Context: an optimization exercise on an open-source flow, tuned for small area. The choices shown serve that exercise and are no tape-out recipe.
At most, simulation tests tie the RTL to the original design; equivalence was not proved.
Some runs may be left out. An edit can pass the tests and still lose a function that they never use.
For runs 2 to 6, only the layout was checked, not whether the RTL still works.

**flow/design.v**
```verilog
module cordic_step ( clock, ce, sin_in, cos_in, angle_in, t_angle, atan,
sin_out, cos_out, angle_out, t_angle_out );
parameter integer step = 0;  
parameter integer W = 12;  
input clock, ce;
input signed [W-1:0] sin_in, cos_in, angle_in, t_angle, atan;
output reg signed [W-1:0] sin_out, cos_out, angle_out, t_angle_out;
always @ (posedge clock)
begin
if( ce == 1'b1 )
begin
if(t_angle >= angle_in)
begin
cos_out <= cos_in - (sin_in >>> step);
sin_out <= ((cos_in >>> step) + sin_in);
angle_out <= angle_in + atan;
end
else if (t_angle < angle_in)
begin
cos_out <= cos_in + (sin_in >>> step);
sin_out <= -(cos_in >>> step) + sin_in;
angle_out <= angle_in - atan;
end
t_angle_out <= t_angle;
end  
end
endmodule
module mul_Kn(clock, ce, value_in, value_out, t_angle );
parameter integer W = 12;  
parameter FXP_SHIFT = 10;  
input clock, ce;
input signed[W-1:0] value_in, t_angle;
output reg signed[W-1:0] value_out;
reg signed [2*W-1:0] val, val_0, val_2, val_4, val_5, val_7, val_7_9_d, val_9;  
reg signed [2*W-1:0] val_0_2, val_4_5, val_7_9, val_0_2_4_5, val_0_2_4_5_7_9;  
always @ (posedge clock)
begin
if( ce == 1'b1 )
begin
val = value_in; val_0 <= val; val_2 <= val << 2; val_4 <= val << 4;
val_5 <= val << 5; val_7 <= val << 7; val_9 <= val << 9;
val_0_2 <= val_0 - val_2; val_4_5 <= val_4 - val_5; val_7_9 <= val_7 + val_9;
val_0_2_4_5 <= val_0_2 + val_4_5;
val_7_9_d <= val_7_9;  
val_0_2_4_5_7_9 = val_0_2_4_5 + val_7_9_d;
value_out <= val_0_2_4_5_7_9 >>> FXP_SHIFT;
end
end
endmodule
module cordic_pipeline_rtl( clock, reset, ce, angle_in, sin_out, cos_out, valid_out );
parameter integer W = 12;  
parameter FXP_MUL = 1024;  
parameter PIPE_LATENCY = 15;  
input clock, reset, ce;
input signed [W-1:0] angle_in;  
output signed [W-1:0] sin_out, cos_out;
output valid_out;
wire signed [11:0] atan[0:10];  
assign atan[0] = 12'sd804;
assign atan[1] = 12'sd475;
assign atan[2] = 12'sd251;
assign atan[3] = 12'sd127;
assign atan[4] = 12'sd64;
assign atan[5] = 12'sd32;
assign atan[6] = 12'sd16;
assign atan[7] = 12'sd8;
assign atan[8] = 12'sd4;
assign atan[9] = 12'sd2;
assign atan[10] = 12'sd1;
wire signed [W-1:0] sin_tab [0:11];
wire signed [W-1:0] cos_tab [0:11];
wire signed [W-1:0] t_angle_tab [0:11];  
wire signed [W-1:0] angle_tab [0:11];
reg unsigned [4:0] valid_cnt;  
always@(posedge clock)
begin
if ( reset == 1'b0 )
valid_cnt <= PIPE_LATENCY;  
else
if( ( valid_cnt != 0 ) && ( ce == 1'b1 ) )
valid_cnt <= valid_cnt - 1;  
end
assign valid_out = ( valid_cnt == 0 )? 1'b1 : 1'b0;  
assign cos_tab[0] = 1.0 * FXP_MUL;
assign sin_tab[0] = 0;
assign angle_tab[0] = 0;
assign t_angle_tab[0] = angle_in;
cordic_step #(0) cordic_step_0 ( clock, ce, sin_tab[0], cos_tab[0], angle_tab[0], t_angle_tab[0], atan[0],
sin_tab[1], cos_tab[1], angle_tab[1], t_angle_tab[1] );
cordic_step #(1) cordic_step_1 ( clock, ce, sin_tab[1], cos_tab[1], angle_tab[1], t_angle_tab[1], atan[1],
sin_tab[2], cos_tab[2], angle_tab[2], t_angle_tab[2] );
cordic_step #(2) cordic_step_2 ( clock, ce, sin_tab[2], cos_tab[2], angle_tab[2], t_angle_tab[2], atan[2],
sin_tab[3], cos_tab[3], angle_tab[3], t_angle_tab[3] );
cordic_step #(3) cordic_step_3 ( clock, ce, sin_tab[3], cos_tab[3], angle_tab[3], t_angle_tab[3], atan[3],
sin_tab[4], cos_tab[4], angle_tab[4], t_angle_tab[4] );
cordic_step #(4) cordic_step_4 ( clock, ce, sin_tab[4], cos_tab[4], angle_tab[4], t_angle_tab[4], atan[4],
sin_tab[5], cos_tab[5], angle_tab[5], t_angle_tab[5] );
cordic_step #(5) cordic_step_5 ( clock, ce, sin_tab[5], cos_tab[5], angle_tab[5], t_angle_tab[5], atan[5],
sin_tab[6], cos_tab[6], angle_tab[6], t_angle_tab[6] );
cordic_step #(6) cordic_step_6 ( clock, ce, sin_tab[6], cos_tab[6], angle_tab[6], t_angle_tab[6], atan[6],
sin_tab[7], cos_tab[7], angle_tab[7], t_angle_tab[7] );
cordic_step #(7) cordic_step_7 ( clock, ce, sin_tab[7], cos_tab[7], angle_tab[7], t_angle_tab[7], atan[7],
sin_tab[8], cos_tab[8], angle_tab[8], t_angle_tab[8] );
cordic_step #(8) cordic_step_8 ( clock, ce, sin_tab[8], cos_tab[8], angle_tab[8], t_angle_tab[8], atan[8],
sin_tab[9], cos_tab[9], angle_tab[9], t_angle_tab[9] );
cordic_step #(9) cordic_step_9 ( clock, ce, sin_tab[9], cos_tab[9], angle_tab[9], t_angle_tab[9], atan[9],
sin_tab[10], cos_tab[10], angle_tab[10], t_angle_tab[10] );
cordic_step #(10)cordic_step_10( clock, ce, sin_tab[10], cos_tab[10], angle_tab[10], t_angle_tab[10],
atan[10], sin_tab[11], cos_tab[11], angle_tab[11], t_angle_tab[11] );
mul_Kn mul_Kn_sin ( clock, ce, sin_tab[11], sin_out, t_angle_tab[11] );
mul_Kn mul_Kn_cos ( clock, ce, cos_tab[11], cos_out, t_angle_tab[11] );
endmodule
```
**flow/run.sh**
```bash
#!/bin/bash
# synth_recipe.tcl (not shown) runs the flow's synth.tcl, then flattens the netlist and writes it again
# the make line also repeats each setting of config.mk as NAME=value (left out here)
make -C /OpenROAD-flow-scripts/flow DESIGN_CONFIG=/design/flow/config.mk WORK_HOME=/design/flow/orfs CLKGATE_MAP_FILE= SYNTH_SCRIPT=/design/flow/synth_recipe.tcl finish
```
**flow/config.mk**
```make
export PLATFORM = sky130hd
export DESIGN_NAME = cordic_pipeline_rtl
export DESIGN_NICKNAME = cordic_pipeline_rtl
export VERILOG_FILES = /design/flow/design.v
export SDC_FILE = /design/flow/constraint.sdc
export NUM_CORES = 4
export LEC_CHECK = 0
export CAP_MARGIN = 20
export CORE_MARGIN = 2
export CORE_UTILIZATION = 40
export SLEW_MARGIN = 20
```
**flow/constraint.sdc**
```tcl
create_clock -name core_clock -period 4.5 [get_ports {clock}]
set_input_delay 0.9000 -clock core_clock [delete_from_list [all_inputs] [get_ports {clock}]]
set_output_delay 0.9000 -clock core_clock [all_outputs]
set_load 0.01 [all_outputs]
```
**Run 1: floorplan with the power grid**

Scale: 1.5 px per um. Pins as bars on the die edge. Tap cells in grey.
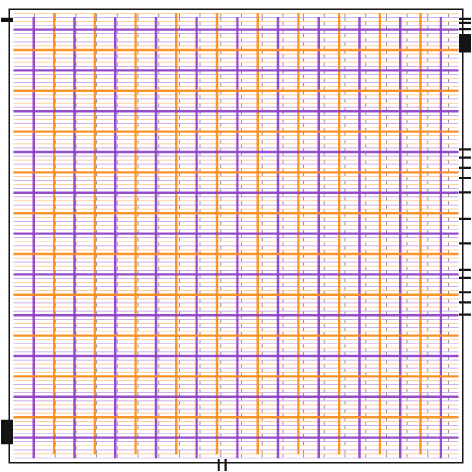
VDD: in orange. VSS: in purple.
21 straps on met5. 21 straps on met4.

**Run 1: cells coloured by class**

Scale: 2 px per um. Fill, decap, tap and diode cells in grey.
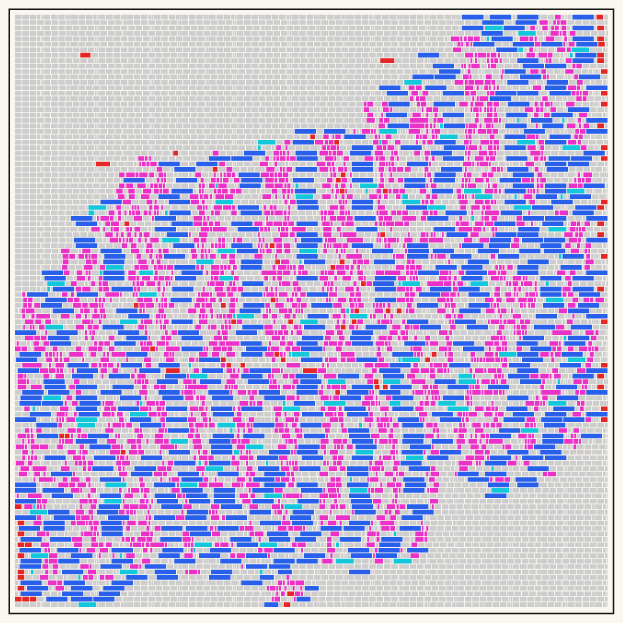
remaining buffers and delay cells: in red, cells 83. sequential cells: in blue, cells 596. clock drivers and dummy loads: in cyan, cells 126. combinational and other logic: in magenta, cells 2342.

**Run 1: routed clock nets over the placement**

Scale: 2 px per um.
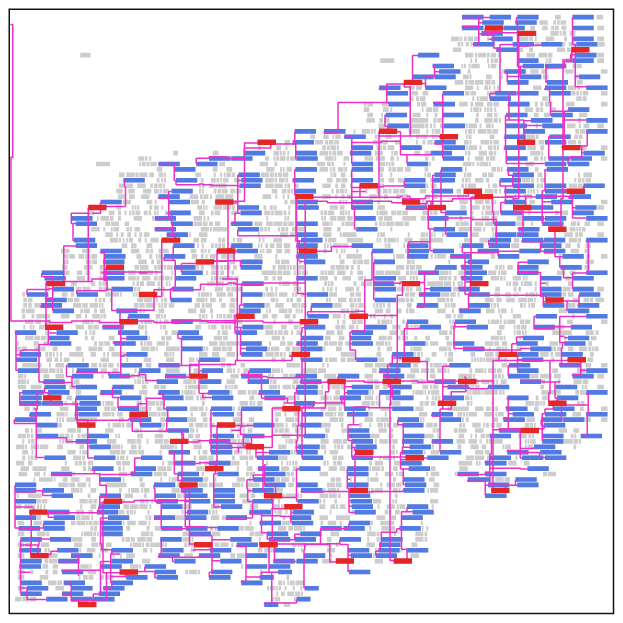
clock wires: in magenta, length 7950 um. clock drivers: in red, count 70. flip-flops: in blue, count 596.
Position of the flops: all over the die. There are 71 routed clock nets.

==> key figures, run 1 <==
STA
  – Min Tclk post-route: roughly 4200 ps
  – Slew Viols, Final: 0
  – Unrepaired setup endpoints after global routing: yes
  – Final Cycle Share: around 93%
  – Worst hold margin: between 300 and 400 ps
  – F_max: 238.7 MHz
  – Final hold vios: 0

Critical path
  – Top Family by Delay on Critical Path: compound AO/OA/AOI/OAI gates
  – CP startpoint: cordic_step_7.t_angle_out[1]$_DFFE_PP_
  – Crit-path max cell delay: 410 ps
  – WP buf/inv: 2

Logic synthesis
  – Cell type with the largest total area after synthesis: edfxtp_1
  – Ys Warns: 15
  – Top post-synthesis cells by count: edfxtp_1, ha_1, inv_1, xnor2_1, nor2_1
  – Mapped Avg Cell Area: roughly 12 um^2
  – Commonest register cell after synthesis: edfxtp_1
  – Synth area leaders: edfxtp_1, ha_1, xnor2_1, inv_1, a21oi_1
  – Flops & latches, synth: 596

Clock network
  – Clk slew on worst S/H paths: approximately 60 ps
  – Worst skew pair latency: ~620 ps
  – Root Buffer: clkbuf_16
  – CTS tree: done

Die
  – Die area: roughly 0.09 mm^2

Placed design
  – Post-DP Area: between 0.03 and 0.04 mm^2
  – RePlAce Congestion: slightly above 0.8

Global routing
  – Vias in the first global route: roughly 21000
  – Total GRT Usage: about an eighth
  – Largest net degree at the start of global routing: 138
  – Antenna violations before repair: 0

Hold path
  – Worst min-delay path category: reg -> reg

Cells and area
  – Finished Layout Cells: ~4300

Detailed routing
  – Drc violations: 0

Outcome
  – Status: complete, no violations
[run 1: layout make-up]
class	count	area, um^2	share of cell area (%)
inverters	352	1321	3.327
well taps	1165	1458	3.670
flip-flops and latches	596	17850	44.94
repair buffers	83	775.7	1.953
clock buffers	81	1793	4.515
clock inverters	45	375.4	0.9451
multi-input cells	1990	16150	40.65
[run 1: cell usage in the layout (no fill, tap or decap), types with 9 or more instances in the layout]
cell	n
a21boi_0	15
a21boi_1	10
a21o_1	72
a21oi_1	190
a21oi_2	11
a31oi_1	24
and2_1	10
and3_1	10
buf_4	40
clkbuf_1	11
clkbuf_16	70
clkdlybuf4s50_1	38
clkinv_1	16
clkinv_2	17
edfxtp_1	591
fa_1	29
ha_1	454
inv_1	347
mux2i_1	13
nand2_1	114
nand2b_1	15
nand3_1	29
nand4_1	11
nor2_1	200
nor2b_1	37
nor3_1	70
o21a_1	26
o21ai_0	94
o21ai_1	9
o21bai_1	63
or2_2	11
xnor2_1	240
xor2_1	79
[run 1: sequential cells by signal (all words and copies together) (netlist names), 13 cells and up]
name                    cells
mul_Kn_cos.val_0_2_4_5     14
mul_Kn_sin.val_0_2_4_5     14
mul_Kn_cos.val_0_2         13
mul_Kn_cos.val_4_5         13
mul_Kn_cos.val_7_9         13
mul_Kn_cos.val_7_9_d       13
mul_Kn_sin.val_0_2         13
mul_Kn_sin.val_4_5         13
mul_Kn_sin.val_7_9         13
mul_Kn_sin.val_7_9_d       13
[run 1: kinds of logic (layout without fill, tap and decap cells)]
family | after synthesis | count (layout) | share of synthesized area, %
adders and majority gates | 486 | 486 | 17.79
DFF | 596 | 596 | 50.45
xor gates and xnor gates | 325 | 325 | 8.259
AOI/OAI and AO/OA | 613 | 613 | 11.44
buffers and inverters | 389 | 561 | 4.181
and+or+nand+nor | 545 | 545 | 7.258
muxes | 21 | 21 | 0.6154
[run 1: metal layers]
layer / part of all wire (%) / global-route usage, % / vias up / wire [um]
li1: - / - / 10960 / -
met5: 0 / 0 / - / 0
met1: 41 / 14.08 / 9471 / 23460
met4: 3.3 / 4.774 / 0 / 1909
met2: 53 / 24.78 / 221 / 30150
met3: 2.8 / 2.291 / 115 / 1623
## Run 2: files that changed since run 1, shown whole
==> flow/design.v <==
module cordic_pipeline_rtl( clock, reset, ce, angle_in, sin_out, cos_out, valid_out );
input clock, reset, ce;
input signed [11:0] angle_in;
output signed [11:0] sin_out, cos_out;
output valid_out;
reg [3:0] valid_cnt;
always @(posedge clock)
  if (reset == 1'b0) valid_cnt <= 4'd15;
  else if (ce && valid_cnt != 4'd0) valid_cnt <= valid_cnt - 4'd1;
assign valid_out = (valid_cnt == 4'd0);
wire [10:0] d_1;
wire dd_2 = ~angle_in[11];
assign d_1[0] = dd_2;
wire signed [12:0] a_3 = 13'sd0 + (dd_2 ? 13'sd804 : -13'sd804);
wire dd_4 = ($signed(angle_in) >= a_3);
assign d_1[1] = dd_4;
wire signed [12:0] a_5 = a_3 + (dd_4 ? 13'sd475 : -13'sd475);
wire dd_6 = ($signed(angle_in) >= a_5);
assign d_1[2] = dd_6;
wire signed [12:0] a_7 = a_5 + (dd_6 ? 13'sd251 : -13'sd251);
wire dd_8 = ($signed(angle_in) >= a_7);
assign d_1[3] = dd_8;
wire signed [12:0] a_9 = a_7 + (dd_8 ? 13'sd127 : -13'sd127);
wire signed [13:0] z_10 = $signed(angle_in) - a_9 + 14'sd128;
wire [6:0] sv_11 = z_10[13] ? 7'd0 : (|z_10[12:8]) ? 7'd127 : z_10[7:1];
assign d_1[4] = sv_11[6];
assign d_1[5] = sv_11[5];
assign d_1[6] = sv_11[4];
assign d_1[7] = sv_11[3];
assign d_1[8] = sv_11[2];
assign d_1[9] = sv_11[1];
assign d_1[10] = sv_11[0];
reg [10:0] l1_d;
reg [10:0] l2_d;
reg [10:0] l3_d;
reg [10:0] l4_d;
reg [10:0] l5_d;
reg [10:0] l6_d;
reg [10:0] l7_d;
reg [10:0] l8_d;
reg [10:0] l9_d;
reg [10:0] l10_d;
reg [10:0] l11_d;
reg [10:0] l12_d;
reg signed [11:0] x_12, y_13;
always @* case (l12_d[3:0])
  4'd0: begin x_12 = 12'hfb0; y_13 = 12'h970; end
  4'd1: begin x_12 = 12'h690; y_13 = 12'hfb0; end
  4'd2: begin x_12 = 12'h510; y_13 = 12'hbd0; end
  4'd3: begin x_12 = 12'h430; y_13 = 12'h510; end
  4'd4: begin x_12 = 12'h2d0; y_13 = 12'ha10; end
  4'd5: begin x_12 = 12'h5f0; y_13 = 12'h2d0; end
  4'd6: begin x_12 = 12'h670; y_13 = 12'heb0; end
  4'd7: begin x_12 = 12'h150; y_13 = 12'h670; end
  4'd8: begin x_12 = 12'h150; y_13 = 12'h990; end
  4'd9: begin x_12 = 12'h670; y_13 = 12'h150; end
  4'd10: begin x_12 = 12'h5f0; y_13 = 12'hd30; end
  4'd11: begin x_12 = 12'h2d0; y_13 = 12'h5f0; end
  4'd12: begin x_12 = 12'h430; y_13 = 12'haf0; end
  4'd13: begin x_12 = 12'h510; y_13 = 12'h430; end
  4'd14: begin x_12 = 12'h690; y_13 = 12'h050; end
  4'd15: begin x_12 = 12'hfb0; y_13 = 12'h690; end
  default: begin x_12 = 12'h000; y_13 = 12'h000; end
endcase
wire signed [11:0] sy_x_14 = y_13 >>> 4;
wire signed [11:0] sx_x_14 = x_12 >>> 4;
wire [12:0] tx_16 = {x_12, l12_d[4]} + {sy_x_14 ^ {12{l12_d[4]}}, l12_d[4]};
wire [12:0] ty_17 = {y_13, ~l12_d[4]} + {sx_x_14 ^ {12{~l12_d[4]}}, ~l12_d[4]};
wire signed [11:0] x_14 = tx_16[12:1];
wire signed [11:0] y_15 = ty_17[12:1];
wire signed [11:0] sy_x_18 = y_15 >>> 5;
wire signed [11:0] sx_x_18 = x_14 >>> 5;
wire [12:0] tx_20 = {x_14, l12_d[5]} + {sy_x_18 ^ {12{l12_d[5]}}, l12_d[5]};
wire [12:0] ty_21 = {y_15, ~l12_d[5]} + {sx_x_18 ^ {12{~l12_d[5]}}, ~l12_d[5]};
wire signed [11:0] x_18 = tx_20[12:1];
wire signed [11:0] y_19 = ty_21[12:1];
wire signed [11:0] sy_x_22 = y_19 >>> 6;
wire signed [11:0] sx_x_22 = x_18 >>> 6;
wire [12:0] tx_24 = {x_18, l12_d[6]} + {sy_x_22 ^ {12{l12_d[6]}}, l12_d[6]};
wire [12:0] ty_25 = {y_19, ~l12_d[6]} + {sx_x_22 ^ {12{~l12_d[6]}}, ~l12_d[6]};
wire signed [11:0] x_22 = tx_24[12:1];
wire signed [11:0] y_23 = ty_25[12:1];
reg signed [11:0] l13_x;
reg signed [11:0] l13_y;
reg [10:7] l13_d;
wire [10:0] dw_26 = {l13_d, 7'd0};
wire signed [11:0] sy_x_27 = l13_y >>> 7;
wire signed [11:0] sx_x_27 = l13_x >>> 7;
wire [12:0] tx_29 = {l13_x, dw_26[7]} + {sy_x_27 ^ {12{dw_26[7]}}, dw_26[7]};
wire [12:0] ty_30 = {l13_y, ~dw_26[7]} + {sx_x_27 ^ {12{~dw_26[7]}}, ~dw_26[7]};
wire signed [11:0] x_27 = tx_29[12:1];
wire signed [11:0] y_28 = ty_30[12:1];
wire signed [11:0] sy_x_31 = y_28 >>> 8;
wire signed [11:0] sx_x_31 = x_27 >>> 8;
wire [12:0] tx_33 = {x_27, dw_26[8]} + {sy_x_31 ^ {12{dw_26[8]}}, dw_26[8]};
wire [12:0] ty_34 = {y_28, ~dw_26[8]} + {sx_x_31 ^ {12{~dw_26[8]}}, ~dw_26[8]};
wire signed [11:0] x_31 = tx_33[12:1];
wire signed [11:0] y_32 = ty_34[12:1];
wire signed [11:0] sy_x_35 = y_32 >>> 9;
wire signed [11:0] sx_x_35 = x_31 >>> 9;
wire [12:0] tx_37 = {x_31, dw_26[9]} + {sy_x_35 ^ {12{dw_26[9]}}, dw_26[9]};
wire [12:0] ty_38 = {y_32, ~dw_26[9]} + {sx_x_35 ^ {12{~dw_26[9]}}, ~dw_26[9]};
wire signed [11:0] x_35 = tx_37[12:1];
wire signed [11:0] y_36 = ty_38[12:1];
wire signed [11:0] sy_x_39 = y_36 >>> 10;
wire signed [11:0] sx_x_39 = x_35 >>> 10;
wire [12:0] tx_41 = {x_35, dw_26[10]} + {sy_x_39 ^ {12{dw_26[10]}}, dw_26[10]};
wire [12:0] ty_42 = {y_36, ~dw_26[10]} + {sx_x_39 ^ {12{~dw_26[10]}}, ~dw_26[10]};
wire signed [11:0] x_39 = tx_41[12:1];
wire signed [11:0] y_40 = ty_42[12:1];
reg signed [11:0] l14_x;
reg signed [11:0] l14_y;
wire signed [23:0] ex_43 = l14_x;
wire signed [23:0] px_44 = ex_43 - (ex_43<<<2) + (ex_43<<<4) - (ex_43<<<5) + (ex_43<<<7) + (ex_43<<<9);
wire signed [11:0] rx_45 = px_44[21:10];
wire signed [23:0] ey_46 = l14_y;
wire signed [23:0] py_47 = ey_46 - (ey_46<<<2) + (ey_46<<<4) - (ey_46<<<5) + (ey_46<<<7) + (ey_46<<<9);
wire signed [11:0] ry_48 = py_47[21:10];
reg signed [11:0] l15_c;
reg signed [11:0] l15_s;
assign cos_out = l15_c;
assign sin_out = l15_s;
always @(posedge clock)
  if (ce) begin
    l1_d <= d_1;
    l2_d <= l1_d;
    l3_d <= l2_d;
    l4_d <= l3_d;
    l5_d <= l4_d;
    l6_d <= l5_d;
    l7_d <= l6_d;
    l8_d <= l7_d;
    l9_d <= l8_d;
    l10_d <= l9_d;
    l11_d <= l10_d;
    l12_d <= l11_d;
    l13_x <= x_22;
    l13_y <= y_23;
    l13_d <= l12_d[10:7];
    l14_x <= x_39;
    l14_y <= y_40;
    l15_c <= rx_45;
    l15_s <= ry_48;
  end
endmodule
**Run 2: the worst timing path**

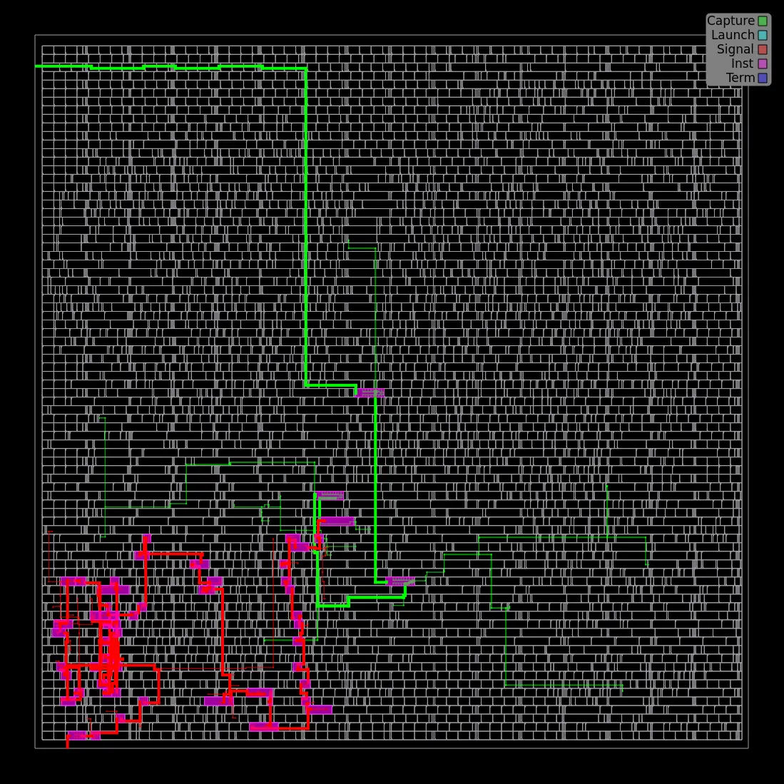
Final Util: 61.03%
Setup WS post-layout: -4679 ps
Finished Layout Cells: 3272
Fin Setup TNS: -125670 ps

**Run 2: routed clock nets over the placement**

Scale: 3 px per um.
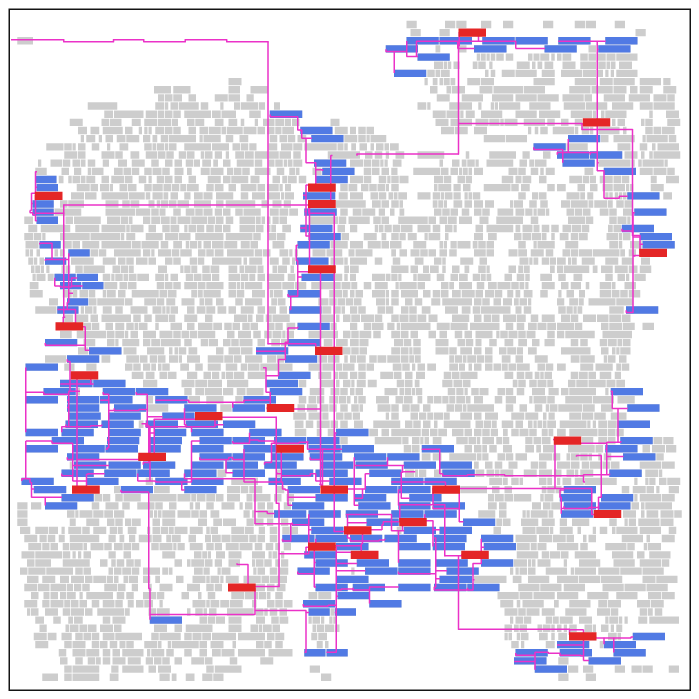
clock wires: in magenta, length 3310 um. clock drivers: in red, count 26. flip-flops: in blue, count 226.
There are 27 routed clock nets.
worst skew pair latency: 570 ps
clk_skew: 18.20 ps

**Run 2: wiring by layer**

Scale: 2 px per um.
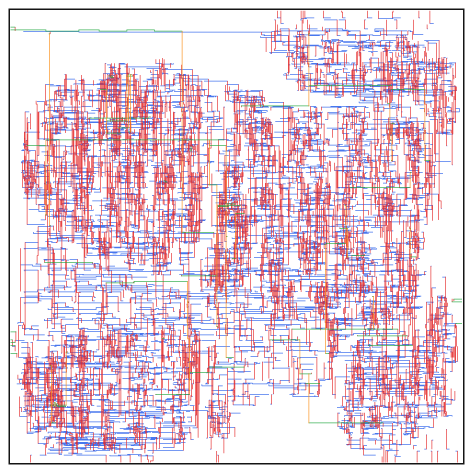
metal 3: in green, wire length 806 um. metal 4: in orange, wire length 945 um. metal 2: in red, wire length 24.1 mm. metal 1: in blue, wire length 19900 um.

**Run 2: floorplan with the power grid**

Scale: 2 px per um. Pins as bars on the die edge. Tap cells in grey.
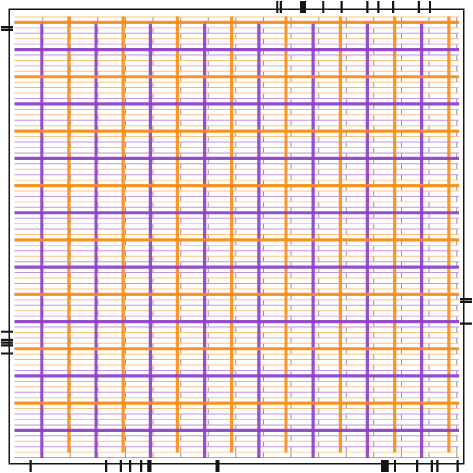
VDD: in orange. VSS: in purple.
664 tap cells. 16 straps on met4. 40 signal pins sit on the boundary.

==> run 2 against run 1 <==
Now fails the layout checks on setup timing. Cell count fell by 24%. Core utilization increased by 16 points. Die area down 44%. Via count down 24%. Synthesized cell count decreased by 38%. Maximum frequency fell by 54%. Clock-buffer cell count down 52. Worst setup slack lost 5000 ps. Critical endpoint is now l1_d[4]$_SDFFCE_PP0P_. Highest routed layer unchanged.
==> key figures, run 2 <==
Outcome
  – Status: failed layout checks
  – Violated checks: setup timing

Critical path
  – Worst path required time: 4810 ps
  – Top Family by Delay on Critical Path: compound AO/OA/AOI/OAI gates
  – Critical Path End Type: register
  – WP buf/inv: 16 (+14)
  – Crit-path max cell delay: 520 ps (+110 ps)
  – Crit start category: input port

Logic synthesis
  – Commonest register cell after synthesis: edfxtp_1
  – Ys Warns: 1 (-14)
  – Flops & latches, synth: 226 (-62%)
  – Mapped Area: ~0.02 mm^2
  – Sequential element share of the synthesized area: around a third
  – Cell type with the largest total area after synthesis: edfxtp_1
  – Mapped Avg Cell Area: 10.76 um^2 (-9.5%)
  – Synth area leaders: edfxtp_1, ha_1, fa_1, xnor2_1, xor2_1
  – Top post-synthesis cells by count: ha_1, edfxtp_1, xnor2_1, inv_1, nor2_1

Cells and area
  – Ant diodes: 0
  – Sequential cell area: 0.006606 mm^2 (-63%)
  – Footprint of the multi-input gates: 0.01501 mm^2 (-7.0%)
  – Most common cell after layout, fill and taps aside: buf_4
  – Commonest cells after routing, fill and taps aside: buf_4, ha_1, edfxtp_1

Global routing
  – Largest net degree at the start of global routing: 170 (+23%)
  – Vias in the first global route: 16510 (-22%)
  – Antenna violations before repair: 0 (unchanged)

STA
  – Setup WS post-layout: -4679 ps
  – Final setup fails: 55
  – Unrepaired setup endpoints after global routing: yes
  – F_max: 108.9 MHz (-54%)
  – Slew Viols, Final: 0 (unchanged)
  – Min Tclk post-route: 9179 ps (+4989 ps)
  – Final hold vios: 0 (unchanged)
  – Final Cycle Share: 204.0% (+110 points)
  – Least-Margin Pin Slew: 984.6 ps

Clock network
  – Clk slew on worst S/H paths: 60 ps (about the same)
  – Root Buffer: clkbuf_16
  – CTS tree: done

Hold path
  – Worst min-delay path category: reg -> reg

Placed design
  – RePlAce Congestion: 0.8459 (+5.1%)

Die
  – Die area: 0.05130 mm^2 (-44%)

Detailed routing
  – Total wire length: around 46000 um
  – Initial DRC count: 498
  – Drc violations: 0 (unchanged)
run 2: worst register-to-register path: cells and delay by family, from the launching register on:
family          cells  cell delay [ps]
simple gates        8              900
compound gates     23             4060
flops               1              490
xor+xnor            5              990
mux                 1              260
buf+inv             1              200
fa+ha+maj           4             1150
run 2: metal layers:
layer	vias to the layer above	GRT usage (%)	share of wire, %
li1	8063	-	-
met1	7558	21.66	44
met2	103	33.77	53
met3	60	1.840	1.8
met4	0	4.796	2.1
met5	-	0	0
run 2: timing repair:
item / in CTS / in global routing
setup buffers: 155 / 51
cloned: 0 / 0
pin swaps: 208 / 217
resized for setup: 243 / 157
endpoints found under the setup margin: 58 / 61
hold buffers: 0 / 0
run 2: metrics by stage:
step                      hold WS [ps]  instance area (um^2)
after floorplan                  400.3                 20760
after global placement           400.9                 26000
after detailed placement         405.1                 26000
after CTS                        414.7                 29040
after global routing             419.8                 29870
final                            407.8                 29870
run 2: kinds of logic after synthesis:
logic type	share of synthesized area, %
compound gates	14.40
fa+ha+maj	28.19
simple gates	8.935
xor+xnor	11.29
flops	33.36
buf+inv	3.140
mux	0.6761
run 2: final cells by class:
type,count,area share (%)
inverters,145,1.872
clock buffers,29,2.216
well taps,664,2.781
clock inverters,19,0.9340
flip-flops and latches,226,22.11
multi-input cells,1452,50.25
repair buffers,737,19.83
run 2: final timing paths:
path | end | from | slack, ps | cells after the start
worst max-delay path | l1_d[4]$_SDFFCE_PP0P_ | angle_in[11] | -4680 | 53
worst min-delay path | l8_d[4]$_DFFE_PP_ | l7_d[4]$_DFFE_PP_ | 410 | 0
worst min register to register | l8_d[4]$_DFFE_PP_ | l7_d[4]$_DFFE_PP_ | 410 | 0
worst max register to register | l14_y[11]$_DFFE_PP_ | l13_d[7]$_DFFE_PP_ | -3840 | 42
## Run 3: files that changed since run 2, shown whole
==> flow/design.v <==
module cordic_pipeline_rtl( clock, reset, ce, angle_in, sin_out, cos_out, valid_out );
input clock, reset, ce;
input signed [11:0] angle_in;
output signed [11:0] sin_out, cos_out;
output valid_out;
reg [3:0] valid_cnt;
always @(posedge clock)
  if (reset == 1'b0) valid_cnt <= 4'd15;
  else if (ce && valid_cnt != 4'd0) valid_cnt <= valid_cnt - 4'd1;
assign valid_out = (valid_cnt == 4'd0);
reg signed [11:0] l1_t;
wire [10:0] d_1;
wire dd_2 = ~l1_t[11];
assign d_1[0] = dd_2;
wire signed [12:0] a_3 = 13'sd0 + (dd_2 ? 13'sd804 : -13'sd804);
wire dd_4 = ($signed(l1_t) >= a_3);
assign d_1[1] = dd_4;
wire signed [12:0] a_5 = a_3 + (dd_4 ? 13'sd475 : -13'sd475);
wire dd_6 = ($signed(l1_t) >= a_5);
assign d_1[2] = dd_6;
wire signed [12:0] a_7 = a_5 + (dd_6 ? 13'sd251 : -13'sd251);
wire dd_8 = ($signed(l1_t) >= a_7);
assign d_1[3] = dd_8;
wire signed [12:0] a_9 = a_7 + (dd_8 ? 13'sd127 : -13'sd127);
wire signed [13:0] z_10 = $signed(l1_t) - a_9 + 14'sd128;
wire [6:0] sv_11 = z_10[13] ? 7'd0 : (|z_10[12:8]) ? 7'd127 : z_10[7:1];
assign d_1[4] = sv_11[6];
assign d_1[5] = sv_11[5];
assign d_1[6] = sv_11[4];
assign d_1[7] = sv_11[3];
assign d_1[8] = sv_11[2];
assign d_1[9] = sv_11[1];
assign d_1[10] = sv_11[0];
reg [10:0] l2_d;
reg [10:0] l3_d;
reg [10:0] l4_d;
reg [10:0] l5_d;
reg [10:0] l6_d;
reg [10:0] l7_d;
reg [10:0] l8_d;
reg [10:0] l9_d;
reg [10:0] l10_d;
reg [10:0] l11_d;
reg signed [11:0] x_12, y_13;
always @* case (l11_d[3:0])
  4'd0: begin x_12 = 12'hfb0; y_13 = 12'h970; end
  4'd1: begin x_12 = 12'h690; y_13 = 12'hfb0; end
  4'd2: begin x_12 = 12'h510; y_13 = 12'hbd0; end
  4'd3: begin x_12 = 12'h430; y_13 = 12'h510; end
  4'd4: begin x_12 = 12'h2d0; y_13 = 12'ha10; end
  4'd5: begin x_12 = 12'h5f0; y_13 = 12'h2d0; end
  4'd6: begin x_12 = 12'h670; y_13 = 12'heb0; end
  4'd7: begin x_12 = 12'h150; y_13 = 12'h670; end
  4'd8: begin x_12 = 12'h150; y_13 = 12'h990; end
  4'd9: begin x_12 = 12'h670; y_13 = 12'h150; end
  4'd10: begin x_12 = 12'h5f0; y_13 = 12'hd30; end
  4'd11: begin x_12 = 12'h2d0; y_13 = 12'h5f0; end
  4'd12: begin x_12 = 12'h430; y_13 = 12'haf0; end
  4'd13: begin x_12 = 12'h510; y_13 = 12'h430; end
  4'd14: begin x_12 = 12'h690; y_13 = 12'h050; end
  4'd15: begin x_12 = 12'hfb0; y_13 = 12'h690; end
  default: begin x_12 = 12'h000; y_13 = 12'h000; end
endcase
wire signed [11:0] sy_x_14 = y_13 >>> 4;
wire signed [11:0] sx_x_14 = x_12 >>> 4;
wire [12:0] tx_16 = {x_12, l11_d[4]} + {sy_x_14 ^ {12{l11_d[4]}}, l11_d[4]};
wire [12:0] ty_17 = {y_13, ~l11_d[4]} + {sx_x_14 ^ {12{~l11_d[4]}}, ~l11_d[4]};
wire signed [11:0] x_14 = tx_16[12:1];
wire signed [11:0] y_15 = ty_17[12:1];
wire signed [11:0] sy_x_18 = y_15 >>> 5;
wire signed [11:0] sx_x_18 = x_14 >>> 5;
wire [12:0] tx_20 = {x_14, l11_d[5]} + {sy_x_18 ^ {12{l11_d[5]}}, l11_d[5]};
wire [12:0] ty_21 = {y_15, ~l11_d[5]} + {sx_x_18 ^ {12{~l11_d[5]}}, ~l11_d[5]};
wire signed [11:0] x_18 = tx_20[12:1];
wire signed [11:0] y_19 = ty_21[12:1];
reg signed [11:0] l12_x;
reg signed [11:0] l12_y;
reg [10:6] l12_d;
wire [10:0] dw_22 = {l12_d, 6'd0};
wire signed [11:0] sy_x_23 = l12_y >>> 6;
wire signed [11:0] sx_x_23 = l12_x >>> 6;
wire [12:0] tx_25 = {l12_x, dw_22[6]} + {sy_x_23 ^ {12{dw_22[6]}}, dw_22[6]};
wire [12:0] ty_26 = {l12_y, ~dw_22[6]} + {sx_x_23 ^ {12{~dw_22[6]}}, ~dw_22[6]};
wire signed [11:0] x_23 = tx_25[12:1];
wire signed [11:0] y_24 = ty_26[12:1];
wire signed [11:0] sy_x_27 = y_24 >>> 7;
wire signed [11:0] sx_x_27 = x_23 >>> 7;
wire [12:0] tx_29 = {x_23, dw_22[7]} + {sy_x_27 ^ {12{dw_22[7]}}, dw_22[7]};
wire [12:0] ty_30 = {y_24, ~dw_22[7]} + {sx_x_27 ^ {12{~dw_22[7]}}, ~dw_22[7]};
wire signed [11:0] x_27 = tx_29[12:1];
wire signed [11:0] y_28 = ty_30[12:1];
reg signed [11:0] l13_x;
reg signed [11:0] l13_y;
reg [10:8] l13_d;
wire [10:0] dw_31 = {l13_d, 8'd0};
wire signed [11:0] sy_x_32 = l13_y >>> 8;
wire signed [11:0] sx_x_32 = l13_x >>> 8;
wire [12:0] tx_34 = {l13_x, dw_31[8]} + {sy_x_32 ^ {12{dw_31[8]}}, dw_31[8]};
wire [12:0] ty_35 = {l13_y, ~dw_31[8]} + {sx_x_32 ^ {12{~dw_31[8]}}, ~dw_31[8]};
wire signed [11:0] x_32 = tx_34[12:1];
wire signed [11:0] y_33 = ty_35[12:1];
wire signed [11:0] sy_x_36 = y_33 >>> 9;
wire signed [11:0] sx_x_36 = x_32 >>> 9;
wire [12:0] tx_38 = {x_32, dw_31[9]} + {sy_x_36 ^ {12{dw_31[9]}}, dw_31[9]};
wire [12:0] ty_39 = {y_33, ~dw_31[9]} + {sx_x_36 ^ {12{~dw_31[9]}}, ~dw_31[9]};
wire signed [11:0] x_36 = tx_38[12:1];
wire signed [11:0] y_37 = ty_39[12:1];
wire signed [11:0] sy_x_40 = y_37 >>> 10;
wire signed [11:0] sx_x_40 = x_36 >>> 10;
wire [12:0] tx_42 = {x_36, dw_31[10]} + {sy_x_40 ^ {12{dw_31[10]}}, dw_31[10]};
wire [12:0] ty_43 = {y_37, ~dw_31[10]} + {sx_x_40 ^ {12{~dw_31[10]}}, ~dw_31[10]};
wire signed [11:0] x_40 = tx_42[12:1];
wire signed [11:0] y_41 = ty_43[12:1];
reg signed [11:0] l14_x;
reg signed [11:0] l14_y;
wire signed [23:0] ex_44 = l14_x;
wire signed [23:0] px_45 = ex_44 - (ex_44<<<2) + (ex_44<<<4) - (ex_44<<<5) + (ex_44<<<7) + (ex_44<<<9);
wire signed [11:0] rx_46 = px_45[21:10];
wire signed [23:0] ey_47 = l14_y;
wire signed [23:0] py_48 = ey_47 - (ey_47<<<2) + (ey_47<<<4) - (ey_47<<<5) + (ey_47<<<7) + (ey_47<<<9);
wire signed [11:0] ry_49 = py_48[21:10];
reg signed [11:0] l15_c;
reg signed [11:0] l15_s;
assign cos_out = l15_c;
assign sin_out = l15_s;
always @(posedge clock)
  if (ce) begin
    l1_t <= angle_in;
    l2_d <= d_1;
    l3_d <= l2_d;
    l4_d <= l3_d;
    l5_d <= l4_d;
    l6_d <= l5_d;
    l7_d <= l6_d;
    l8_d <= l7_d;
    l9_d <= l8_d;
    l10_d <= l9_d;
    l11_d <= l10_d;
    l12_x <= x_18;
    l12_y <= y_19;
    l12_d <= l11_d[10:6];
    l13_x <= x_27;
    l13_y <= y_28;
    l13_d <= dw_22[10:8];
    l14_x <= x_40;
    l14_y <= y_41;
    l15_c <= rx_46;
    l15_s <= ry_49;
  end
endmodule
**Run 3: wiring by layer**

Scale: 2 px per um.
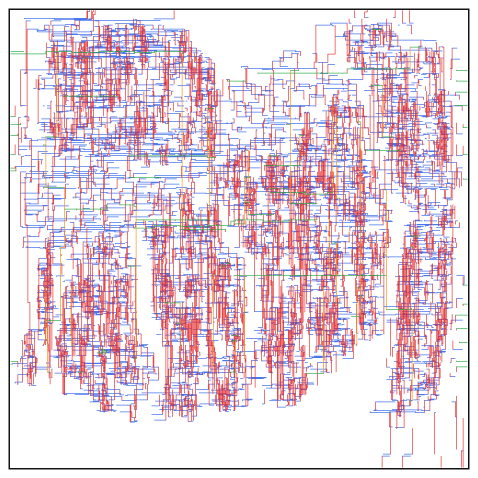
metal 4: in orange, wire length 1160 um. metal 1: in blue, wire length 18100 um. metal 2: in red, wire length 23.4 mm. metal 3: in green, wire length 883 um.

**Run 3: routed clock nets over the placement**

Scale: 3 px per um.
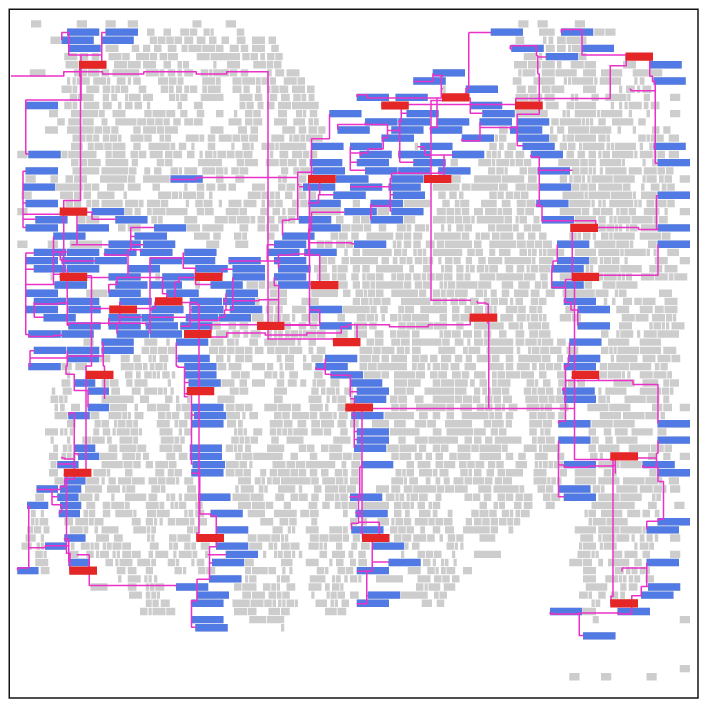
clock drivers: in red, count 29. clock wires: in magenta, length 3460 um. flip-flops: in blue, count 244.
There are 30 routed clock nets.
worst skew pair latency: 560 ps

**Run 3: the worst timing path**

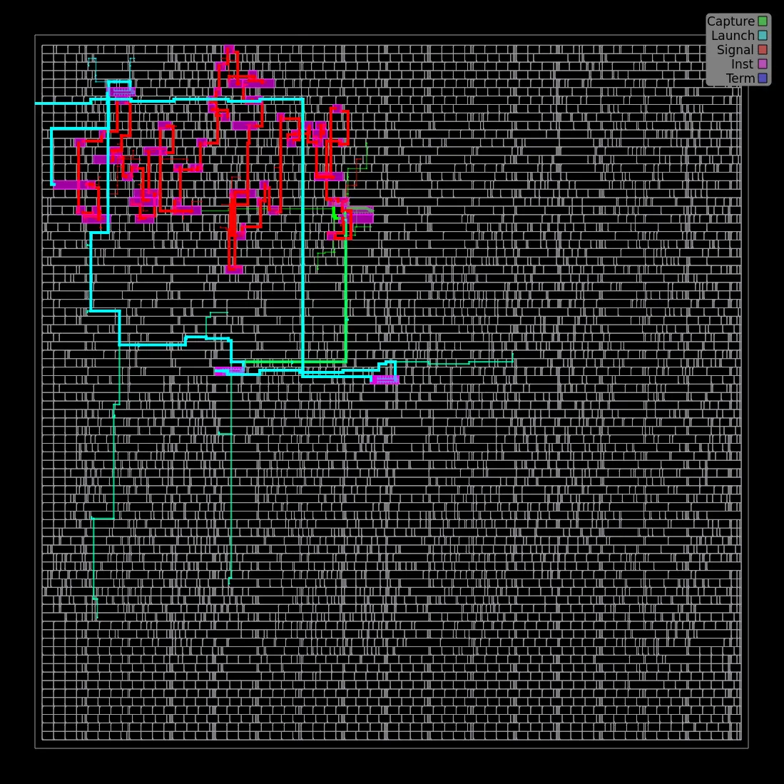
Final Util: 56.42%
Fin Setup TNS: -63500 ps

**Run 3: floorplan with the power grid**

Scale: 2 px per um. Pins as bars on the die edge. Tap cells in grey.
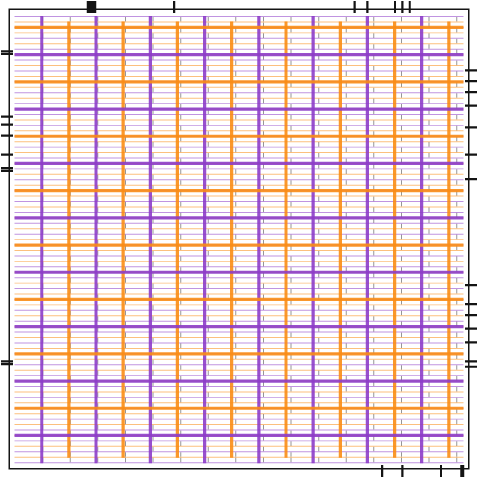
VDD: in orange. VSS: in purple.
16 straps on met4. 83 met1 rails follow the rows. 40 signal pins sit on the boundary. 16 straps on met5. 672 tap cells.
total core area: 0.05007 mm^2

==> run 3 against run 2 <==
Hold slack improved by 6.4 ps. Critical endpoint is now l2_d[5]$_SDFFCE_PP0P_. Core utilization down 4.6 points. Area after synthesis increased by 2.3%. First-iteration DRC count is 6.6% higher. Still fails the layout checks on setup timing. Global-route usage fell by 1.8 points.
==> key figures, run 3 <==
Clock network
  – Root Buffer: clkbuf_16
  – CTS tree: done

Outcome
  – Status: failed layout checks
  – Violated checks: setup timing

Critical path
  – Worst reg-to-reg path cell count: 53 (+26%)
  – RR Endpoint: l2_d[5]$_SDFFCE_PP0P_
  – Crit start category: register
  – Worst path required time: 4810 ps (about the same)
  – Critical Path End Type: register
  – Crit-path max cell delay: 480 ps (-40 ps)
  – Critical Path Sink: l2_d[5]$_SDFFCE_PP0P_
  – Worst R2R Start: l1_t[11]$_DFFE_PP_

Hold path
  – Worst Hold End: l9_d[5]$_DFFE_PP_
  – Worst min-delay path category: reg -> reg
  – WHS Path Cells: 0 (unchanged)
  – Hold_sp: l8_d[5]$_DFFE_PP_

Logic synthesis
  – Sequential element share of the synthesized area: 35.28% (+1.9 points)
  – Synth area leaders: edfxtp_1, ha_1, fa_1, xnor2_1, inv_1
  – Flops & latches, synth: 244 (+8.0%)
  – Mapped Avg Cell Area: 10.82 um^2 (+0.61%)
  – Cell type with the largest total area after synthesis: edfxtp_1
  – Top post-synthesis cells by count: ha_1, edfxtp_1, inv_1, xnor2_1, nor2_1
  – Mapped Area: 0.02026 mm^2 (+2.3%)
  – Asr flop ratio synth: 0%
  – Ys Warns: 1 (unchanged)
  – Commonest register cell after synthesis: edfxtp_1

STA
  – Min Tclk post-route: 9551 ps (+372.0 ps)
  – Final setup fails: 33 (-40%)
  – Least-Margin Pin Slew: 1116 ps (+131.3 ps)
  – Final Cycle Share: 212.2% (+8.3 points)
  – Final hold vios: 0 (unchanged)
  – Setup WS post-layout: -5051 ps (-372.0 ps)
  – Unrepaired setup endpoints after global routing: yes
  – Slew Viols, Final: 0 (unchanged)
  – Clk_skew: 8.913 ps (-9.291 ps)

Detailed routing
  – Initial DRC count: 531 (+6.6%)
  – Drc violations: 0 (unchanged)
  – Routed metal-1 wirelength: 18090 um (-9.2%)
  – DR WL met3: 883 um (+9.6%)
  – Total wire length: 43510 um (-4.9%)
  – Drt wl/cell: ~14 um
  – Highest metal used: met4
  – Met2 WL post-DR: 23390 um (-2.9%)

Die
  – Die area: 0.05246 mm^2 (+2.3%)
  – Chip height: approximately 230 um

Cells and area
  – Ant diodes: 0 (unchanged)
  – Finished Layout Cells: 3143 (-3.9%)
  – Post-route cell area: 0.02825 mm^2 (-5.4%)

Global routing
  – Antenna violations before repair: 0 (unchanged)
  – Largest net degree at the start of global routing: 196 (+15%)
  – Vias in the first global route: 15830 (-4.1%)

Placed design
  – Post-DP Area: 0.02508 mm^2 (-3.5%)
## run 3: cell count changes in the layout (fill, tap and decap cells not counted), moves of 11 or more
| cell | delta |
|---|---|
| ha_4 | -12 |
| nor2_1 | +14 |
| ha_1 | +11 |
| buf_4 | -155 |
| a21oi_2 | -21 |
| edfxtp_1 | +18 |
| a21o_1 | -13 |
| o21ai_2 | -11 |
| xnor2_1 | +25 |
| buf_6 | -23 |
| a21oi_1 | +27 |
| inv_1 | +48 |
## run 3: layout make-up
class | count | area (um^2) | area share [%]
well taps | 672 | 840.8 | 2.976
flip-flops and latches | 244 | 7147 | 25.30
repair buffers | 556 | 4446 | 15.74
clock buffers | 33 | 740.7 | 2.622
multi-input cells | 1429 | 14110 | 49.95
clock inverters | 21 | 249.0 | 0.8814
inverters | 188 | 715.7 | 2.534
## run 3: cells by family after synthesis
family                     Yosys count  share of synthesized area, %
DFF                                244                         35.28
AOI/OAI and AO/OA                  391                         12.38
adders and majority gates          394                         27.56
muxes                               17                        0.8585
and+or+nand+nor                    366                         8.807
xor gates and xnor gates           260                         11.37
buffers and inverters              200                         3.743
## run 3: repair_timing
action                     CTS  global route
setup endpoints to repair   43            55
resized for setup          118           152
gates cloned                 1             0
setup buffers               81            63
pin swaps                  119           143
## run 3: through the flow
stage / hold WS (ps) / setup WS (ps)
6_report: 414.2 / -5051
5_1_grt: 423.8 / -5632
4_1_cts: 415.9 / -4981
3_5_place_dp: 404.5 / -5302
3_3_place_gp: 402.7 / -5062
2_1_floorplan: 400.3 / -5237
## run 3: layer usage
layer	track usage [%]	vias up
li1	-	7752
met1	18.50	7289
met2	31.19	145
met3	1.917	72
met4	4.525	0
met5	0	-
## run 3: worst max-delay path: cells and delay by family, from the launching register on
family                   cells  cell delay, ps
AO/OA/AOI/OAI               24            3940
flip-flops                   1             430
AND/OR/NAND/NOR             13            1640
buffers and inverters        4             480
adder cells (fa/ha/maj)      9            2210
multiplexers                 1             210
XOR/XNOR                     2             340
==> run 4: a larger rewrite; changed files in full <==
==> flow/design.v <==
module cordic_pipeline_rtl( clock, reset, ce, angle_in, sin_out, cos_out, valid_out );
input clock, reset, ce;
input signed [11:0] angle_in;
output signed [11:0] sin_out, cos_out;
output valid_out;
reg [3:0] valid_cnt;
always @(posedge clock)
  if (reset == 1'b0) valid_cnt <= 4'd15;
  else if (ce && valid_cnt != 4'd0) valid_cnt <= valid_cnt - 4'd1;
assign valid_out = (valid_cnt == 4'd0);
reg signed [11:0] l1_t;
wire [10:0] d_1;
wire dd_2 = ~l1_t[11];
assign d_1[0] = dd_2;
wire signed [12:0] a_3 = 13'sd0 + (dd_2 ? 13'sd804 : -13'sd804);
wire dd_4 = ($signed(l1_t) >= a_3);
assign d_1[1] = dd_4;
wire signed [12:0] a_5 = a_3 + (dd_4 ? 13'sd475 : -13'sd475);
wire dd_6 = ($signed(l1_t) >= a_5);
assign d_1[2] = dd_6;
wire signed [12:0] a_7 = a_5 + (dd_6 ? 13'sd251 : -13'sd251);
wire dd_8 = ($signed(l1_t) >= a_7);
assign d_1[3] = dd_8;
wire signed [12:0] a_9 = a_7 + (dd_8 ? 13'sd127 : -13'sd127);
wire signed [13:0] z_10 = $signed(l1_t) - a_9 + 14'sd128;
wire [6:0] sv_11 = z_10[13] ? 7'd0 : (|z_10[12:8]) ? 7'd127 : z_10[7:1];
assign d_1[4] = sv_11[6];
assign d_1[5] = sv_11[5];
assign d_1[6] = sv_11[4];
assign d_1[7] = sv_11[3];
assign d_1[8] = sv_11[2];
assign d_1[9] = sv_11[1];
assign d_1[10] = sv_11[0];
reg [10:0] l2_d;
reg [10:0] l3_d;
reg [10:0] l4_d;
reg [10:0] l5_d;
reg [10:0] l6_d;
reg [10:0] l7_d;
reg [10:0] l8_d;
reg [10:0] l9_d;
reg [10:0] l10_d;
reg [10:0] l11_d;
reg signed [11:0] x_12, y_13;
always @* case (l11_d[3:0])
  4'd0: begin x_12 = 12'hfb0; y_13 = 12'h970; end
  4'd1: begin x_12 = 12'h690; y_13 = 12'hfb0; end
  4'd2: begin x_12 = 12'h510; y_13 = 12'hbd0; end
  4'd3: begin x_12 = 12'h430; y_13 = 12'h510; end
  4'd4: begin x_12 = 12'h2d0; y_13 = 12'ha10; end
  4'd5: begin x_12 = 12'h5f0; y_13 = 12'h2d0; end
  4'd6: begin x_12 = 12'h670; y_13 = 12'heb0; end
  4'd7: begin x_12 = 12'h150; y_13 = 12'h670; end
  4'd8: begin x_12 = 12'h150; y_13 = 12'h990; end
  4'd9: begin x_12 = 12'h670; y_13 = 12'h150; end
  4'd10: begin x_12 = 12'h5f0; y_13 = 12'hd30; end
  4'd11: begin x_12 = 12'h2d0; y_13 = 12'h5f0; end
  4'd12: begin x_12 = 12'h430; y_13 = 12'haf0; end
  4'd13: begin x_12 = 12'h510; y_13 = 12'h430; end
  4'd14: begin x_12 = 12'h690; y_13 = 12'h050; end
  4'd15: begin x_12 = 12'hfb0; y_13 = 12'h690; end
  default: begin x_12 = 12'h000; y_13 = 12'h000; end
endcase
wire signed [11:0] sy_x_14 = y_13 >>> 4;
wire signed [11:0] sx_x_14 = x_12 >>> 4;
wire [12:0] tx_16;
wire [12:0] ty_17;
wire [11:0] tx_16_b = (sy_x_14 ^ {12{l11_d[4]}});
wire [12:0] tx_16_c;
assign tx_16_c[0] = l11_d[4];
assign tx_16[0] = 1'b0;
assign tx_16[12:1] = x_12 ^ tx_16_b ^ tx_16_c[11:0];
assign tx_16_c[12:1] = (x_12 & tx_16_b) | (x_12 & tx_16_c[11:0]) | (tx_16_b & tx_16_c[11:0]);
wire [11:0] ty_17_b = (sx_x_14 ^ {12{~l11_d[4]}});
wire [12:0] ty_17_c;
assign ty_17_c[0] = ~l11_d[4];
assign ty_17[0] = 1'b0;
assign ty_17[12:1] = y_13 ^ ty_17_b ^ ty_17_c[11:0];
assign ty_17_c[12:1] = (y_13 & ty_17_b) | (y_13 & ty_17_c[11:0]) | (ty_17_b & ty_17_c[11:0]);
wire signed [11:0] x_14 = tx_16[12:1];
wire signed [11:0] y_15 = ty_17[12:1];
wire signed [11:0] sy_x_18 = y_15 >>> 5;
wire signed [11:0] sx_x_18 = x_14 >>> 5;
wire [12:0] tx_20;
wire [12:0] ty_21;
wire [11:0] tx_20_b = (sy_x_18 ^ {12{l11_d[5]}});
wire [12:0] tx_20_c;
assign tx_20_c[0] = l11_d[5];
assign tx_20[0] = 1'b0;
assign tx_20[12:1] = x_14 ^ tx_20_b ^ tx_20_c[11:0];
assign tx_20_c[12:1] = (x_14 & tx_20_b) | (x_14 & tx_20_c[11:0]) | (tx_20_b & tx_20_c[11:0]);
wire [11:0] ty_21_b = (sx_x_18 ^ {12{~l11_d[5]}});
wire [12:0] ty_21_c;
assign ty_21_c[0] = ~l11_d[5];
assign ty_21[0] = 1'b0;
assign ty_21[12:1] = y_15 ^ ty_21_b ^ ty_21_c[11:0];
assign ty_21_c[12:1] = (y_15 & ty_21_b) | (y_15 & ty_21_c[11:0]) | (ty_21_b & ty_21_c[11:0]);
wire signed [11:0] x_18 = tx_20[12:1];
wire signed [11:0] y_19 = ty_21[12:1];
reg signed [11:0] l12_x;
reg signed [11:0] l12_y;
reg [10:6] l12_d;
wire [10:0] dw_22 = {l12_d, 6'd0};
wire signed [11:0] sy_x_23 = l12_y >>> 6;
wire signed [11:0] sx_x_23 = l12_x >>> 6;
wire [12:0] tx_25;
wire [12:0] ty_26;
wire [11:0] tx_25_b = (sy_x_23 ^ {12{dw_22[6]}});
wire [12:0] tx_25_c;
assign tx_25_c[0] = dw_22[6];
assign tx_25[0] = 1'b0;
assign tx_25[12:1] = l12_x ^ tx_25_b ^ tx_25_c[11:0];
assign tx_25_c[12:1] = (l12_x & tx_25_b) | (l12_x & tx_25_c[11:0]) | (tx_25_b & tx_25_c[11:0]);
wire [11:0] ty_26_b = (sx_x_23 ^ {12{~dw_22[6]}});
wire [12:0] ty_26_c;
assign ty_26_c[0] = ~dw_22[6];
assign ty_26[0] = 1'b0;
assign ty_26[12:1] = l12_y ^ ty_26_b ^ ty_26_c[11:0];
assign ty_26_c[12:1] = (l12_y & ty_26_b) | (l12_y & ty_26_c[11:0]) | (ty_26_b & ty_26_c[11:0]);
wire signed [11:0] x_23 = tx_25[12:1];
wire signed [11:0] y_24 = ty_26[12:1];
wire signed [11:0] sy_x_27 = y_24 >>> 7;
wire signed [11:0] sx_x_27 = x_23 >>> 7;
wire [12:0] tx_29;
wire [12:0] ty_30;
wire [11:0] tx_29_b = (sy_x_27 ^ {12{dw_22[7]}});
wire [12:0] tx_29_c;
assign tx_29_c[0] = dw_22[7];
assign tx_29[0] = 1'b0;
assign tx_29[12:1] = x_23 ^ tx_29_b ^ tx_29_c[11:0];
assign tx_29_c[12:1] = (x_23 & tx_29_b) | (x_23 & tx_29_c[11:0]) | (tx_29_b & tx_29_c[11:0]);
wire [11:0] ty_30_b = (sx_x_27 ^ {12{~dw_22[7]}});
wire [12:0] ty_30_c;
assign ty_30_c[0] = ~dw_22[7];
assign ty_30[0] = 1'b0;
assign ty_30[12:1] = y_24 ^ ty_30_b ^ ty_30_c[11:0];
assign ty_30_c[12:1] = (y_24 & ty_30_b) | (y_24 & ty_30_c[11:0]) | (ty_30_b & ty_30_c[11:0]);
wire signed [11:0] x_27 = tx_29[12:1];
wire signed [11:0] y_28 = ty_30[12:1];
reg signed [11:0] l13_x;
reg signed [11:0] l13_y;
reg [10:8] l13_d;
wire [10:0] dw_31 = {l13_d, 8'd0};
wire signed [11:0] sy_x_32 = l13_y >>> 8;
wire signed [11:0] sx_x_32 = l13_x >>> 8;
wire [12:0] tx_34;
wire [12:0] ty_35;
wire [11:0] tx_34_b = (sy_x_32 ^ {12{dw_31[8]}});
wire [12:0] tx_34_c;
assign tx_34_c[0] = dw_31[8];
assign tx_34[0] = 1'b0;
assign tx_34[12:1] = l13_x ^ tx_34_b ^ tx_34_c[11:0];
assign tx_34_c[12:1] = (l13_x & tx_34_b) | (l13_x & tx_34_c[11:0]) | (tx_34_b & tx_34_c[11:0]);
wire [11:0] ty_35_b = (sx_x_32 ^ {12{~dw_31[8]}});
wire [12:0] ty_35_c;
assign ty_35_c[0] = ~dw_31[8];
assign ty_35[0] = 1'b0;
assign ty_35[12:1] = l13_y ^ ty_35_b ^ ty_35_c[11:0];
assign ty_35_c[12:1] = (l13_y & ty_35_b) | (l13_y & ty_35_c[11:0]) | (ty_35_b & ty_35_c[11:0]);
wire signed [11:0] x_32 = tx_34[12:1];
wire signed [11:0] y_33 = ty_35[12:1];
wire signed [11:0] sy_x_36 = y_33 >>> 9;
wire signed [11:0] sx_x_36 = x_32 >>> 9;
wire [12:0] tx_38;
wire [12:0] ty_39;
wire [11:0] tx_38_b = (sy_x_36 ^ {12{dw_31[9]}});
wire [12:0] tx_38_c;
assign tx_38_c[0] = dw_31[9];
assign tx_38[0] = 1'b0;
assign tx_38[12:1] = x_32 ^ tx_38_b ^ tx_38_c[11:0];
assign tx_38_c[12:1] = (x_32 & tx_38_b) | (x_32 & tx_38_c[11:0]) | (tx_38_b & tx_38_c[11:0]);
wire [11:0] ty_39_b = (sx_x_36 ^ {12{~dw_31[9]}});
wire [12:0] ty_39_c;
assign ty_39_c[0] = ~dw_31[9];
assign ty_39[0] = 1'b0;
assign ty_39[12:1] = y_33 ^ ty_39_b ^ ty_39_c[11:0];
assign ty_39_c[12:1] = (y_33 & ty_39_b) | (y_33 & ty_39_c[11:0]) | (ty_39_b & ty_39_c[11:0]);
wire signed [11:0] x_36 = tx_38[12:1];
wire signed [11:0] y_37 = ty_39[12:1];
wire signed [11:0] sy_x_40 = y_37 >>> 10;
wire signed [11:0] sx_x_40 = x_36 >>> 10;
wire [12:0] tx_42;
wire [12:0] ty_43;
wire [11:0] tx_42_b = (sy_x_40 ^ {12{dw_31[10]}});
wire [12:0] tx_42_c;
assign tx_42_c[0] = dw_31[10];
assign tx_42[0] = 1'b0;
assign tx_42[12:1] = x_36 ^ tx_42_b ^ tx_42_c[11:0];
assign tx_42_c[12:1] = (x_36 & tx_42_b) | (x_36 & tx_42_c[11:0]) | (tx_42_b & tx_42_c[11:0]);
wire [11:0] ty_43_b = (sx_x_40 ^ {12{~dw_31[10]}});
wire [12:0] ty_43_c;
assign ty_43_c[0] = ~dw_31[10];
assign ty_43[0] = 1'b0;
assign ty_43[12:1] = y_37 ^ ty_43_b ^ ty_43_c[11:0];
assign ty_43_c[12:1] = (y_37 & ty_43_b) | (y_37 & ty_43_c[11:0]) | (ty_43_b & ty_43_c[11:0]);
wire signed [11:0] x_40 = tx_42[12:1];
wire signed [11:0] y_41 = ty_43[12:1];
reg signed [11:0] l14_x;
reg signed [11:0] l14_y;
wire signed [23:0] ex_44 = l14_x;
wire signed [23:0] px_45 = ex_44 - (ex_44<<<2) + (ex_44<<<4) - (ex_44<<<5) + (ex_44<<<7) + (ex_44<<<9);
wire signed [11:0] rx_46 = px_45[21:10];
wire signed [23:0] ey_47 = l14_y;
wire signed [23:0] py_48 = ey_47 - (ey_47<<<2) + (ey_47<<<4) - (ey_47<<<5) + (ey_47<<<7) + (ey_47<<<9);
wire signed [11:0] ry_49 = py_48[21:10];
reg signed [11:0] l15_c;
reg signed [11:0] l15_s;
assign cos_out = l15_c;
assign sin_out = l15_s;
always @(posedge clock)
  if (ce) begin
    l1_t <= angle_in;
    l2_d <= d_1;
    l3_d <= l2_d;
    l4_d <= l3_d;
    l5_d <= l4_d;
    l6_d <= l5_d;
    l7_d <= l6_d;
    l8_d <= l7_d;
    l9_d <= l8_d;
    l10_d <= l9_d;
    l11_d <= l10_d;
    l12_x <= x_18;
    l12_y <= y_19;
    l12_d <= l11_d[10:6];
    l13_x <= x_27;
    l13_y <= y_28;
    l13_d <= dw_22[10:8];
    l14_x <= x_40;
    l14_y <= y_41;
    l15_c <= rx_46;
    l15_s <= ry_49;
  end
endmodule
**Run 4: floorplan with the power grid**

Scale: 2 px per um. Pins as bars on the die edge. Tap cells in grey.
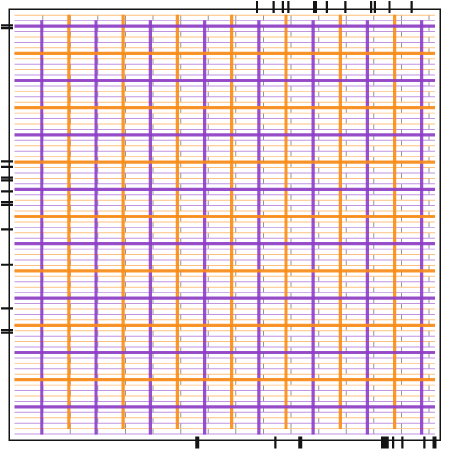
VSS: in purple. VDD: in orange.
78 met1 rails follow the rows. The core has 77 rows. 40 signal pins sit on the boundary.

**Run 4: wiring by layer**

Scale: 2 px per um.
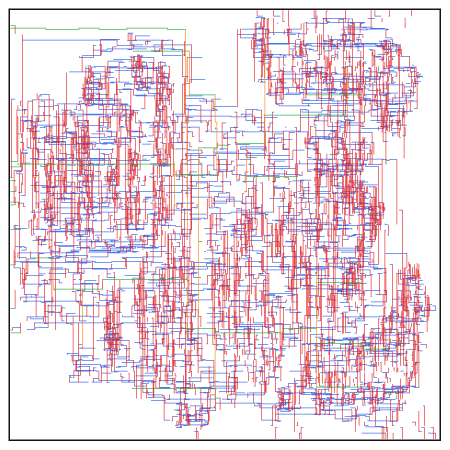
metal 4: in orange, wire length 528 um. metal 3: in green, wire length 684 um. metal 1: in blue, wire length 13300 um. metal 2: in red, wire length 18000 um.

**Run 4: the routed nets**

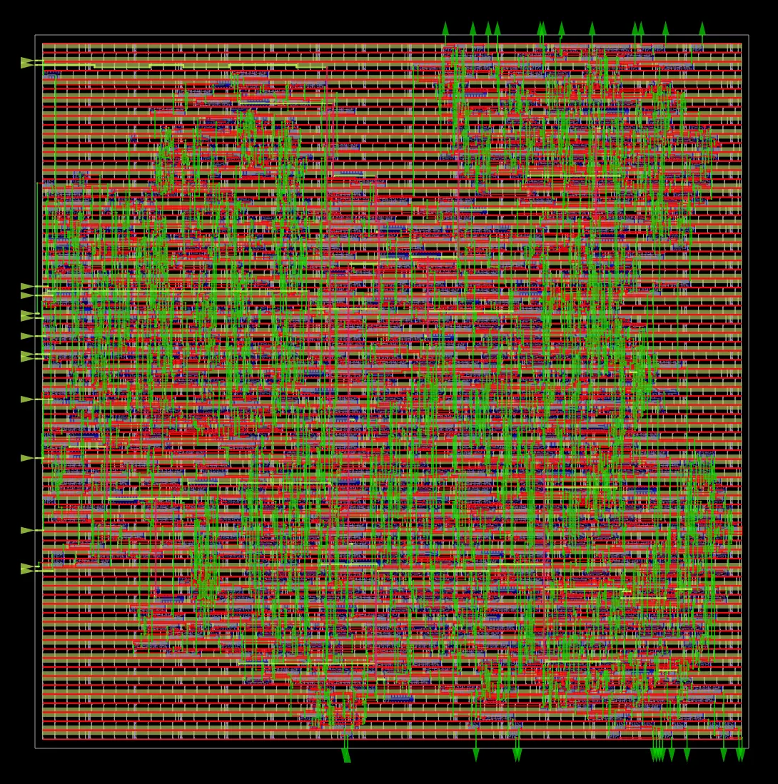
drt wl/cell: 13.84 um
total wire length: 32460 um
highest metal used: met4
Total GRT Usage: 14.54%

**Run 4: the worst timing path**

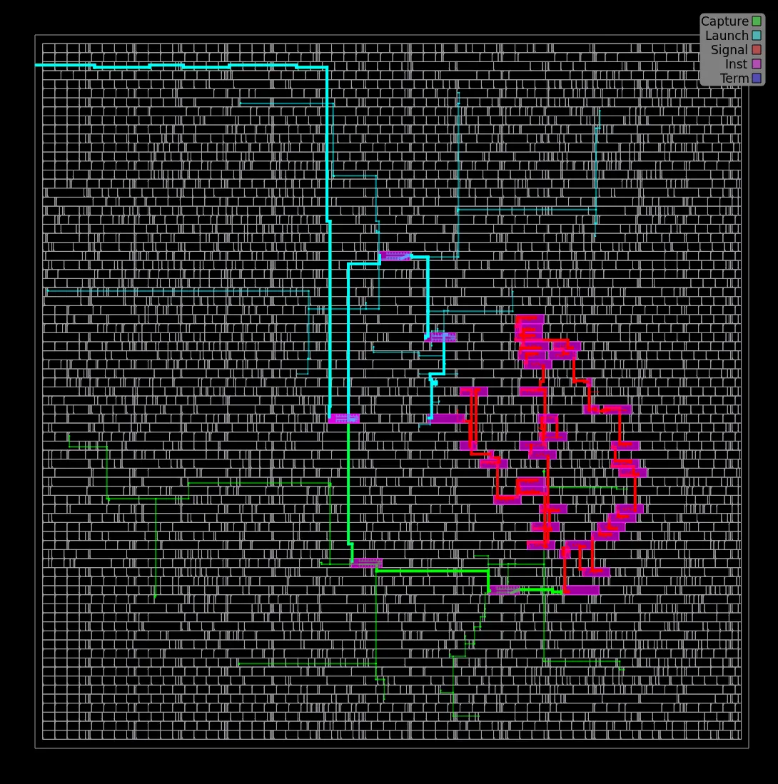
Final Util: 53.21%
Fin Setup TNS: -208050 ps
Finished Layout Cells: 2345
Setup WS post-layout: -7721 ps

==> run 4 against run 3 <==
Still fails the layout checks on setup timing. Wire length shrank 25%. Global-route usage shrank 1.6 points. Maximum frequency shrank 22%. First-iteration DRC count shrank 35%. Critical endpoint is now l14_x[11]$_DFFE_PP_.
==> key figures, run 4 <==
Logic synthesis
  – Synth Area in XOR/XNOR: 8.267% (-3.1 points)
  – Asr flop ratio synth: 0% (unchanged)
  – Top post-synthesis cells by count: edfxtp_1, inv_1, fa_1, ha_1, xnor2_1
  – Flops & latches, synth: 244 (unchanged)
  – Sequential element share of the synthesized area: 40.22% (+4.9 points)
  – Post-Synth Adder-Cell Area: 34.12% (+6.6 points)
  – Commonest register cell after synthesis: edfxtp_1

STA
  – Final setup fails: 64 (+94%)
  – Setup WS post-layout: -7721 ps (-2670 ps)
  – Slew Viols, Final: 0 (unchanged)

Critical path
  – Crit-path max cell delay: 580 ps (+100 ps)
  – WP buf/inv: 2 (-2)
  – RR Endpoint: l14_x[11]$_DFFE_PP_

Hold path
  – Hold_sp: l6_d[10]$_DFFE_PP_
  – WHS Path Cells: 0 (unchanged)

Outcome
  – Violated checks: setup timing
  – Status: failed layout checks

Clock network
  – Worst skew pair latency: 550 ps (about the same)
  – Root Buffer: clkbuf_16

Global routing
  – Largest net degree at the start of global routing: 163 (-17%)
  – Vias in the first global route: 11770 (-26%)

Cells and area
  – Post-route cell area: 0.02343 mm^2 (-17%)

Detailed routing
  – Initial DRC count: 343 (-35%)

Placed design
  – Post-DP Area: 0.02151 mm^2 (-14%)
## run 4: layout make-up
cell class	count	area [um^2]	share of cell area (%)
multi-input cells	892	10940	46.70
flip-flops and latches	244	7147	30.50
repair buffers	354	2870	12.25
inverters	211	804.5	3.434
clock buffers	35	768.2	3.279
well taps	592	740.7	3.162
clock inverters	17	157.7	0.6729
## run 4: per-layer routing
| metal | vias to the layer above | GRT usage [%] |
|---|---|---|
| met5 | - | 0 |
| met4 | 0 | 3.218 |
| met3 | 36 | 1.670 |
| met2 | 62 | 28.32 |
| met1 | 5412 | 16.99 |
| li1 | 5342 | - |
## run 4: kinds of logic after synthesis
family | count (synthesis)
buf+inv | 227
mux | 15
fa+ha+maj | 364
flops | 244
simple gates | 162
xor+xnor | 163
compound gates | 188
## run 4: worst max-delay path by stage
stage                       startpoint             endpoint  slack, ps  depth (start not counted)
floorplan           l13_d[8]$_DFFE_PP_  l14_x[11]$_DFFE_PP_      -7620                         39
global placement    l13_d[8]$_DFFE_PP_  l14_x[11]$_DFFE_PP_      -7750                         37
detailed placement  l13_y[9]$_DFFE_PP_  l14_x[11]$_DFFE_PP_      -7840                         37
CTS                 l13_d[8]$_DFFE_PP_  l14_x[11]$_DFFE_PP_      -7760                         37
global route        l13_d[8]$_DFFE_PP_  l14_x[11]$_DFFE_PP_      -7990                         37
finish              l13_d[8]$_DFFE_PP_  l14_x[11]$_DFFE_PP_      -7720                         37
## run 4: worst register-to-register path, delay by kind of cell, from the launching register on
family                   cells  cell delay, ps
multiplexers                 1             210
buffers and inverters        2              90
adder cells (fa/ha/maj)     30           10860
AND/OR/NAND/NOR              2             100
XOR/XNOR                     2             250
flip-flops                   1             450
## run 4: what timing repair did
item / CTS / global route
pin swaps: 41 / 49
resized for setup: 79 / 57
hold endpoints to repair: 0 / 0
buffers inserted: 24 / 34
cloned: 0 / 0
endpoints found under the setup margin: 64 / 69
## Run 5: files that changed since run 4, shown whole
==> flow/design.v <==
module cordic_pipeline_rtl( clock, reset, ce, angle_in, sin_out, cos_out, valid_out );
input clock, reset, ce;
input signed [11:0] angle_in;
output signed [11:0] sin_out, cos_out;
output valid_out;
reg [3:0] valid_cnt;
always @(posedge clock)
  if (reset == 1'b0) valid_cnt <= 4'd15;
  else if (ce && valid_cnt != 4'd0) valid_cnt <= valid_cnt - 4'd1;
assign valid_out = (valid_cnt == 4'd0);
reg signed [11:0] l1_t;
wire [10:0] d_1;
wire sg_3 = l1_t[11];
wire [10:0] u_2 = l1_t[10:0] ^ {11{sg_3}};
wire e_4 = (u_2 >= 11'd804);
wire e_5 = e_4 ? (u_2 >= 11'd1279) : (u_2 >= 11'd329);
wire e_6 = e_4 ? (e_5 ? (u_2 >= 11'd1530) : (u_2 >= 11'd1028)) : (e_5 ? (u_2 >= 11'd580) : (u_2 >= 11'd78));
reg [9:0] k_7;
always @* case ({e_4,e_5,e_6})
  3'd0: k_7 = 10'd177;
  3'd1: k_7 = 10'd947;
  3'd2: k_7 = 10'd699;
  3'd3: k_7 = 10'd445;
  3'd4: k_7 = 10'd251;
  3'd5: k_7 = 10'd1021;
  3'd6: k_7 = 10'd773;
  3'd7: k_7 = 10'd519;
  default: k_7 = 10'd0;
endcase
wire [9:0] w_8 = u_2[9:0] + k_7;
wire [6:0] sv_9 = (|w_8[9:8]) ? 7'd127 : w_8[7:1];
assign d_1[0] = ~sg_3;
assign d_1[1] = e_4 ^ sg_3;
assign d_1[2] = e_5 ^ sg_3;
assign d_1[3] = e_6 ^ sg_3;
assign d_1[4] = sv_9[6] ^ sg_3;
assign d_1[5] = sv_9[5] ^ sg_3;
assign d_1[6] = sv_9[4] ^ sg_3;
assign d_1[7] = sv_9[3] ^ sg_3;
assign d_1[8] = sv_9[2] ^ sg_3;
assign d_1[9] = sv_9[1] ^ sg_3;
assign d_1[10] = sv_9[0] ^ sg_3;
reg [10:0] l2_d;
reg [10:0] l3_d;
reg [10:0] l4_d;
reg [10:0] l5_d;
reg [10:0] l6_d;
reg [10:0] l7_d;
reg [10:0] l8_d;
reg [10:0] l9_d;
reg [10:0] l10_d;
reg [10:0] l11_d;
reg signed [11:0] x_10, y_11;
always @* case (l11_d[4:0])
  5'd0: begin x_10 = 12'hf47; y_11 = 12'h975; end
  5'd1: begin x_10 = 12'h68b; y_11 = 12'hf47; end
  5'd2: begin x_10 = 12'h4cd; y_11 = 12'hb7f; end
  5'd3: begin x_10 = 12'h481; y_11 = 12'h4cd; end
  5'd4: begin x_10 = 12'h271; y_11 = 12'h9e3; end
  5'd5: begin x_10 = 12'h61d; y_11 = 12'h271; end
  5'd6: begin x_10 = 12'h65b; y_11 = 12'he49; end
  5'd7: begin x_10 = 12'h1b7; y_11 = 12'h65b; end
  5'd8: begin x_10 = 12'h0e9; y_11 = 12'h97b; end
  5'd9: begin x_10 = 12'h685; y_11 = 12'h0e9; end
  5'd10: begin x_10 = 12'h5c3; y_11 = 12'hcd1; end
  5'd11: begin x_10 = 12'h32f; y_11 = 12'h5c3; end
  5'd12: begin x_10 = 12'h3df; y_11 = 12'haad; end
  5'd13: begin x_10 = 12'h553; y_11 = 12'h3df; end
  5'd14: begin x_10 = 12'h695; y_11 = 12'hfe7; end
  5'd15: begin x_10 = 12'h019; y_11 = 12'h695; end
  5'd16: begin x_10 = 12'h019; y_11 = 12'h96b; end
  5'd17: begin x_10 = 12'h695; y_11 = 12'h019; end
  5'd18: begin x_10 = 12'h553; y_11 = 12'hc21; end
  5'd19: begin x_10 = 12'h3df; y_11 = 12'h553; end
  5'd20: begin x_10 = 12'h32f; y_11 = 12'ha3d; end
  5'd21: begin x_10 = 12'h5c3; y_11 = 12'h32f; end
  5'd22: begin x_10 = 12'h685; y_11 = 12'hf17; end
  5'd23: begin x_10 = 12'h0e9; y_11 = 12'h685; end
  5'd24: begin x_10 = 12'h1b7; y_11 = 12'h9a5; end
  5'd25: begin x_10 = 12'h65b; y_11 = 12'h1b7; end
  5'd26: begin x_10 = 12'h61d; y_11 = 12'hd8f; end
  5'd27: begin x_10 = 12'h271; y_11 = 12'h61d; end
  5'd28: begin x_10 = 12'h481; y_11 = 12'hb33; end
  5'd29: begin x_10 = 12'h4cd; y_11 = 12'h481; end
  5'd30: begin x_10 = 12'h68b; y_11 = 12'h0b9; end
  5'd31: begin x_10 = 12'hf47; y_11 = 12'h68b; end
  default: begin x_10 = 12'h000; y_11 = 12'h000; end
endcase
wire signed [11:0] sy_x_12 = y_11 >>> 5;
wire signed [11:0] sx_x_12 = x_10 >>> 5;
wire [12:0] tx_14 = {x_10, l11_d[5]} + {sy_x_12 ^ {12{l11_d[5]}}, l11_d[5]};
wire [12:0] ty_15 = {y_11, ~l11_d[5]} + {sx_x_12 ^ {12{~l11_d[5]}}, ~l11_d[5]};
wire signed [11:0] x_12 = tx_14[12:1];
wire signed [11:0] y_13 = ty_15[12:1];
wire signed [11:0] sy_x_16 = y_13 >>> 6;
wire signed [11:0] sx_x_16 = x_12 >>> 6;
wire [12:0] tx_18 = {x_12, l11_d[6]} + {sy_x_16 ^ {12{l11_d[6]}}, l11_d[6]};
wire [12:0] ty_19 = {y_13, ~l11_d[6]} + {sx_x_16 ^ {12{~l11_d[6]}}, ~l11_d[6]};
wire signed [11:0] x_16 = tx_18[12:1];
wire signed [11:0] y_17 = ty_19[12:1];
reg signed [11:0] l12_x;
reg signed [11:0] l12_y;
reg [10:7] l12_d;
wire [10:0] dw_20 = {l12_d, 7'd0};
wire signed [11:0] sy_x_21 = l12_y >>> 7;
wire signed [11:0] sx_x_21 = l12_x >>> 7;
wire [12:0] tx_23 = {l12_x, dw_20[7]} + {sy_x_21 ^ {12{dw_20[7]}}, dw_20[7]};
wire [12:0] ty_24 = {l12_y, ~dw_20[7]} + {sx_x_21 ^ {12{~dw_20[7]}}, ~dw_20[7]};
wire signed [11:0] x_21 = tx_23[12:1];
wire signed [11:0] y_22 = ty_24[12:1];
wire signed [11:0] sy_x_25 = y_22 >>> 8;
wire signed [11:0] sx_x_25 = x_21 >>> 8;
wire [12:0] tx_27 = {x_21, dw_20[8]} + {sy_x_25 ^ {12{dw_20[8]}}, dw_20[8]};
wire [12:0] ty_28 = {y_22, ~dw_20[8]} + {sx_x_25 ^ {12{~dw_20[8]}}, ~dw_20[8]};
wire signed [11:0] x_25 = tx_27[12:1];
wire signed [11:0] y_26 = ty_28[12:1];
reg signed [11:0] l13_x;
reg signed [11:0] l13_y;
reg [10:9] l13_d;
wire [10:0] dw_29 = {l13_d, 9'd0};
wire signed [11:0] sy_x_30 = l13_y >>> 9;
wire signed [11:0] sx_x_30 = l13_x >>> 9;
wire [12:0] tx_32 = {l13_x, dw_29[9]} + {sy_x_30 ^ {12{dw_29[9]}}, dw_29[9]};
wire [12:0] ty_33 = {l13_y, ~dw_29[9]} + {sx_x_30 ^ {12{~dw_29[9]}}, ~dw_29[9]};
wire signed [11:0] x_30 = tx_32[12:1];
wire signed [11:0] y_31 = ty_33[12:1];
wire signed [11:0] sy_x_34 = y_31 >>> 10;
wire signed [11:0] sx_x_34 = x_30 >>> 10;
wire [12:0] tx_36 = {x_30, dw_29[10]} + {sy_x_34 ^ {12{dw_29[10]}}, dw_29[10]};
wire [12:0] ty_37 = {y_31, ~dw_29[10]} + {sx_x_34 ^ {12{~dw_29[10]}}, ~dw_29[10]};
wire signed [11:0] x_34 = tx_36[12:1];
wire signed [11:0] y_35 = ty_37[12:1];
reg signed [11:0] l14_x;
reg signed [11:0] l14_y;
wire signed [23:0] ex_38 = l14_x;
wire signed [23:0] px_39 = ex_38 - (ex_38<<<2) + (ex_38<<<4) - (ex_38<<<5) + (ex_38<<<7) + (ex_38<<<9);
wire signed [11:0] rx_40 = px_39[21:10];
wire signed [23:0] ey_41 = l14_y;
wire signed [23:0] py_42 = ey_41 - (ey_41<<<2) + (ey_41<<<4) - (ey_41<<<5) + (ey_41<<<7) + (ey_41<<<9);
wire signed [11:0] ry_43 = py_42[21:10];
reg signed [11:0] l15_c;
reg signed [11:0] l15_s;
assign cos_out = l15_c;
assign sin_out = l15_s;
always @(posedge clock)
  if (ce) begin
    l1_t <= angle_in;
    l2_d <= d_1;
    l3_d <= l2_d;
    l4_d <= l3_d;
    l5_d <= l4_d;
    l6_d <= l5_d;
    l7_d <= l6_d;
    l8_d <= l7_d;
    l9_d <= l8_d;
    l10_d <= l9_d;
    l11_d <= l10_d;
    l12_x <= x_16;
    l12_y <= y_17;
    l12_d <= l11_d[10:7];
    l13_x <= x_25;
    l13_y <= y_26;
    l13_d <= dw_20[10:9];
    l14_x <= x_34;
    l14_y <= y_35;
    l15_c <= rx_40;
    l15_s <= ry_43;
  end
endmodule
**Run 5: the worst timing path**

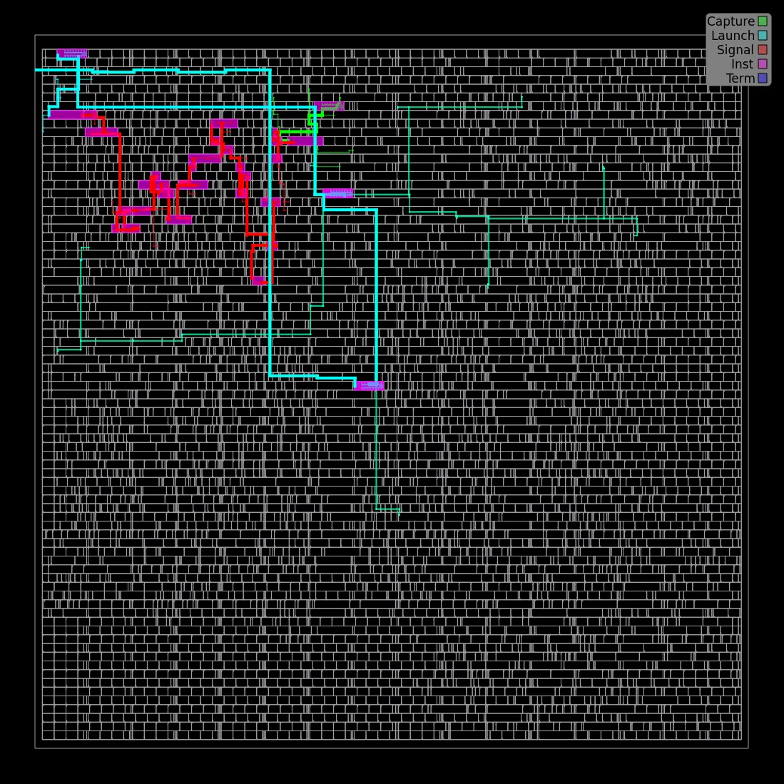
Finished Layout Cells: 2762
Fin Setup TNS: -5439 ps
min Tclk post-route: 5286 ps
Final Util: 53.42%

**Run 5: floorplan with the power grid**

Scale: 2 px per um. Pins as bars on the die edge. Tap cells in grey.
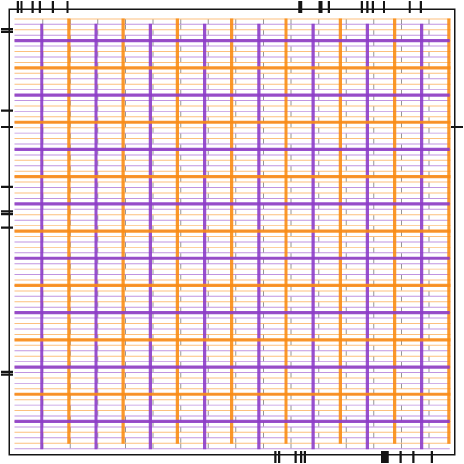
VSS: in purple. VDD: in orange.
40 signal pins sit on the boundary. 15 straps on met5. 16 straps on met4. 80 met1 rails follow the rows.

**Run 5: wiring by layer**

Scale: 2 px per um.
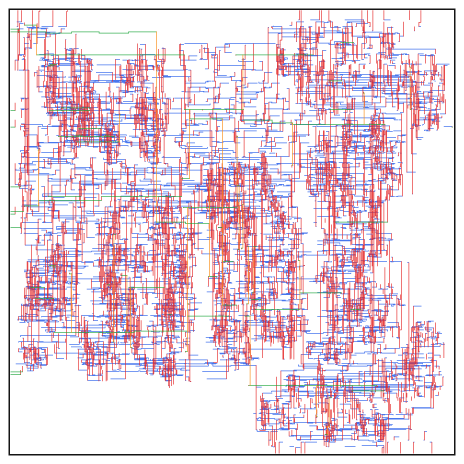
metal 4: in orange, wire length 860 um. metal 2: in red, wire length 20.8 mm. metal 1: in blue, wire length 17200 um. metal 3: in green, wire length 960 um.
Total GRT Usage: 15.62%
total wire length: 39810 um
detailed-route via count: 14020

**Run 5: the routed nets**

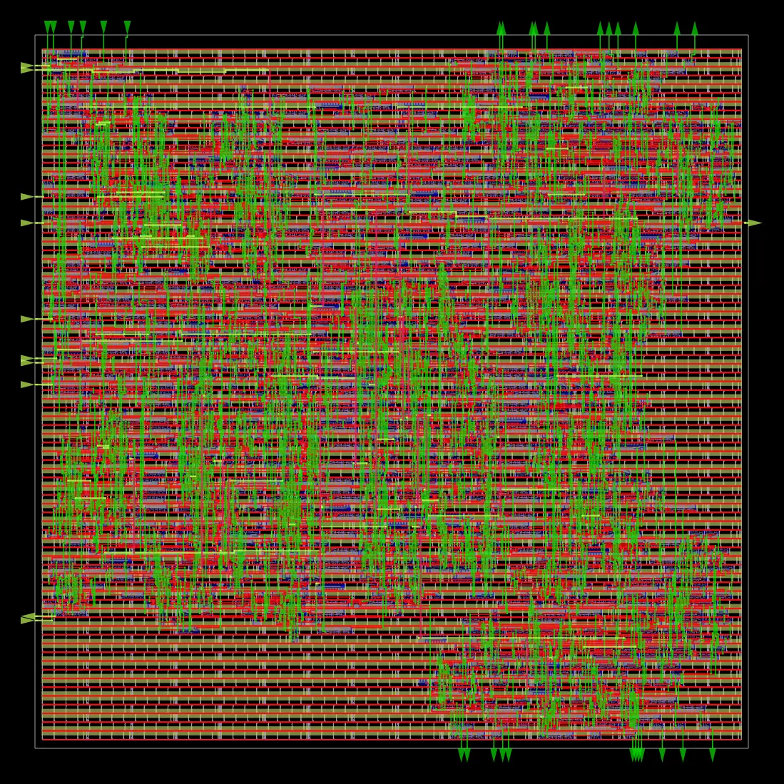
drt wl/cell: 14.41 um
routed metal-1 wirelength: 17190 um

==> run 5 against run 4 <==
The layout still fails its checks (setup timing). Synthesized cell count grew 28%. Maximum frequency grew 130%. First-iteration DRC count grew 57%. Hold slack lost 4.9 ps. Largest cell class unchanged. Highest routed layer unchanged.
==> key figures, run 5 <==
Outcome
  – Status: failed layout checks
  – Violated checks: setup timing

Placed design
  – RePlAce Congestion: about 0.84
  – Post-DP Area: 0.02225 mm^2 (+3.4%)

Clock network
  – Worst skew pair latency: 590 ps (+40 ps)
  – Root Buffer: clkbuf_16
  – CTS tree: done

Detailed routing
  – Initial DRC count: 538 (+57%)

Critical path
  – WP buf/inv: 4 (+2)
  – Crit-path max cell delay: 560 ps (-20 ps)

Logic synthesis
  – Top post-synthesis cells by count: edfxtp_1, ha_1, xnor2_1, nor2_1, inv_1
  – Asr flop ratio synth: 0% (unchanged)
  – Flops & latches, synth: 250 (+2.5%)
  – Sequential element share of the synthesized area: 38.11% (-2.1 points)
  – Commonest register cell after synthesis: edfxtp_1

Global routing
  – Largest net degree at the start of global routing: 160 (-1.8%)

Die
  – Die width: 222.1 um
  – Total core area: 0.04675 mm^2

STA
  – F_max: approximately 190 MHz
  – Slew Viols, Final: 0 (unchanged)
  – Setup WS post-layout: -786.0 ps (+6935 ps)
  – Final setup fails: 8 (-88%)

Cells and area
  – Post-route cell area: 0.02497 mm^2 (+6.6%)
[run 5: stage by stage]
step,hold slack (ps),util [%],setup WS [ps]
global route,419.0,53.42,-1079
global placement,401.2,47.59,-626.5
finish,410.4,53.42,-786.0
floorplan,400.3,-,-662.8
CTS,411.3,50.61,-700.6
detailed placement,404.5,47.59,-805.0
[run 5: metal layers]
layer | global-route usage (%) | share of wire [%] | vias to the layer above
met1 | 19.12 | 43 | 6754
met4 | 4.250 | 2.2 | 0
met3 | 1.789 | 2.4 | 57
met2 | 28.90 | 52 | 123
met5 | 0 | 0 | -
li1 | - | - | 7088
[run 5: layout make-up]
class | count | area (um^2) | area share (%)
Timing Repair Buffer | 387 | 3103 | 12.42
Inverter | 110 | 415.4 | 1.663
Tap cell | 607 | 759.5 | 3.041
Sequential cell | 250 | 7247 | 29.02
Clock buffer | 36 | 827.0 | 3.312
Clock inverter | 17 | 150.1 | 0.6012
Multi-Input combinational cell | 1355 | 12470 | 49.94
[run 5: what timing repair did]
item	4_1_cts	5_1_grt
setup buffers	26	47
gates resized for setup	50	196
endpoints found under the setup margin	28	42
pin swaps	27	130
[run 5: path summary, 6_finish.rpt]
| kind | slack, ps | depth (start not counted) | endpoint | startpoint |
|---|---|---|---|---|
| setup / recovery | -790 | 25 | l2_d[8]$_DFFE_PP_ | l1_t[11]$_DFFE_PP_ |
| hold / removal | 410 | 0 | l5_d[5]$_DFFE_PP_ | l4_d[5]$_DFFE_PP_ |
| setup reg to reg | -790 | 25 | l2_d[8]$_DFFE_PP_ | l1_t[11]$_DFFE_PP_ |
| hold reg to reg | 410 | 0 | l5_d[5]$_DFFE_PP_ | l4_d[5]$_DFFE_PP_ |
[run 5: cells by family after synthesis]
logic type | share of synthesized area (%)
AND/OR/NAND/NOR | 11.55
AO/OA/AOI/OAI | 12.30
adder cells (fa/ha/maj) | 22.93
flip-flops | 38.11
XOR/XNOR | 11.03
buffers and inverters | 2.816
multiplexers | 1.263
## Run 6: files that changed since run 5, shown whole
==> flow/design.v <==
module cordic_pipeline_rtl( clock, reset, ce, angle_in, sin_out, cos_out, valid_out );
input clock, reset, ce;
input signed [11:0] angle_in;
output signed [11:0] sin_out, cos_out;
output valid_out;
reg [3:0] valid_cnt;
always @(posedge clock)
  if (reset == 1'b0) valid_cnt <= 4'd15;
  else if (ce && valid_cnt != 4'd0) valid_cnt <= valid_cnt - 4'd1;
assign valid_out = (valid_cnt == 4'd0);
reg signed [11:0] l1_t;
wire [10:0] d_1;
wire sg_3 = l1_t[11];
wire [10:0] u_2 = l1_t[10:0] ^ {11{sg_3}};
wire e_4 = (u_2 >= 11'd804);
wire e_5 = e_4 ? (u_2 >= 11'd1279) : (u_2 >= 11'd329);
wire e_6 = e_4 ? (e_5 ? (u_2 >= 11'd1530) : (u_2 >= 11'd1028)) : (e_5 ? (u_2 >= 11'd580) : (u_2 >= 11'd78));
reg [9:0] k_7;
always @* case ({e_4,e_5,e_6})
  3'd0: k_7 = 10'd177;
  3'd1: k_7 = 10'd947;
  3'd2: k_7 = 10'd699;
  3'd3: k_7 = 10'd445;
  3'd4: k_7 = 10'd251;
  3'd5: k_7 = 10'd1021;
  3'd6: k_7 = 10'd773;
  3'd7: k_7 = 10'd519;
  default: k_7 = 10'd0;
endcase
wire [9:0] w_8 = u_2[9:0] + k_7;
wire [6:0] sv_9 = (|w_8[9:8]) ? 7'd127 : w_8[7:1];
assign d_1[0] = ~sg_3;
assign d_1[1] = e_4 ^ sg_3;
assign d_1[2] = e_5 ^ sg_3;
assign d_1[3] = e_6 ^ sg_3;
assign d_1[4] = sv_9[6] ^ sg_3;
assign d_1[5] = sv_9[5] ^ sg_3;
assign d_1[6] = sv_9[4] ^ sg_3;
assign d_1[7] = sv_9[3] ^ sg_3;
assign d_1[8] = sv_9[2] ^ sg_3;
assign d_1[9] = sv_9[1] ^ sg_3;
assign d_1[10] = sv_9[0] ^ sg_3;
reg [10:0] l2_d;
reg [10:0] l3_d;
reg [10:0] l4_d;
reg [10:0] l5_d;
reg [10:0] l6_d;
reg [10:0] l7_d;
reg [10:0] l8_d;
reg [10:0] l9_d;
reg [10:0] l10_d;
reg [10:0] l11_d;
reg signed [11:0] x_10, y_11;
always @* case (l11_d[3:0])
  4'd0: begin x_10 = 12'hfb0; y_11 = 12'h970; end
  4'd1: begin x_10 = 12'h690; y_11 = 12'hfb0; end
  4'd2: begin x_10 = 12'h510; y_11 = 12'hbd0; end
  4'd3: begin x_10 = 12'h430; y_11 = 12'h510; end
  4'd4: begin x_10 = 12'h2d0; y_11 = 12'ha10; end
  4'd5: begin x_10 = 12'h5f0; y_11 = 12'h2d0; end
  4'd6: begin x_10 = 12'h670; y_11 = 12'heb0; end
  4'd7: begin x_10 = 12'h150; y_11 = 12'h670; end
  4'd8: begin x_10 = 12'h150; y_11 = 12'h990; end
  4'd9: begin x_10 = 12'h670; y_11 = 12'h150; end
  4'd10: begin x_10 = 12'h5f0; y_11 = 12'hd30; end
  4'd11: begin x_10 = 12'h2d0; y_11 = 12'h5f0; end
  4'd12: begin x_10 = 12'h430; y_11 = 12'haf0; end
  4'd13: begin x_10 = 12'h510; y_11 = 12'h430; end
  4'd14: begin x_10 = 12'h690; y_11 = 12'h050; end
  4'd15: begin x_10 = 12'hfb0; y_11 = 12'h690; end
  default: begin x_10 = 12'h000; y_11 = 12'h000; end
endcase
wire signed [11:0] sy_x_12 = y_11 >>> 4;
wire signed [11:0] sx_x_12 = x_10 >>> 4;
wire [12:0] tx_14 = {x_10, l11_d[4]} + {sy_x_12 ^ {12{l11_d[4]}}, l11_d[4]};
wire [12:0] ty_15 = {y_11, ~l11_d[4]} + {sx_x_12 ^ {12{~l11_d[4]}}, ~l11_d[4]};
wire signed [11:0] x_12 = tx_14[12:1];
wire signed [11:0] y_13 = ty_15[12:1];
wire signed [11:0] sy_x_16 = y_13 >>> 5;
wire signed [11:0] sx_x_16 = x_12 >>> 5;
wire [12:0] tx_18 = {x_12, l11_d[5]} + {sy_x_16 ^ {12{l11_d[5]}}, l11_d[5]};
wire [12:0] ty_19 = {y_13, ~l11_d[5]} + {sx_x_16 ^ {12{~l11_d[5]}}, ~l11_d[5]};
wire signed [11:0] x_16 = tx_18[12:1];
wire signed [11:0] y_17 = ty_19[12:1];
reg signed [11:0] l12_x;
reg signed [11:0] l12_y;
reg [10:6] l12_d;
wire [10:0] dw_20 = {l12_d, 6'd0};
wire signed [11:0] sy_x_21 = l12_y >>> 6;
wire signed [11:0] sx_x_21 = l12_x >>> 6;
wire [12:0] tx_23 = {l12_x, dw_20[6]} + {sy_x_21 ^ {12{dw_20[6]}}, dw_20[6]};
wire [12:0] ty_24 = {l12_y, ~dw_20[6]} + {sx_x_21 ^ {12{~dw_20[6]}}, ~dw_20[6]};
wire signed [11:0] x_21 = tx_23[12:1];
wire signed [11:0] y_22 = ty_24[12:1];
wire signed [11:0] sy_x_25 = y_22 >>> 7;
wire signed [11:0] sx_x_25 = x_21 >>> 7;
wire [12:0] tx_27 = {x_21, dw_20[7]} + {sy_x_25 ^ {12{dw_20[7]}}, dw_20[7]};
wire [12:0] ty_28 = {y_22, ~dw_20[7]} + {sx_x_25 ^ {12{~dw_20[7]}}, ~dw_20[7]};
wire signed [11:0] x_25 = tx_27[12:1];
wire signed [11:0] y_26 = ty_28[12:1];
reg signed [11:0] l13_x;
reg signed [11:0] l13_y;
reg [10:8] l13_d;
wire [10:0] dw_29 = {l13_d, 8'd0};
wire signed [11:0] sy_x_30 = l13_y >>> 8;
wire signed [11:0] sx_x_30 = l13_x >>> 8;
wire [12:0] tx_32 = {l13_x, dw_29[8]} + {sy_x_30 ^ {12{dw_29[8]}}, dw_29[8]};
wire [12:0] ty_33 = {l13_y, ~dw_29[8]} + {sx_x_30 ^ {12{~dw_29[8]}}, ~dw_29[8]};
wire signed [11:0] x_30 = tx_32[12:1];
wire signed [11:0] y_31 = ty_33[12:1];
wire signed [11:0] sy_x_34 = y_31 >>> 9;
wire signed [11:0] sx_x_34 = x_30 >>> 9;
wire [12:0] tx_36 = {x_30, dw_29[9]} + {sy_x_34 ^ {12{dw_29[9]}}, dw_29[9]};
wire [12:0] ty_37 = {y_31, ~dw_29[9]} + {sx_x_34 ^ {12{~dw_29[9]}}, ~dw_29[9]};
wire signed [11:0] x_34 = tx_36[12:1];
wire signed [11:0] y_35 = ty_37[12:1];
wire signed [11:0] sy_x_38 = y_35 >>> 10;
wire signed [11:0] sx_x_38 = x_34 >>> 10;
wire [12:0] tx_40 = {x_34, dw_29[10]} + {sy_x_38 ^ {12{dw_29[10]}}, dw_29[10]};
wire [12:0] ty_41 = {y_35, ~dw_29[10]} + {sx_x_38 ^ {12{~dw_29[10]}}, ~dw_29[10]};
wire signed [11:0] x_38 = tx_40[12:1];
wire signed [11:0] y_39 = ty_41[12:1];
reg signed [11:0] l14_x;
reg signed [11:0] l14_y;
wire signed [23:0] ex_42 = l14_x;
wire signed [23:0] px_43 = ex_42 - (ex_42<<<2) + (ex_42<<<4) - (ex_42<<<5) + (ex_42<<<7) + (ex_42<<<9);
wire signed [11:0] rx_44 = px_43[21:10];
wire signed [23:0] ey_45 = l14_y;
wire signed [23:0] py_46 = ey_45 - (ey_45<<<2) + (ey_45<<<4) - (ey_45<<<5) + (ey_45<<<7) + (ey_45<<<9);
wire signed [11:0] ry_47 = py_46[21:10];
reg signed [11:0] l15_c;
reg signed [11:0] l15_s;
assign cos_out = l15_c;
assign sin_out = l15_s;
always @(posedge clock)
  if (ce) begin
    l1_t <= angle_in;
    l2_d <= d_1;
    l3_d <= l2_d;
    l4_d <= l3_d;
    l5_d <= l4_d;
    l6_d <= l5_d;
    l7_d <= l6_d;
    l8_d <= l7_d;
    l9_d <= l8_d;
    l10_d <= l9_d;
    l11_d <= l10_d;
    l12_x <= x_16;
    l12_y <= y_17;
    l12_d <= l11_d[10:6];
    l13_x <= x_25;
    l13_y <= y_26;
    l13_d <= dw_20[10:8];
    l14_x <= x_38;
    l14_y <= y_39;
    l15_c <= rx_44;
    l15_s <= ry_47;
  end
endmodule
**Run 6: wiring by layer**

Scale: 2 px per um.
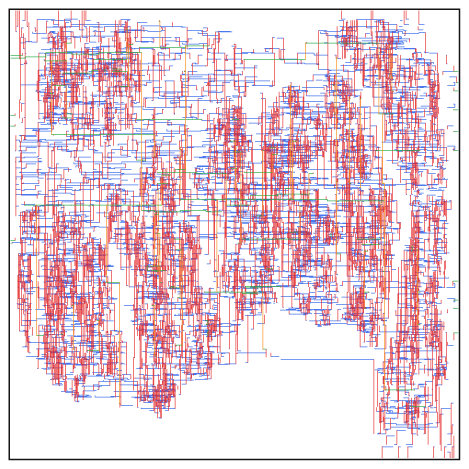
metal 3: in green, wire length 986 um. metal 1: in blue, wire length 17800 um. metal 4: in orange, wire length 1490 um. metal 2: in red, wire length 23.9 mm.
Total GRT Usage: 17.05%
total wire length: 44170 um
detailed-route via count: 15140
drt wl/cell: 14.77 um

**Run 6: the routed nets**

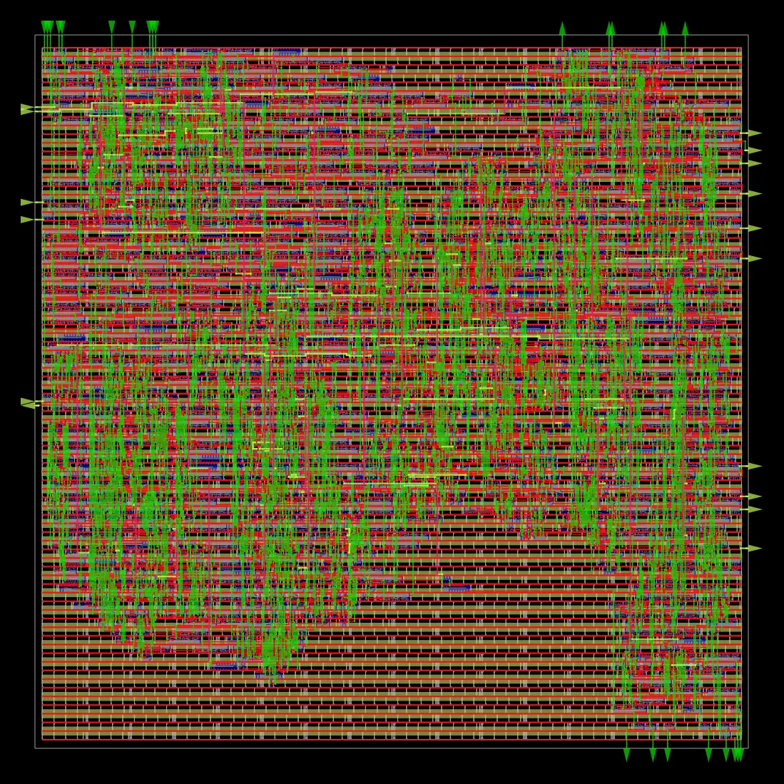
met2 WL post-DR: 23870 um
DR WL met3: 985 um
routed metal-1 wirelength: 17820 um

**Run 6: cells coloured by class**

Scale: 2 px per um. Fill, decap, tap and diode cells in grey.
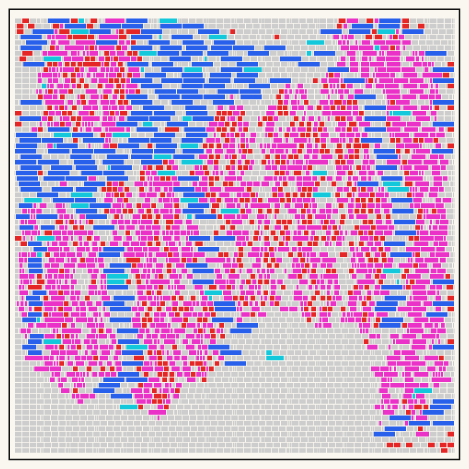
clock drivers and dummy loads: in cyan, cells 54. combinational and other logic: in magenta, cells 1495. remaining buffers and delay cells: in red, cells 582. sequential cells: in blue, cells 244.

**Run 6: floorplan with the power grid**

Scale: 2 px per um. Pins as bars on the die edge. Tap cells in grey.
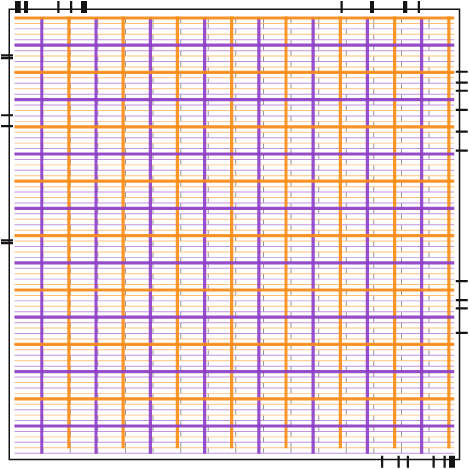
VDD: in orange. VSS: in purple.
16 straps on met4. 40 signal pins sit on the boundary.
total core area: 0.04785 mm^2
chip height: 224.3 um
die width: 224.3 um

==> run 6 against run 5 <==
Register-to-register slack lost 680 ps. The layout still fails its checks (setup timing). Critical path type unchanged. Highest routed layer unchanged. Sequential cell count shrank 6. Area after synthesis grew 2.1%. Critical path depth grew 5. Worst setup slack lost 680 ps. Maximum frequency shrank 11%. First-iteration DRC count grew 3.3%. Clock-buffer cell count is the same. Hold slack gained 1.3 ps.
==> key figures, run 6 <==
Detailed routing
  – Via density: 5.064
  – Initial DRC count: 556 (+3.3%)
  – First-pass detailed-route iteration total: 4
  – Antenna viol nets, final: 0

Logic synthesis
  – Top post-synthesis cells by count: edfxtp_1, ha_1, xnor2_1, inv_1, nor2_1
  – Sequential element share of the synthesized area: 36.81% (-1.3 points)
  – Syn nets: 2082
  – Mapped Area: approximately 0.019 mm^2
  – Mapped Avg Cell Area: approximately 11 um^2
  – Cell type with the largest total area after synthesis: edfxtp_1
  – Flops & latches, synth: 244 (-2.4%)
  – Top-count cell post-synth: edfxtp_1
  – Synth top area share: around a third
  – Commonest register cell after synthesis: edfxtp_1
  – Synth area leaders: edfxtp_1, ha_1, fa_1, xnor2_1, xor2_1
  – Ys Warns: 1
  – Cells after synthesis: ~1800
  – Asr flop ratio synth: 0% (unchanged)

Clock network
  – CTS tree: done
  – Worst skew pair latency: 590 ps (about the same)
  – Clock tree sinks: 244
  – Post_cts resized: 115 (+130%)
  – H-tree Lvls: 1
  – Clock buffer count from CTS: 29
  – Root Buffer: clkbuf_16
  – Setup Fix Bufs, Post-CTS: 79 (+200%)

STA
  – Slew Viols, Final: 0 (unchanged)
  – Min Tclk post-route: 5971 ps (+684.6 ps)
  – Worst hold margin: 411.7 ps (+1.267 ps)
  – Final setup fails: 38 (+30)
  – Rel. slew slack: slightly above 30%
  – Final hold vios: 0
  – Setup WS post-layout: -1471 ps (-684.6 ps)
  – F_max: 167.5 MHz (-11%)

Global routing
  – Largest net degree at the start of global routing: 88 (-45%)
  – Gr ovfl total: 0
  – First-pass GRT wire length: ~72000 um

Cells and area
  – Final Util: 56.89% (+3.5 points)
  – Layout cells sized above 1: around 37%
  – Sequential cell area: 0.007147 mm^2 (-1.4%)
  – Post-route cell area: 0.02722 mm^2 (+9.0%)
  – Synthesis-to-layout area growth: 40.19%
  – Fillers: between 3000 and 4000
  – Footprint of the multi-input gates: 0.01313 mm^2 (+5.3%)

Hold path
  – Worst min-delay path category: reg -> reg

Placed design
  – Pre-CTS setup slack: -1641 ps (-836.5 ps)
  – RePlAce Congestion: 0.8559 (+1.5%)
  – Post-detailed-placement half-perimeter wirelength: roughly 32000 um
  – Post-DP Area: 0.02396 mm^2 (+7.7%)

Critical path
  – Worst path required time: a little under 5000 ps
  – Setup CP Type: reg -> reg
  – Critical Path Fanout Max: 7
  – Crit-path max cell delay: 440 ps (-120 ps)
  – Crit start category: register

Die
  – Die area: between 0.05 and 0.06 mm^2

Outcome
  – Violated checks: setup timing
  – Status: failed layout checks

Job
  – MaxCap Viol Count: 0
==> run 6: changes by cell type after synthesis, sizes merged, moves of 9 or more <==
| cell | change |
|---|---|
| a21o | +26 |
| xnor2 | +23 |
| nor2 | -21 |
| inv | +15 |
| nor3 | -14 |
| o21ai | +11 |
| a21oi | -9 |
| o21bai | +9 |
==> run 6: area by class of cell <==
cell class              count  area share [%]
well taps                 615           2.827
clock inverters            18          0.9193
repair buffers            582           17.11
clock buffers              36           2.836
multi-input cells        1368           48.25
inverters                 127           1.806
flip-flops and latches    244           26.25
==> run 6: cell families (layout without fill, tap and decap cells) <==
family	count (synthesis)	after routing	share of synthesized area, %
xor gates and xnor gates	260	260	11.95
and+or+nand+nor	397	397	10.50
muxes	20	20	1.082
buffers and inverters	150	763	3.003
adders and majority gates	306	306	22.91
DFF	244	244	36.81
AOI/OAI and AO/OA	385	385	13.74
==> run 6: worst paths after layout <==
kind	end	slack [ps]	cells after the start	start
hold reg to reg	l10_d[2]$_DFFE_PP_	410	0	l9_d[2]$_DFFE_PP_
hold / removal	l10_d[2]$_DFFE_PP_	410	0	l9_d[2]$_DFFE_PP_
setup reg to reg	l14_y[11]$_DFFE_PP_	-1470	30	l13_d[8]$_DFFE_PP_
setup / recovery	l14_y[11]$_DFFE_PP_	-1470	30	l13_d[8]$_DFFE_PP_
==> run 6: worst max-delay path, delay by kind of cell (launching register included) <==
family / cells / cell delay [ps]
adders and majority gates: 3 / 880
AOI/OAI and AO/OA: 13 / 2410
and+or+nand+nor: 8 / 1290
xor gates and xnor gates: 3 / 410
DFF: 1 / 440
buffers and inverters: 3 / 380
==> run 6: metal layers <==
layer  vias up  global-route usage, %  wire length (um)  share of wire [%]
li1       7563                      -                 -                  -
met3        99                  2.064               985                2.2
met4         0                  5.768              1492                3.4
met1      7308                  19.22             17820                 40
met2       171                  32.96             23870                 54
met5         -                      0                 0                  0
==> run 6: per-stage QoR <==
stage	setup TNS (ps)	cells
after floorplan	-26440	1762
after global placement	-35200	2806
after detailed placement	-39410	2806
after CTS	-31390	2939
after global routing	-47590	2990
final	-34000	2990
--- run 7: outline of the changes from run 6 ---
flow/design.v: 159 -> 170 lines; modules unchanged: 0
  cordic_pipeline_rtl: edited, 159 -> 170 lines
--- a/flow/config.mk
+++ b/flow/config.mk
@@ -6,6 +6,7 @@
 export NUM_CORES = 4
 export LEC_CHECK = 0
-export CAP_MARGIN = 20
+export CAP_MARGIN = 0
 export CORE_MARGIN = 2
-export CORE_UTILIZATION = 40
-export SLEW_MARGIN = 20
+export CORE_UTILIZATION = 60
+export GPL_TIMING_DRIVEN = 0
+export SLEW_MARGIN = 0
**Run 7: wiring by layer**

Scale: 2 px per um.
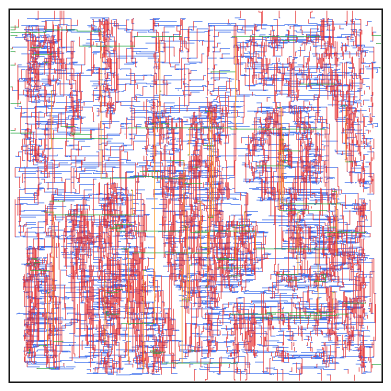
metal 2: in red, wire length 20000 um. metal 4: in orange, wire length 1180 um. metal 3: in green, wire length 1160 um. metal 1: in blue, wire length 16500 um.
Total GRT Usage: 22.36%
total wire length: 38820 um
drt wl/cell: 15.42 um
detailed-route via count: 13900

**Run 7: the routed nets**

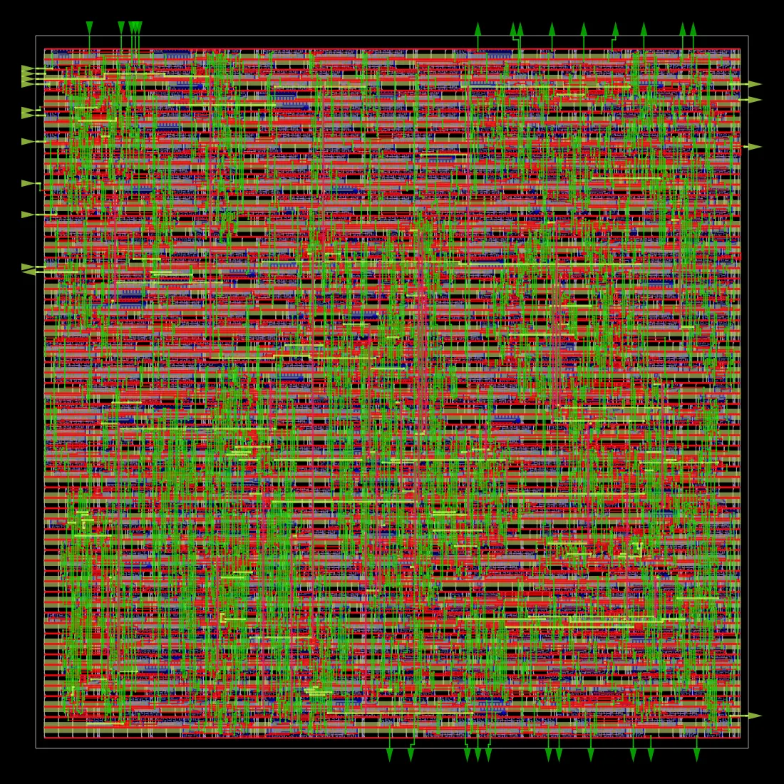
met2 WL post-DR: 19960 um
DR WL met3: 1160 um

**Run 7: routed clock nets over the placement**

Scale: 4 px per um.
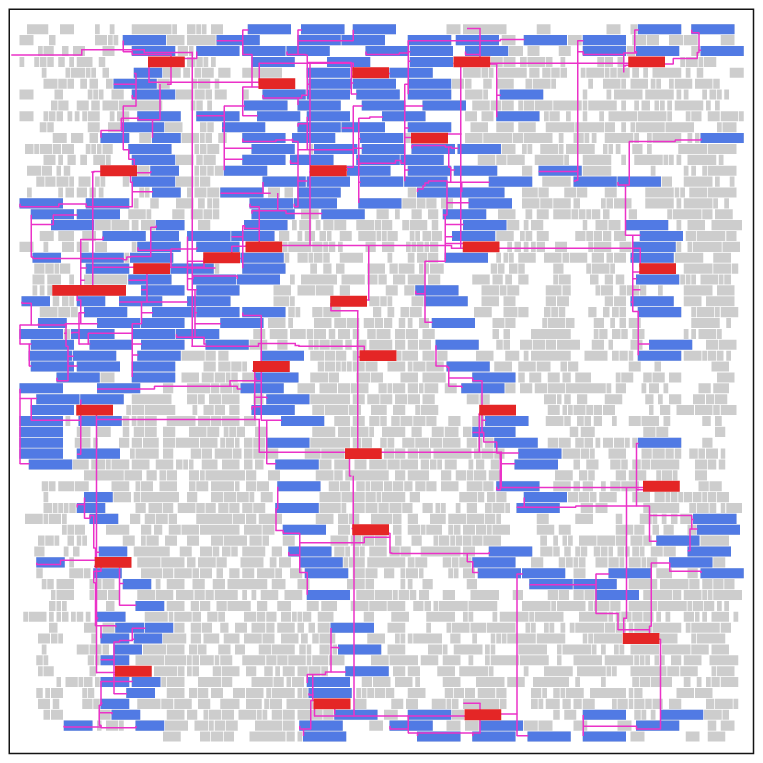
flip-flops: in blue, count 259. clock drivers: in red, count 28. clock wires: in magenta, length 3240 um.
There are 29 routed clock nets.

**Run 7: the worst timing path**

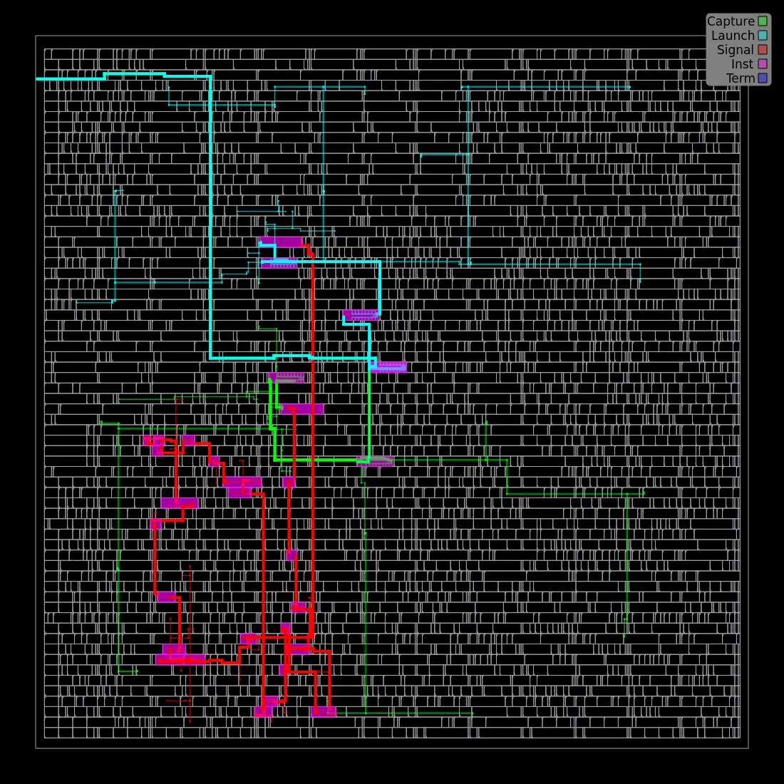
Fin Setup TNS: -309.4 ps
Setup WS post-layout: -126.8 ps
Finished Layout Cells: 2517
min Tclk post-route: 4627 ps
Final Util: 72.31%

==> run 7 against run 6 <==
The layout still fails its checks (setup timing). Register-to-register slack improved by 1300 ps. Core utilization rose by 15 points. Non-clock buffer count fell by 401. Cell count is 16% lower. Worst setup slack better by 1300 ps. Sequential share of layout area rose by 5.4 points. Critical path depth shrank 7. Wire length down 12%.
==> key figures, run 7 <==
Outcome
  – Status: failed layout checks
  – Violated checks: setup timing

Critical path
  – WP depth: 23 (-23%)
  – Crit-path max cell delay: 510 ps (+70 ps)
  – WP buf/inv: 5 (+2)
  – Setup CP Type: reg -> reg
  – CP startpoint: l11_d[5]$_DFFE_PP_
  – Critical Path Sink: l12_y[11]$_DFFE_PP_
  – RR Endpoint: l12_y[11]$_DFFE_PP_
  – Crit start category: register
  – Critical Path Fanout Max: 6 (-1)

Logic synthesis
  – Cells after synthesis: 1880 (+6.7%)
  – Syn nets: 2182 (+4.8%)
  – Sequential element share of the synthesized area: 37.59% (+0.79 points)
  – Mapped Avg Cell Area: 10.54 um^2 (-4.4%)
  – Flops & latches, synth: 259 (+6.1%)
  – Asr flop ratio synth: 0% (unchanged)
  – Ys Warns: 1 (unchanged)
  – Synth top area share: 34.26% (-0.69 points)
  – Top-count cell post-synth: edfxtp_1
  – Commonest register cell after synthesis: edfxtp_1

Cells and area
  – Layout cells sized above 1: 16.82% (-20 points)
  – Synthesis-to-layout area growth: 18.77%
  – Sequential cell area: 0.007447 mm^2 (+4.2%)
  – Footprint of the multi-input gates: 0.01230 mm^2 (-6.4%)
  – Fillers: 2358 (-41%)

Detailed routing
  – First-pass detailed-route iteration total: 5 (+1)
  – Initial DRC count: 638 (+15%)
  – Via density: 5.523 (+9.1%)
  – Antenna viol nets, final: 0 (unchanged)

STA
  – Final setup fails: 6 (-84%)
  – F_max: 216.1 MHz (+29%)
  – Slew Viols, Final: 0 (unchanged)
  – Worst hold margin: 415.8 ps (+4.114 ps)
  – Rel. slew slack: 31.23% (+0.80 points)
  – Setup WS post-layout: -126.8 ps (+1344 ps)

Clock network
  – H-tree Lvls: 1 (unchanged)
  – Worst skew pair latency: 560 ps (-30 ps)
  – Root Buffer: clkbuf_16
  – CTS tree: done
  – Clock tree sinks: 259 (+6.1%)

Die
  – Die width: 185.7 um (-17%)
  – Total core area: 0.03254 mm^2 (-32%)
  – Die area: 0.03448 mm^2 (-31%)

Placed design
  – Post-detailed-placement half-perimeter wirelength: 27830 um (-14%)

Global routing
  – First-pass GRT wire length: 63070 um (-12%)
run 7: cell type report:
| class | instances | area share, % |
|---|---|---|
| repair buffers | 149 | 5.456 |
| clock inverters | 13 | 0.7445 |
| inverters | 208 | 3.382 |
| plain buffers | 32 | 0.7924 |
| flip-flops and latches | 259 | 31.65 |
| clock buffers | 36 | 3.350 |
| well taps | 442 | 2.351 |
| multi-input cells | 1378 | 52.27 |
run 7: cells by family after synthesis:
group / after synthesis / share of synthesized area, %
xor gates and xnor gates: 246 / 10.99
adders and majority gates: 289 / 21.30
muxes: 22 / 1.150
and+or+nand+nor: 427 / 10.77
AOI/OAI and AO/OA: 394 / 13.40
buffers and inverters: 243 / 4.794
DFF: 259 / 37.59
run 7: per-layer routing:
layer	global-route usage (%)	vias up	part of all wire, %
li1	-	6996	-
met1	27.03	6635	43
met2	41.07	200	51
met3	2.876	70	3.0
met4	7.433	0	3.0
met5	0	-	0
run 7: through the flow:
stage               worst slack (ps)  std cells  utilization, %  cell area (um^2)
global route                  -304.0       2517           72.31             23530
finish                        -126.8       2517           72.31             23530
global placement               -7122       2355           63.65             20710
CTS                           -76.01       2462           69.12             22490
detailed placement            -732.4       2357           63.84             20770
floorplan                      29.25       1880               -             19830
run 7: worst min-delay path by stage:
stage / from / to / slack (ps) / depth (start not counted)
6_report: l8_d[5]$_DFFE_PP_ / l9_d[5]$_DFFE_PP_ / 420 / 0
5_1_grt: l8_d[5]$_DFFE_PP_ / l9_d[5]$_DFFE_PP_ / 420 / 0
4_1_cts: l8_d[5]$_DFFE_PP_ / l9_d[5]$_DFFE_PP_ / 410 / 0
3_5_place_dp: l8_d[5]$_DFFE_PP_ / l9_d[5]$_DFFE_PP_ / 400 / 0
3_3_place_gp: l2_d[10]$_DFFE_PP_ / l3_d[10]$_DFFE_PP_ / 400 / 0
2_1_floorplan: l9_d[0]$_DFFE_PP_ / l10_d[0]$_DFFE_PP_ / 400 / 0
run 7: repair_timing:
action | in CTS | in global routing
pin swaps | 51 | 102
setup endpoints to repair | 37 | 32
gates resized for setup | 76 | 131
setup buffers | 56 | 58
cloned | 1 | 0
hold buffers | 0 | 0

## Gallery

Routed clock nets over the placement.
Scale: 3 px per um.
Plate I
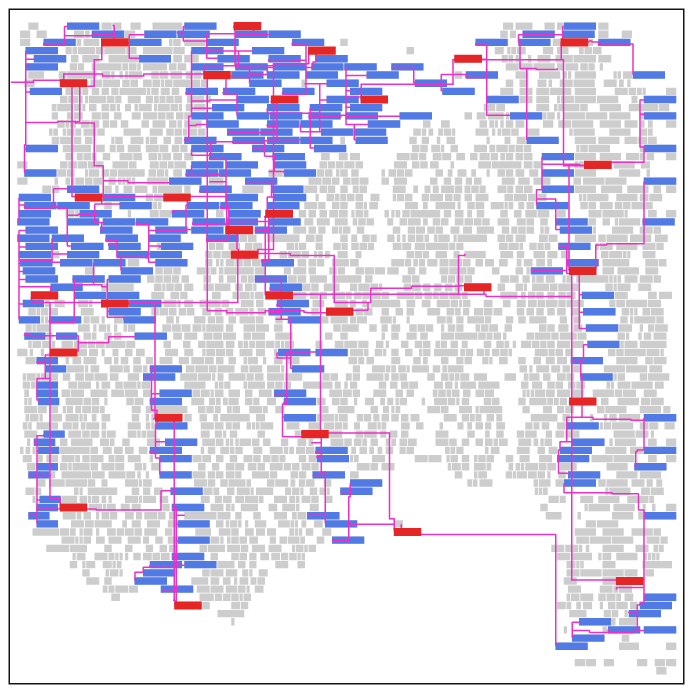
Plate II
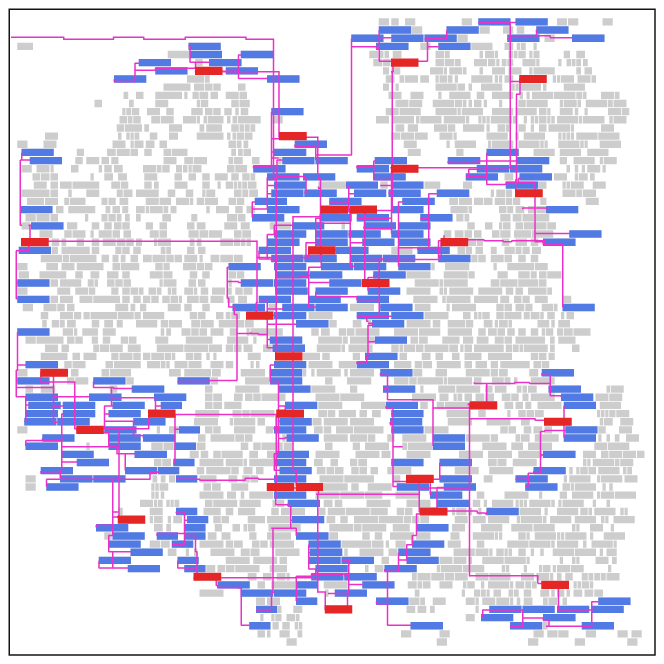
Plate III
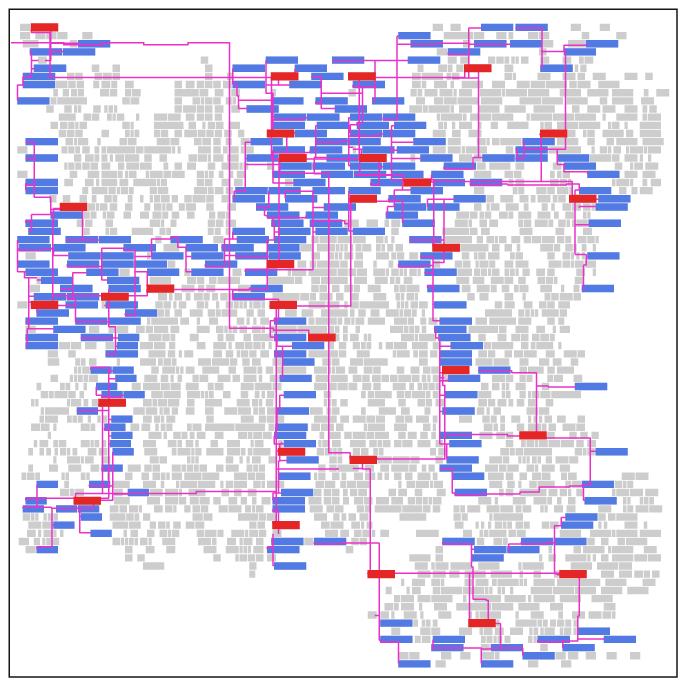
Plate III is run 5.
Plate II is run 4.
Plate I is run 6.

Key to Plate II:
clock wires: in magenta, length 3420 um. clock drivers: in red, count 28. flip-flops: in blue, count 244.
Position of the flops: all over the die. There are 29 routed clock nets.


==> notes/layouts.md <==
Pictures saved along the way, in no particular order.

The routed nets.
image #1
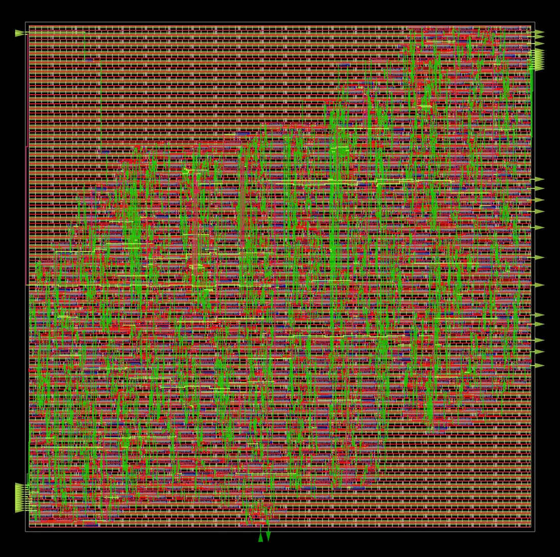
image #2
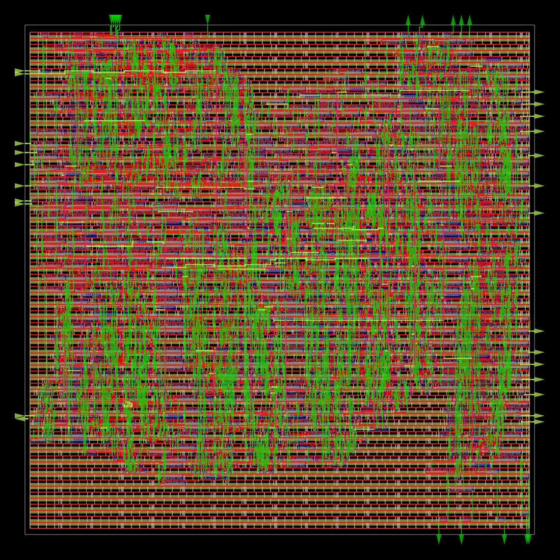
image #3
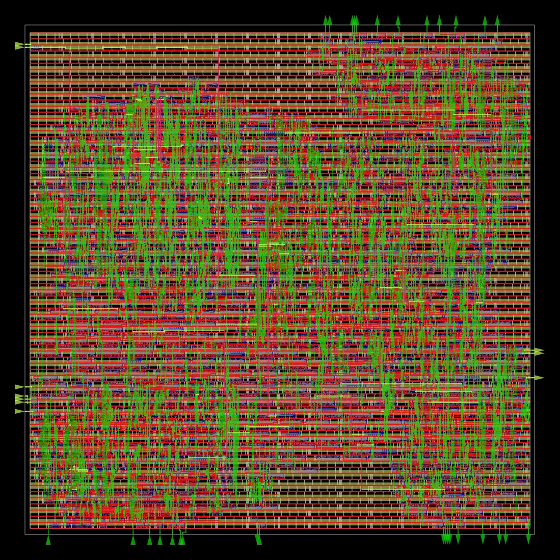
- lowest track usage: image #1
image #2: run 3
image #3: run 2
image #1: run 1

static timing again, ports no longer ideal:
No port has a modelled driver above. Below, the same layouts with a new extraction and two added sets of constraints. Step 1 assumes that a clkbuf_16 drives the clock port and a buf_2 every other input. Step 2, shift: input delay + t, output delay - t, t = (earliest + latest rising clock arrival at the registers) / 2. This alone moves slack from input paths to output paths. Slacks: ideal ports / drivers / drivers and shift; pairs: ideal ports / drivers.
| run | t (ns) | setup WS [ns] | hold slack, ns | worst data-port slew with drivers (ns) |
|---|---|---|---|---|
| run 1 | 0.661 | 0.310 / 0.310 / 0.310 | 0.397 / 0.397 / 0.397 | 0.07 |
| run 2 | 0.617 | -4.679 / -4.671 / -5.289 | 0.408 / 0.408 / 0.408 | 0.05 |
| run 3 | 0.613 | -5.051 / -5.051 / -5.051 | 0.414 / 0.414 / 0.414 | 0.05 |
| run 4 | 0.593 | -7.721 / -7.721 / -7.721 | 0.415 / 0.415 / 0.415 | 0.05 |
| run 5 | 0.633 | -0.786 / -0.786 / -0.786 | 0.410 / 0.410 / 0.410 | 0.05 |
| run 6 | 0.635 | -1.471 / -1.471 / -1.471 | 0.412 / 0.412 / 0.412 | 0.05 |
| run 7 | 0.605 | -0.127 / -0.127 / -0.127 | 0.416 / 0.416 / 0.416 | 0.05 |
The setup slack of run 2, which loses most, moves by +0.008 ns with the drivers and by -0.610 ns with both steps.
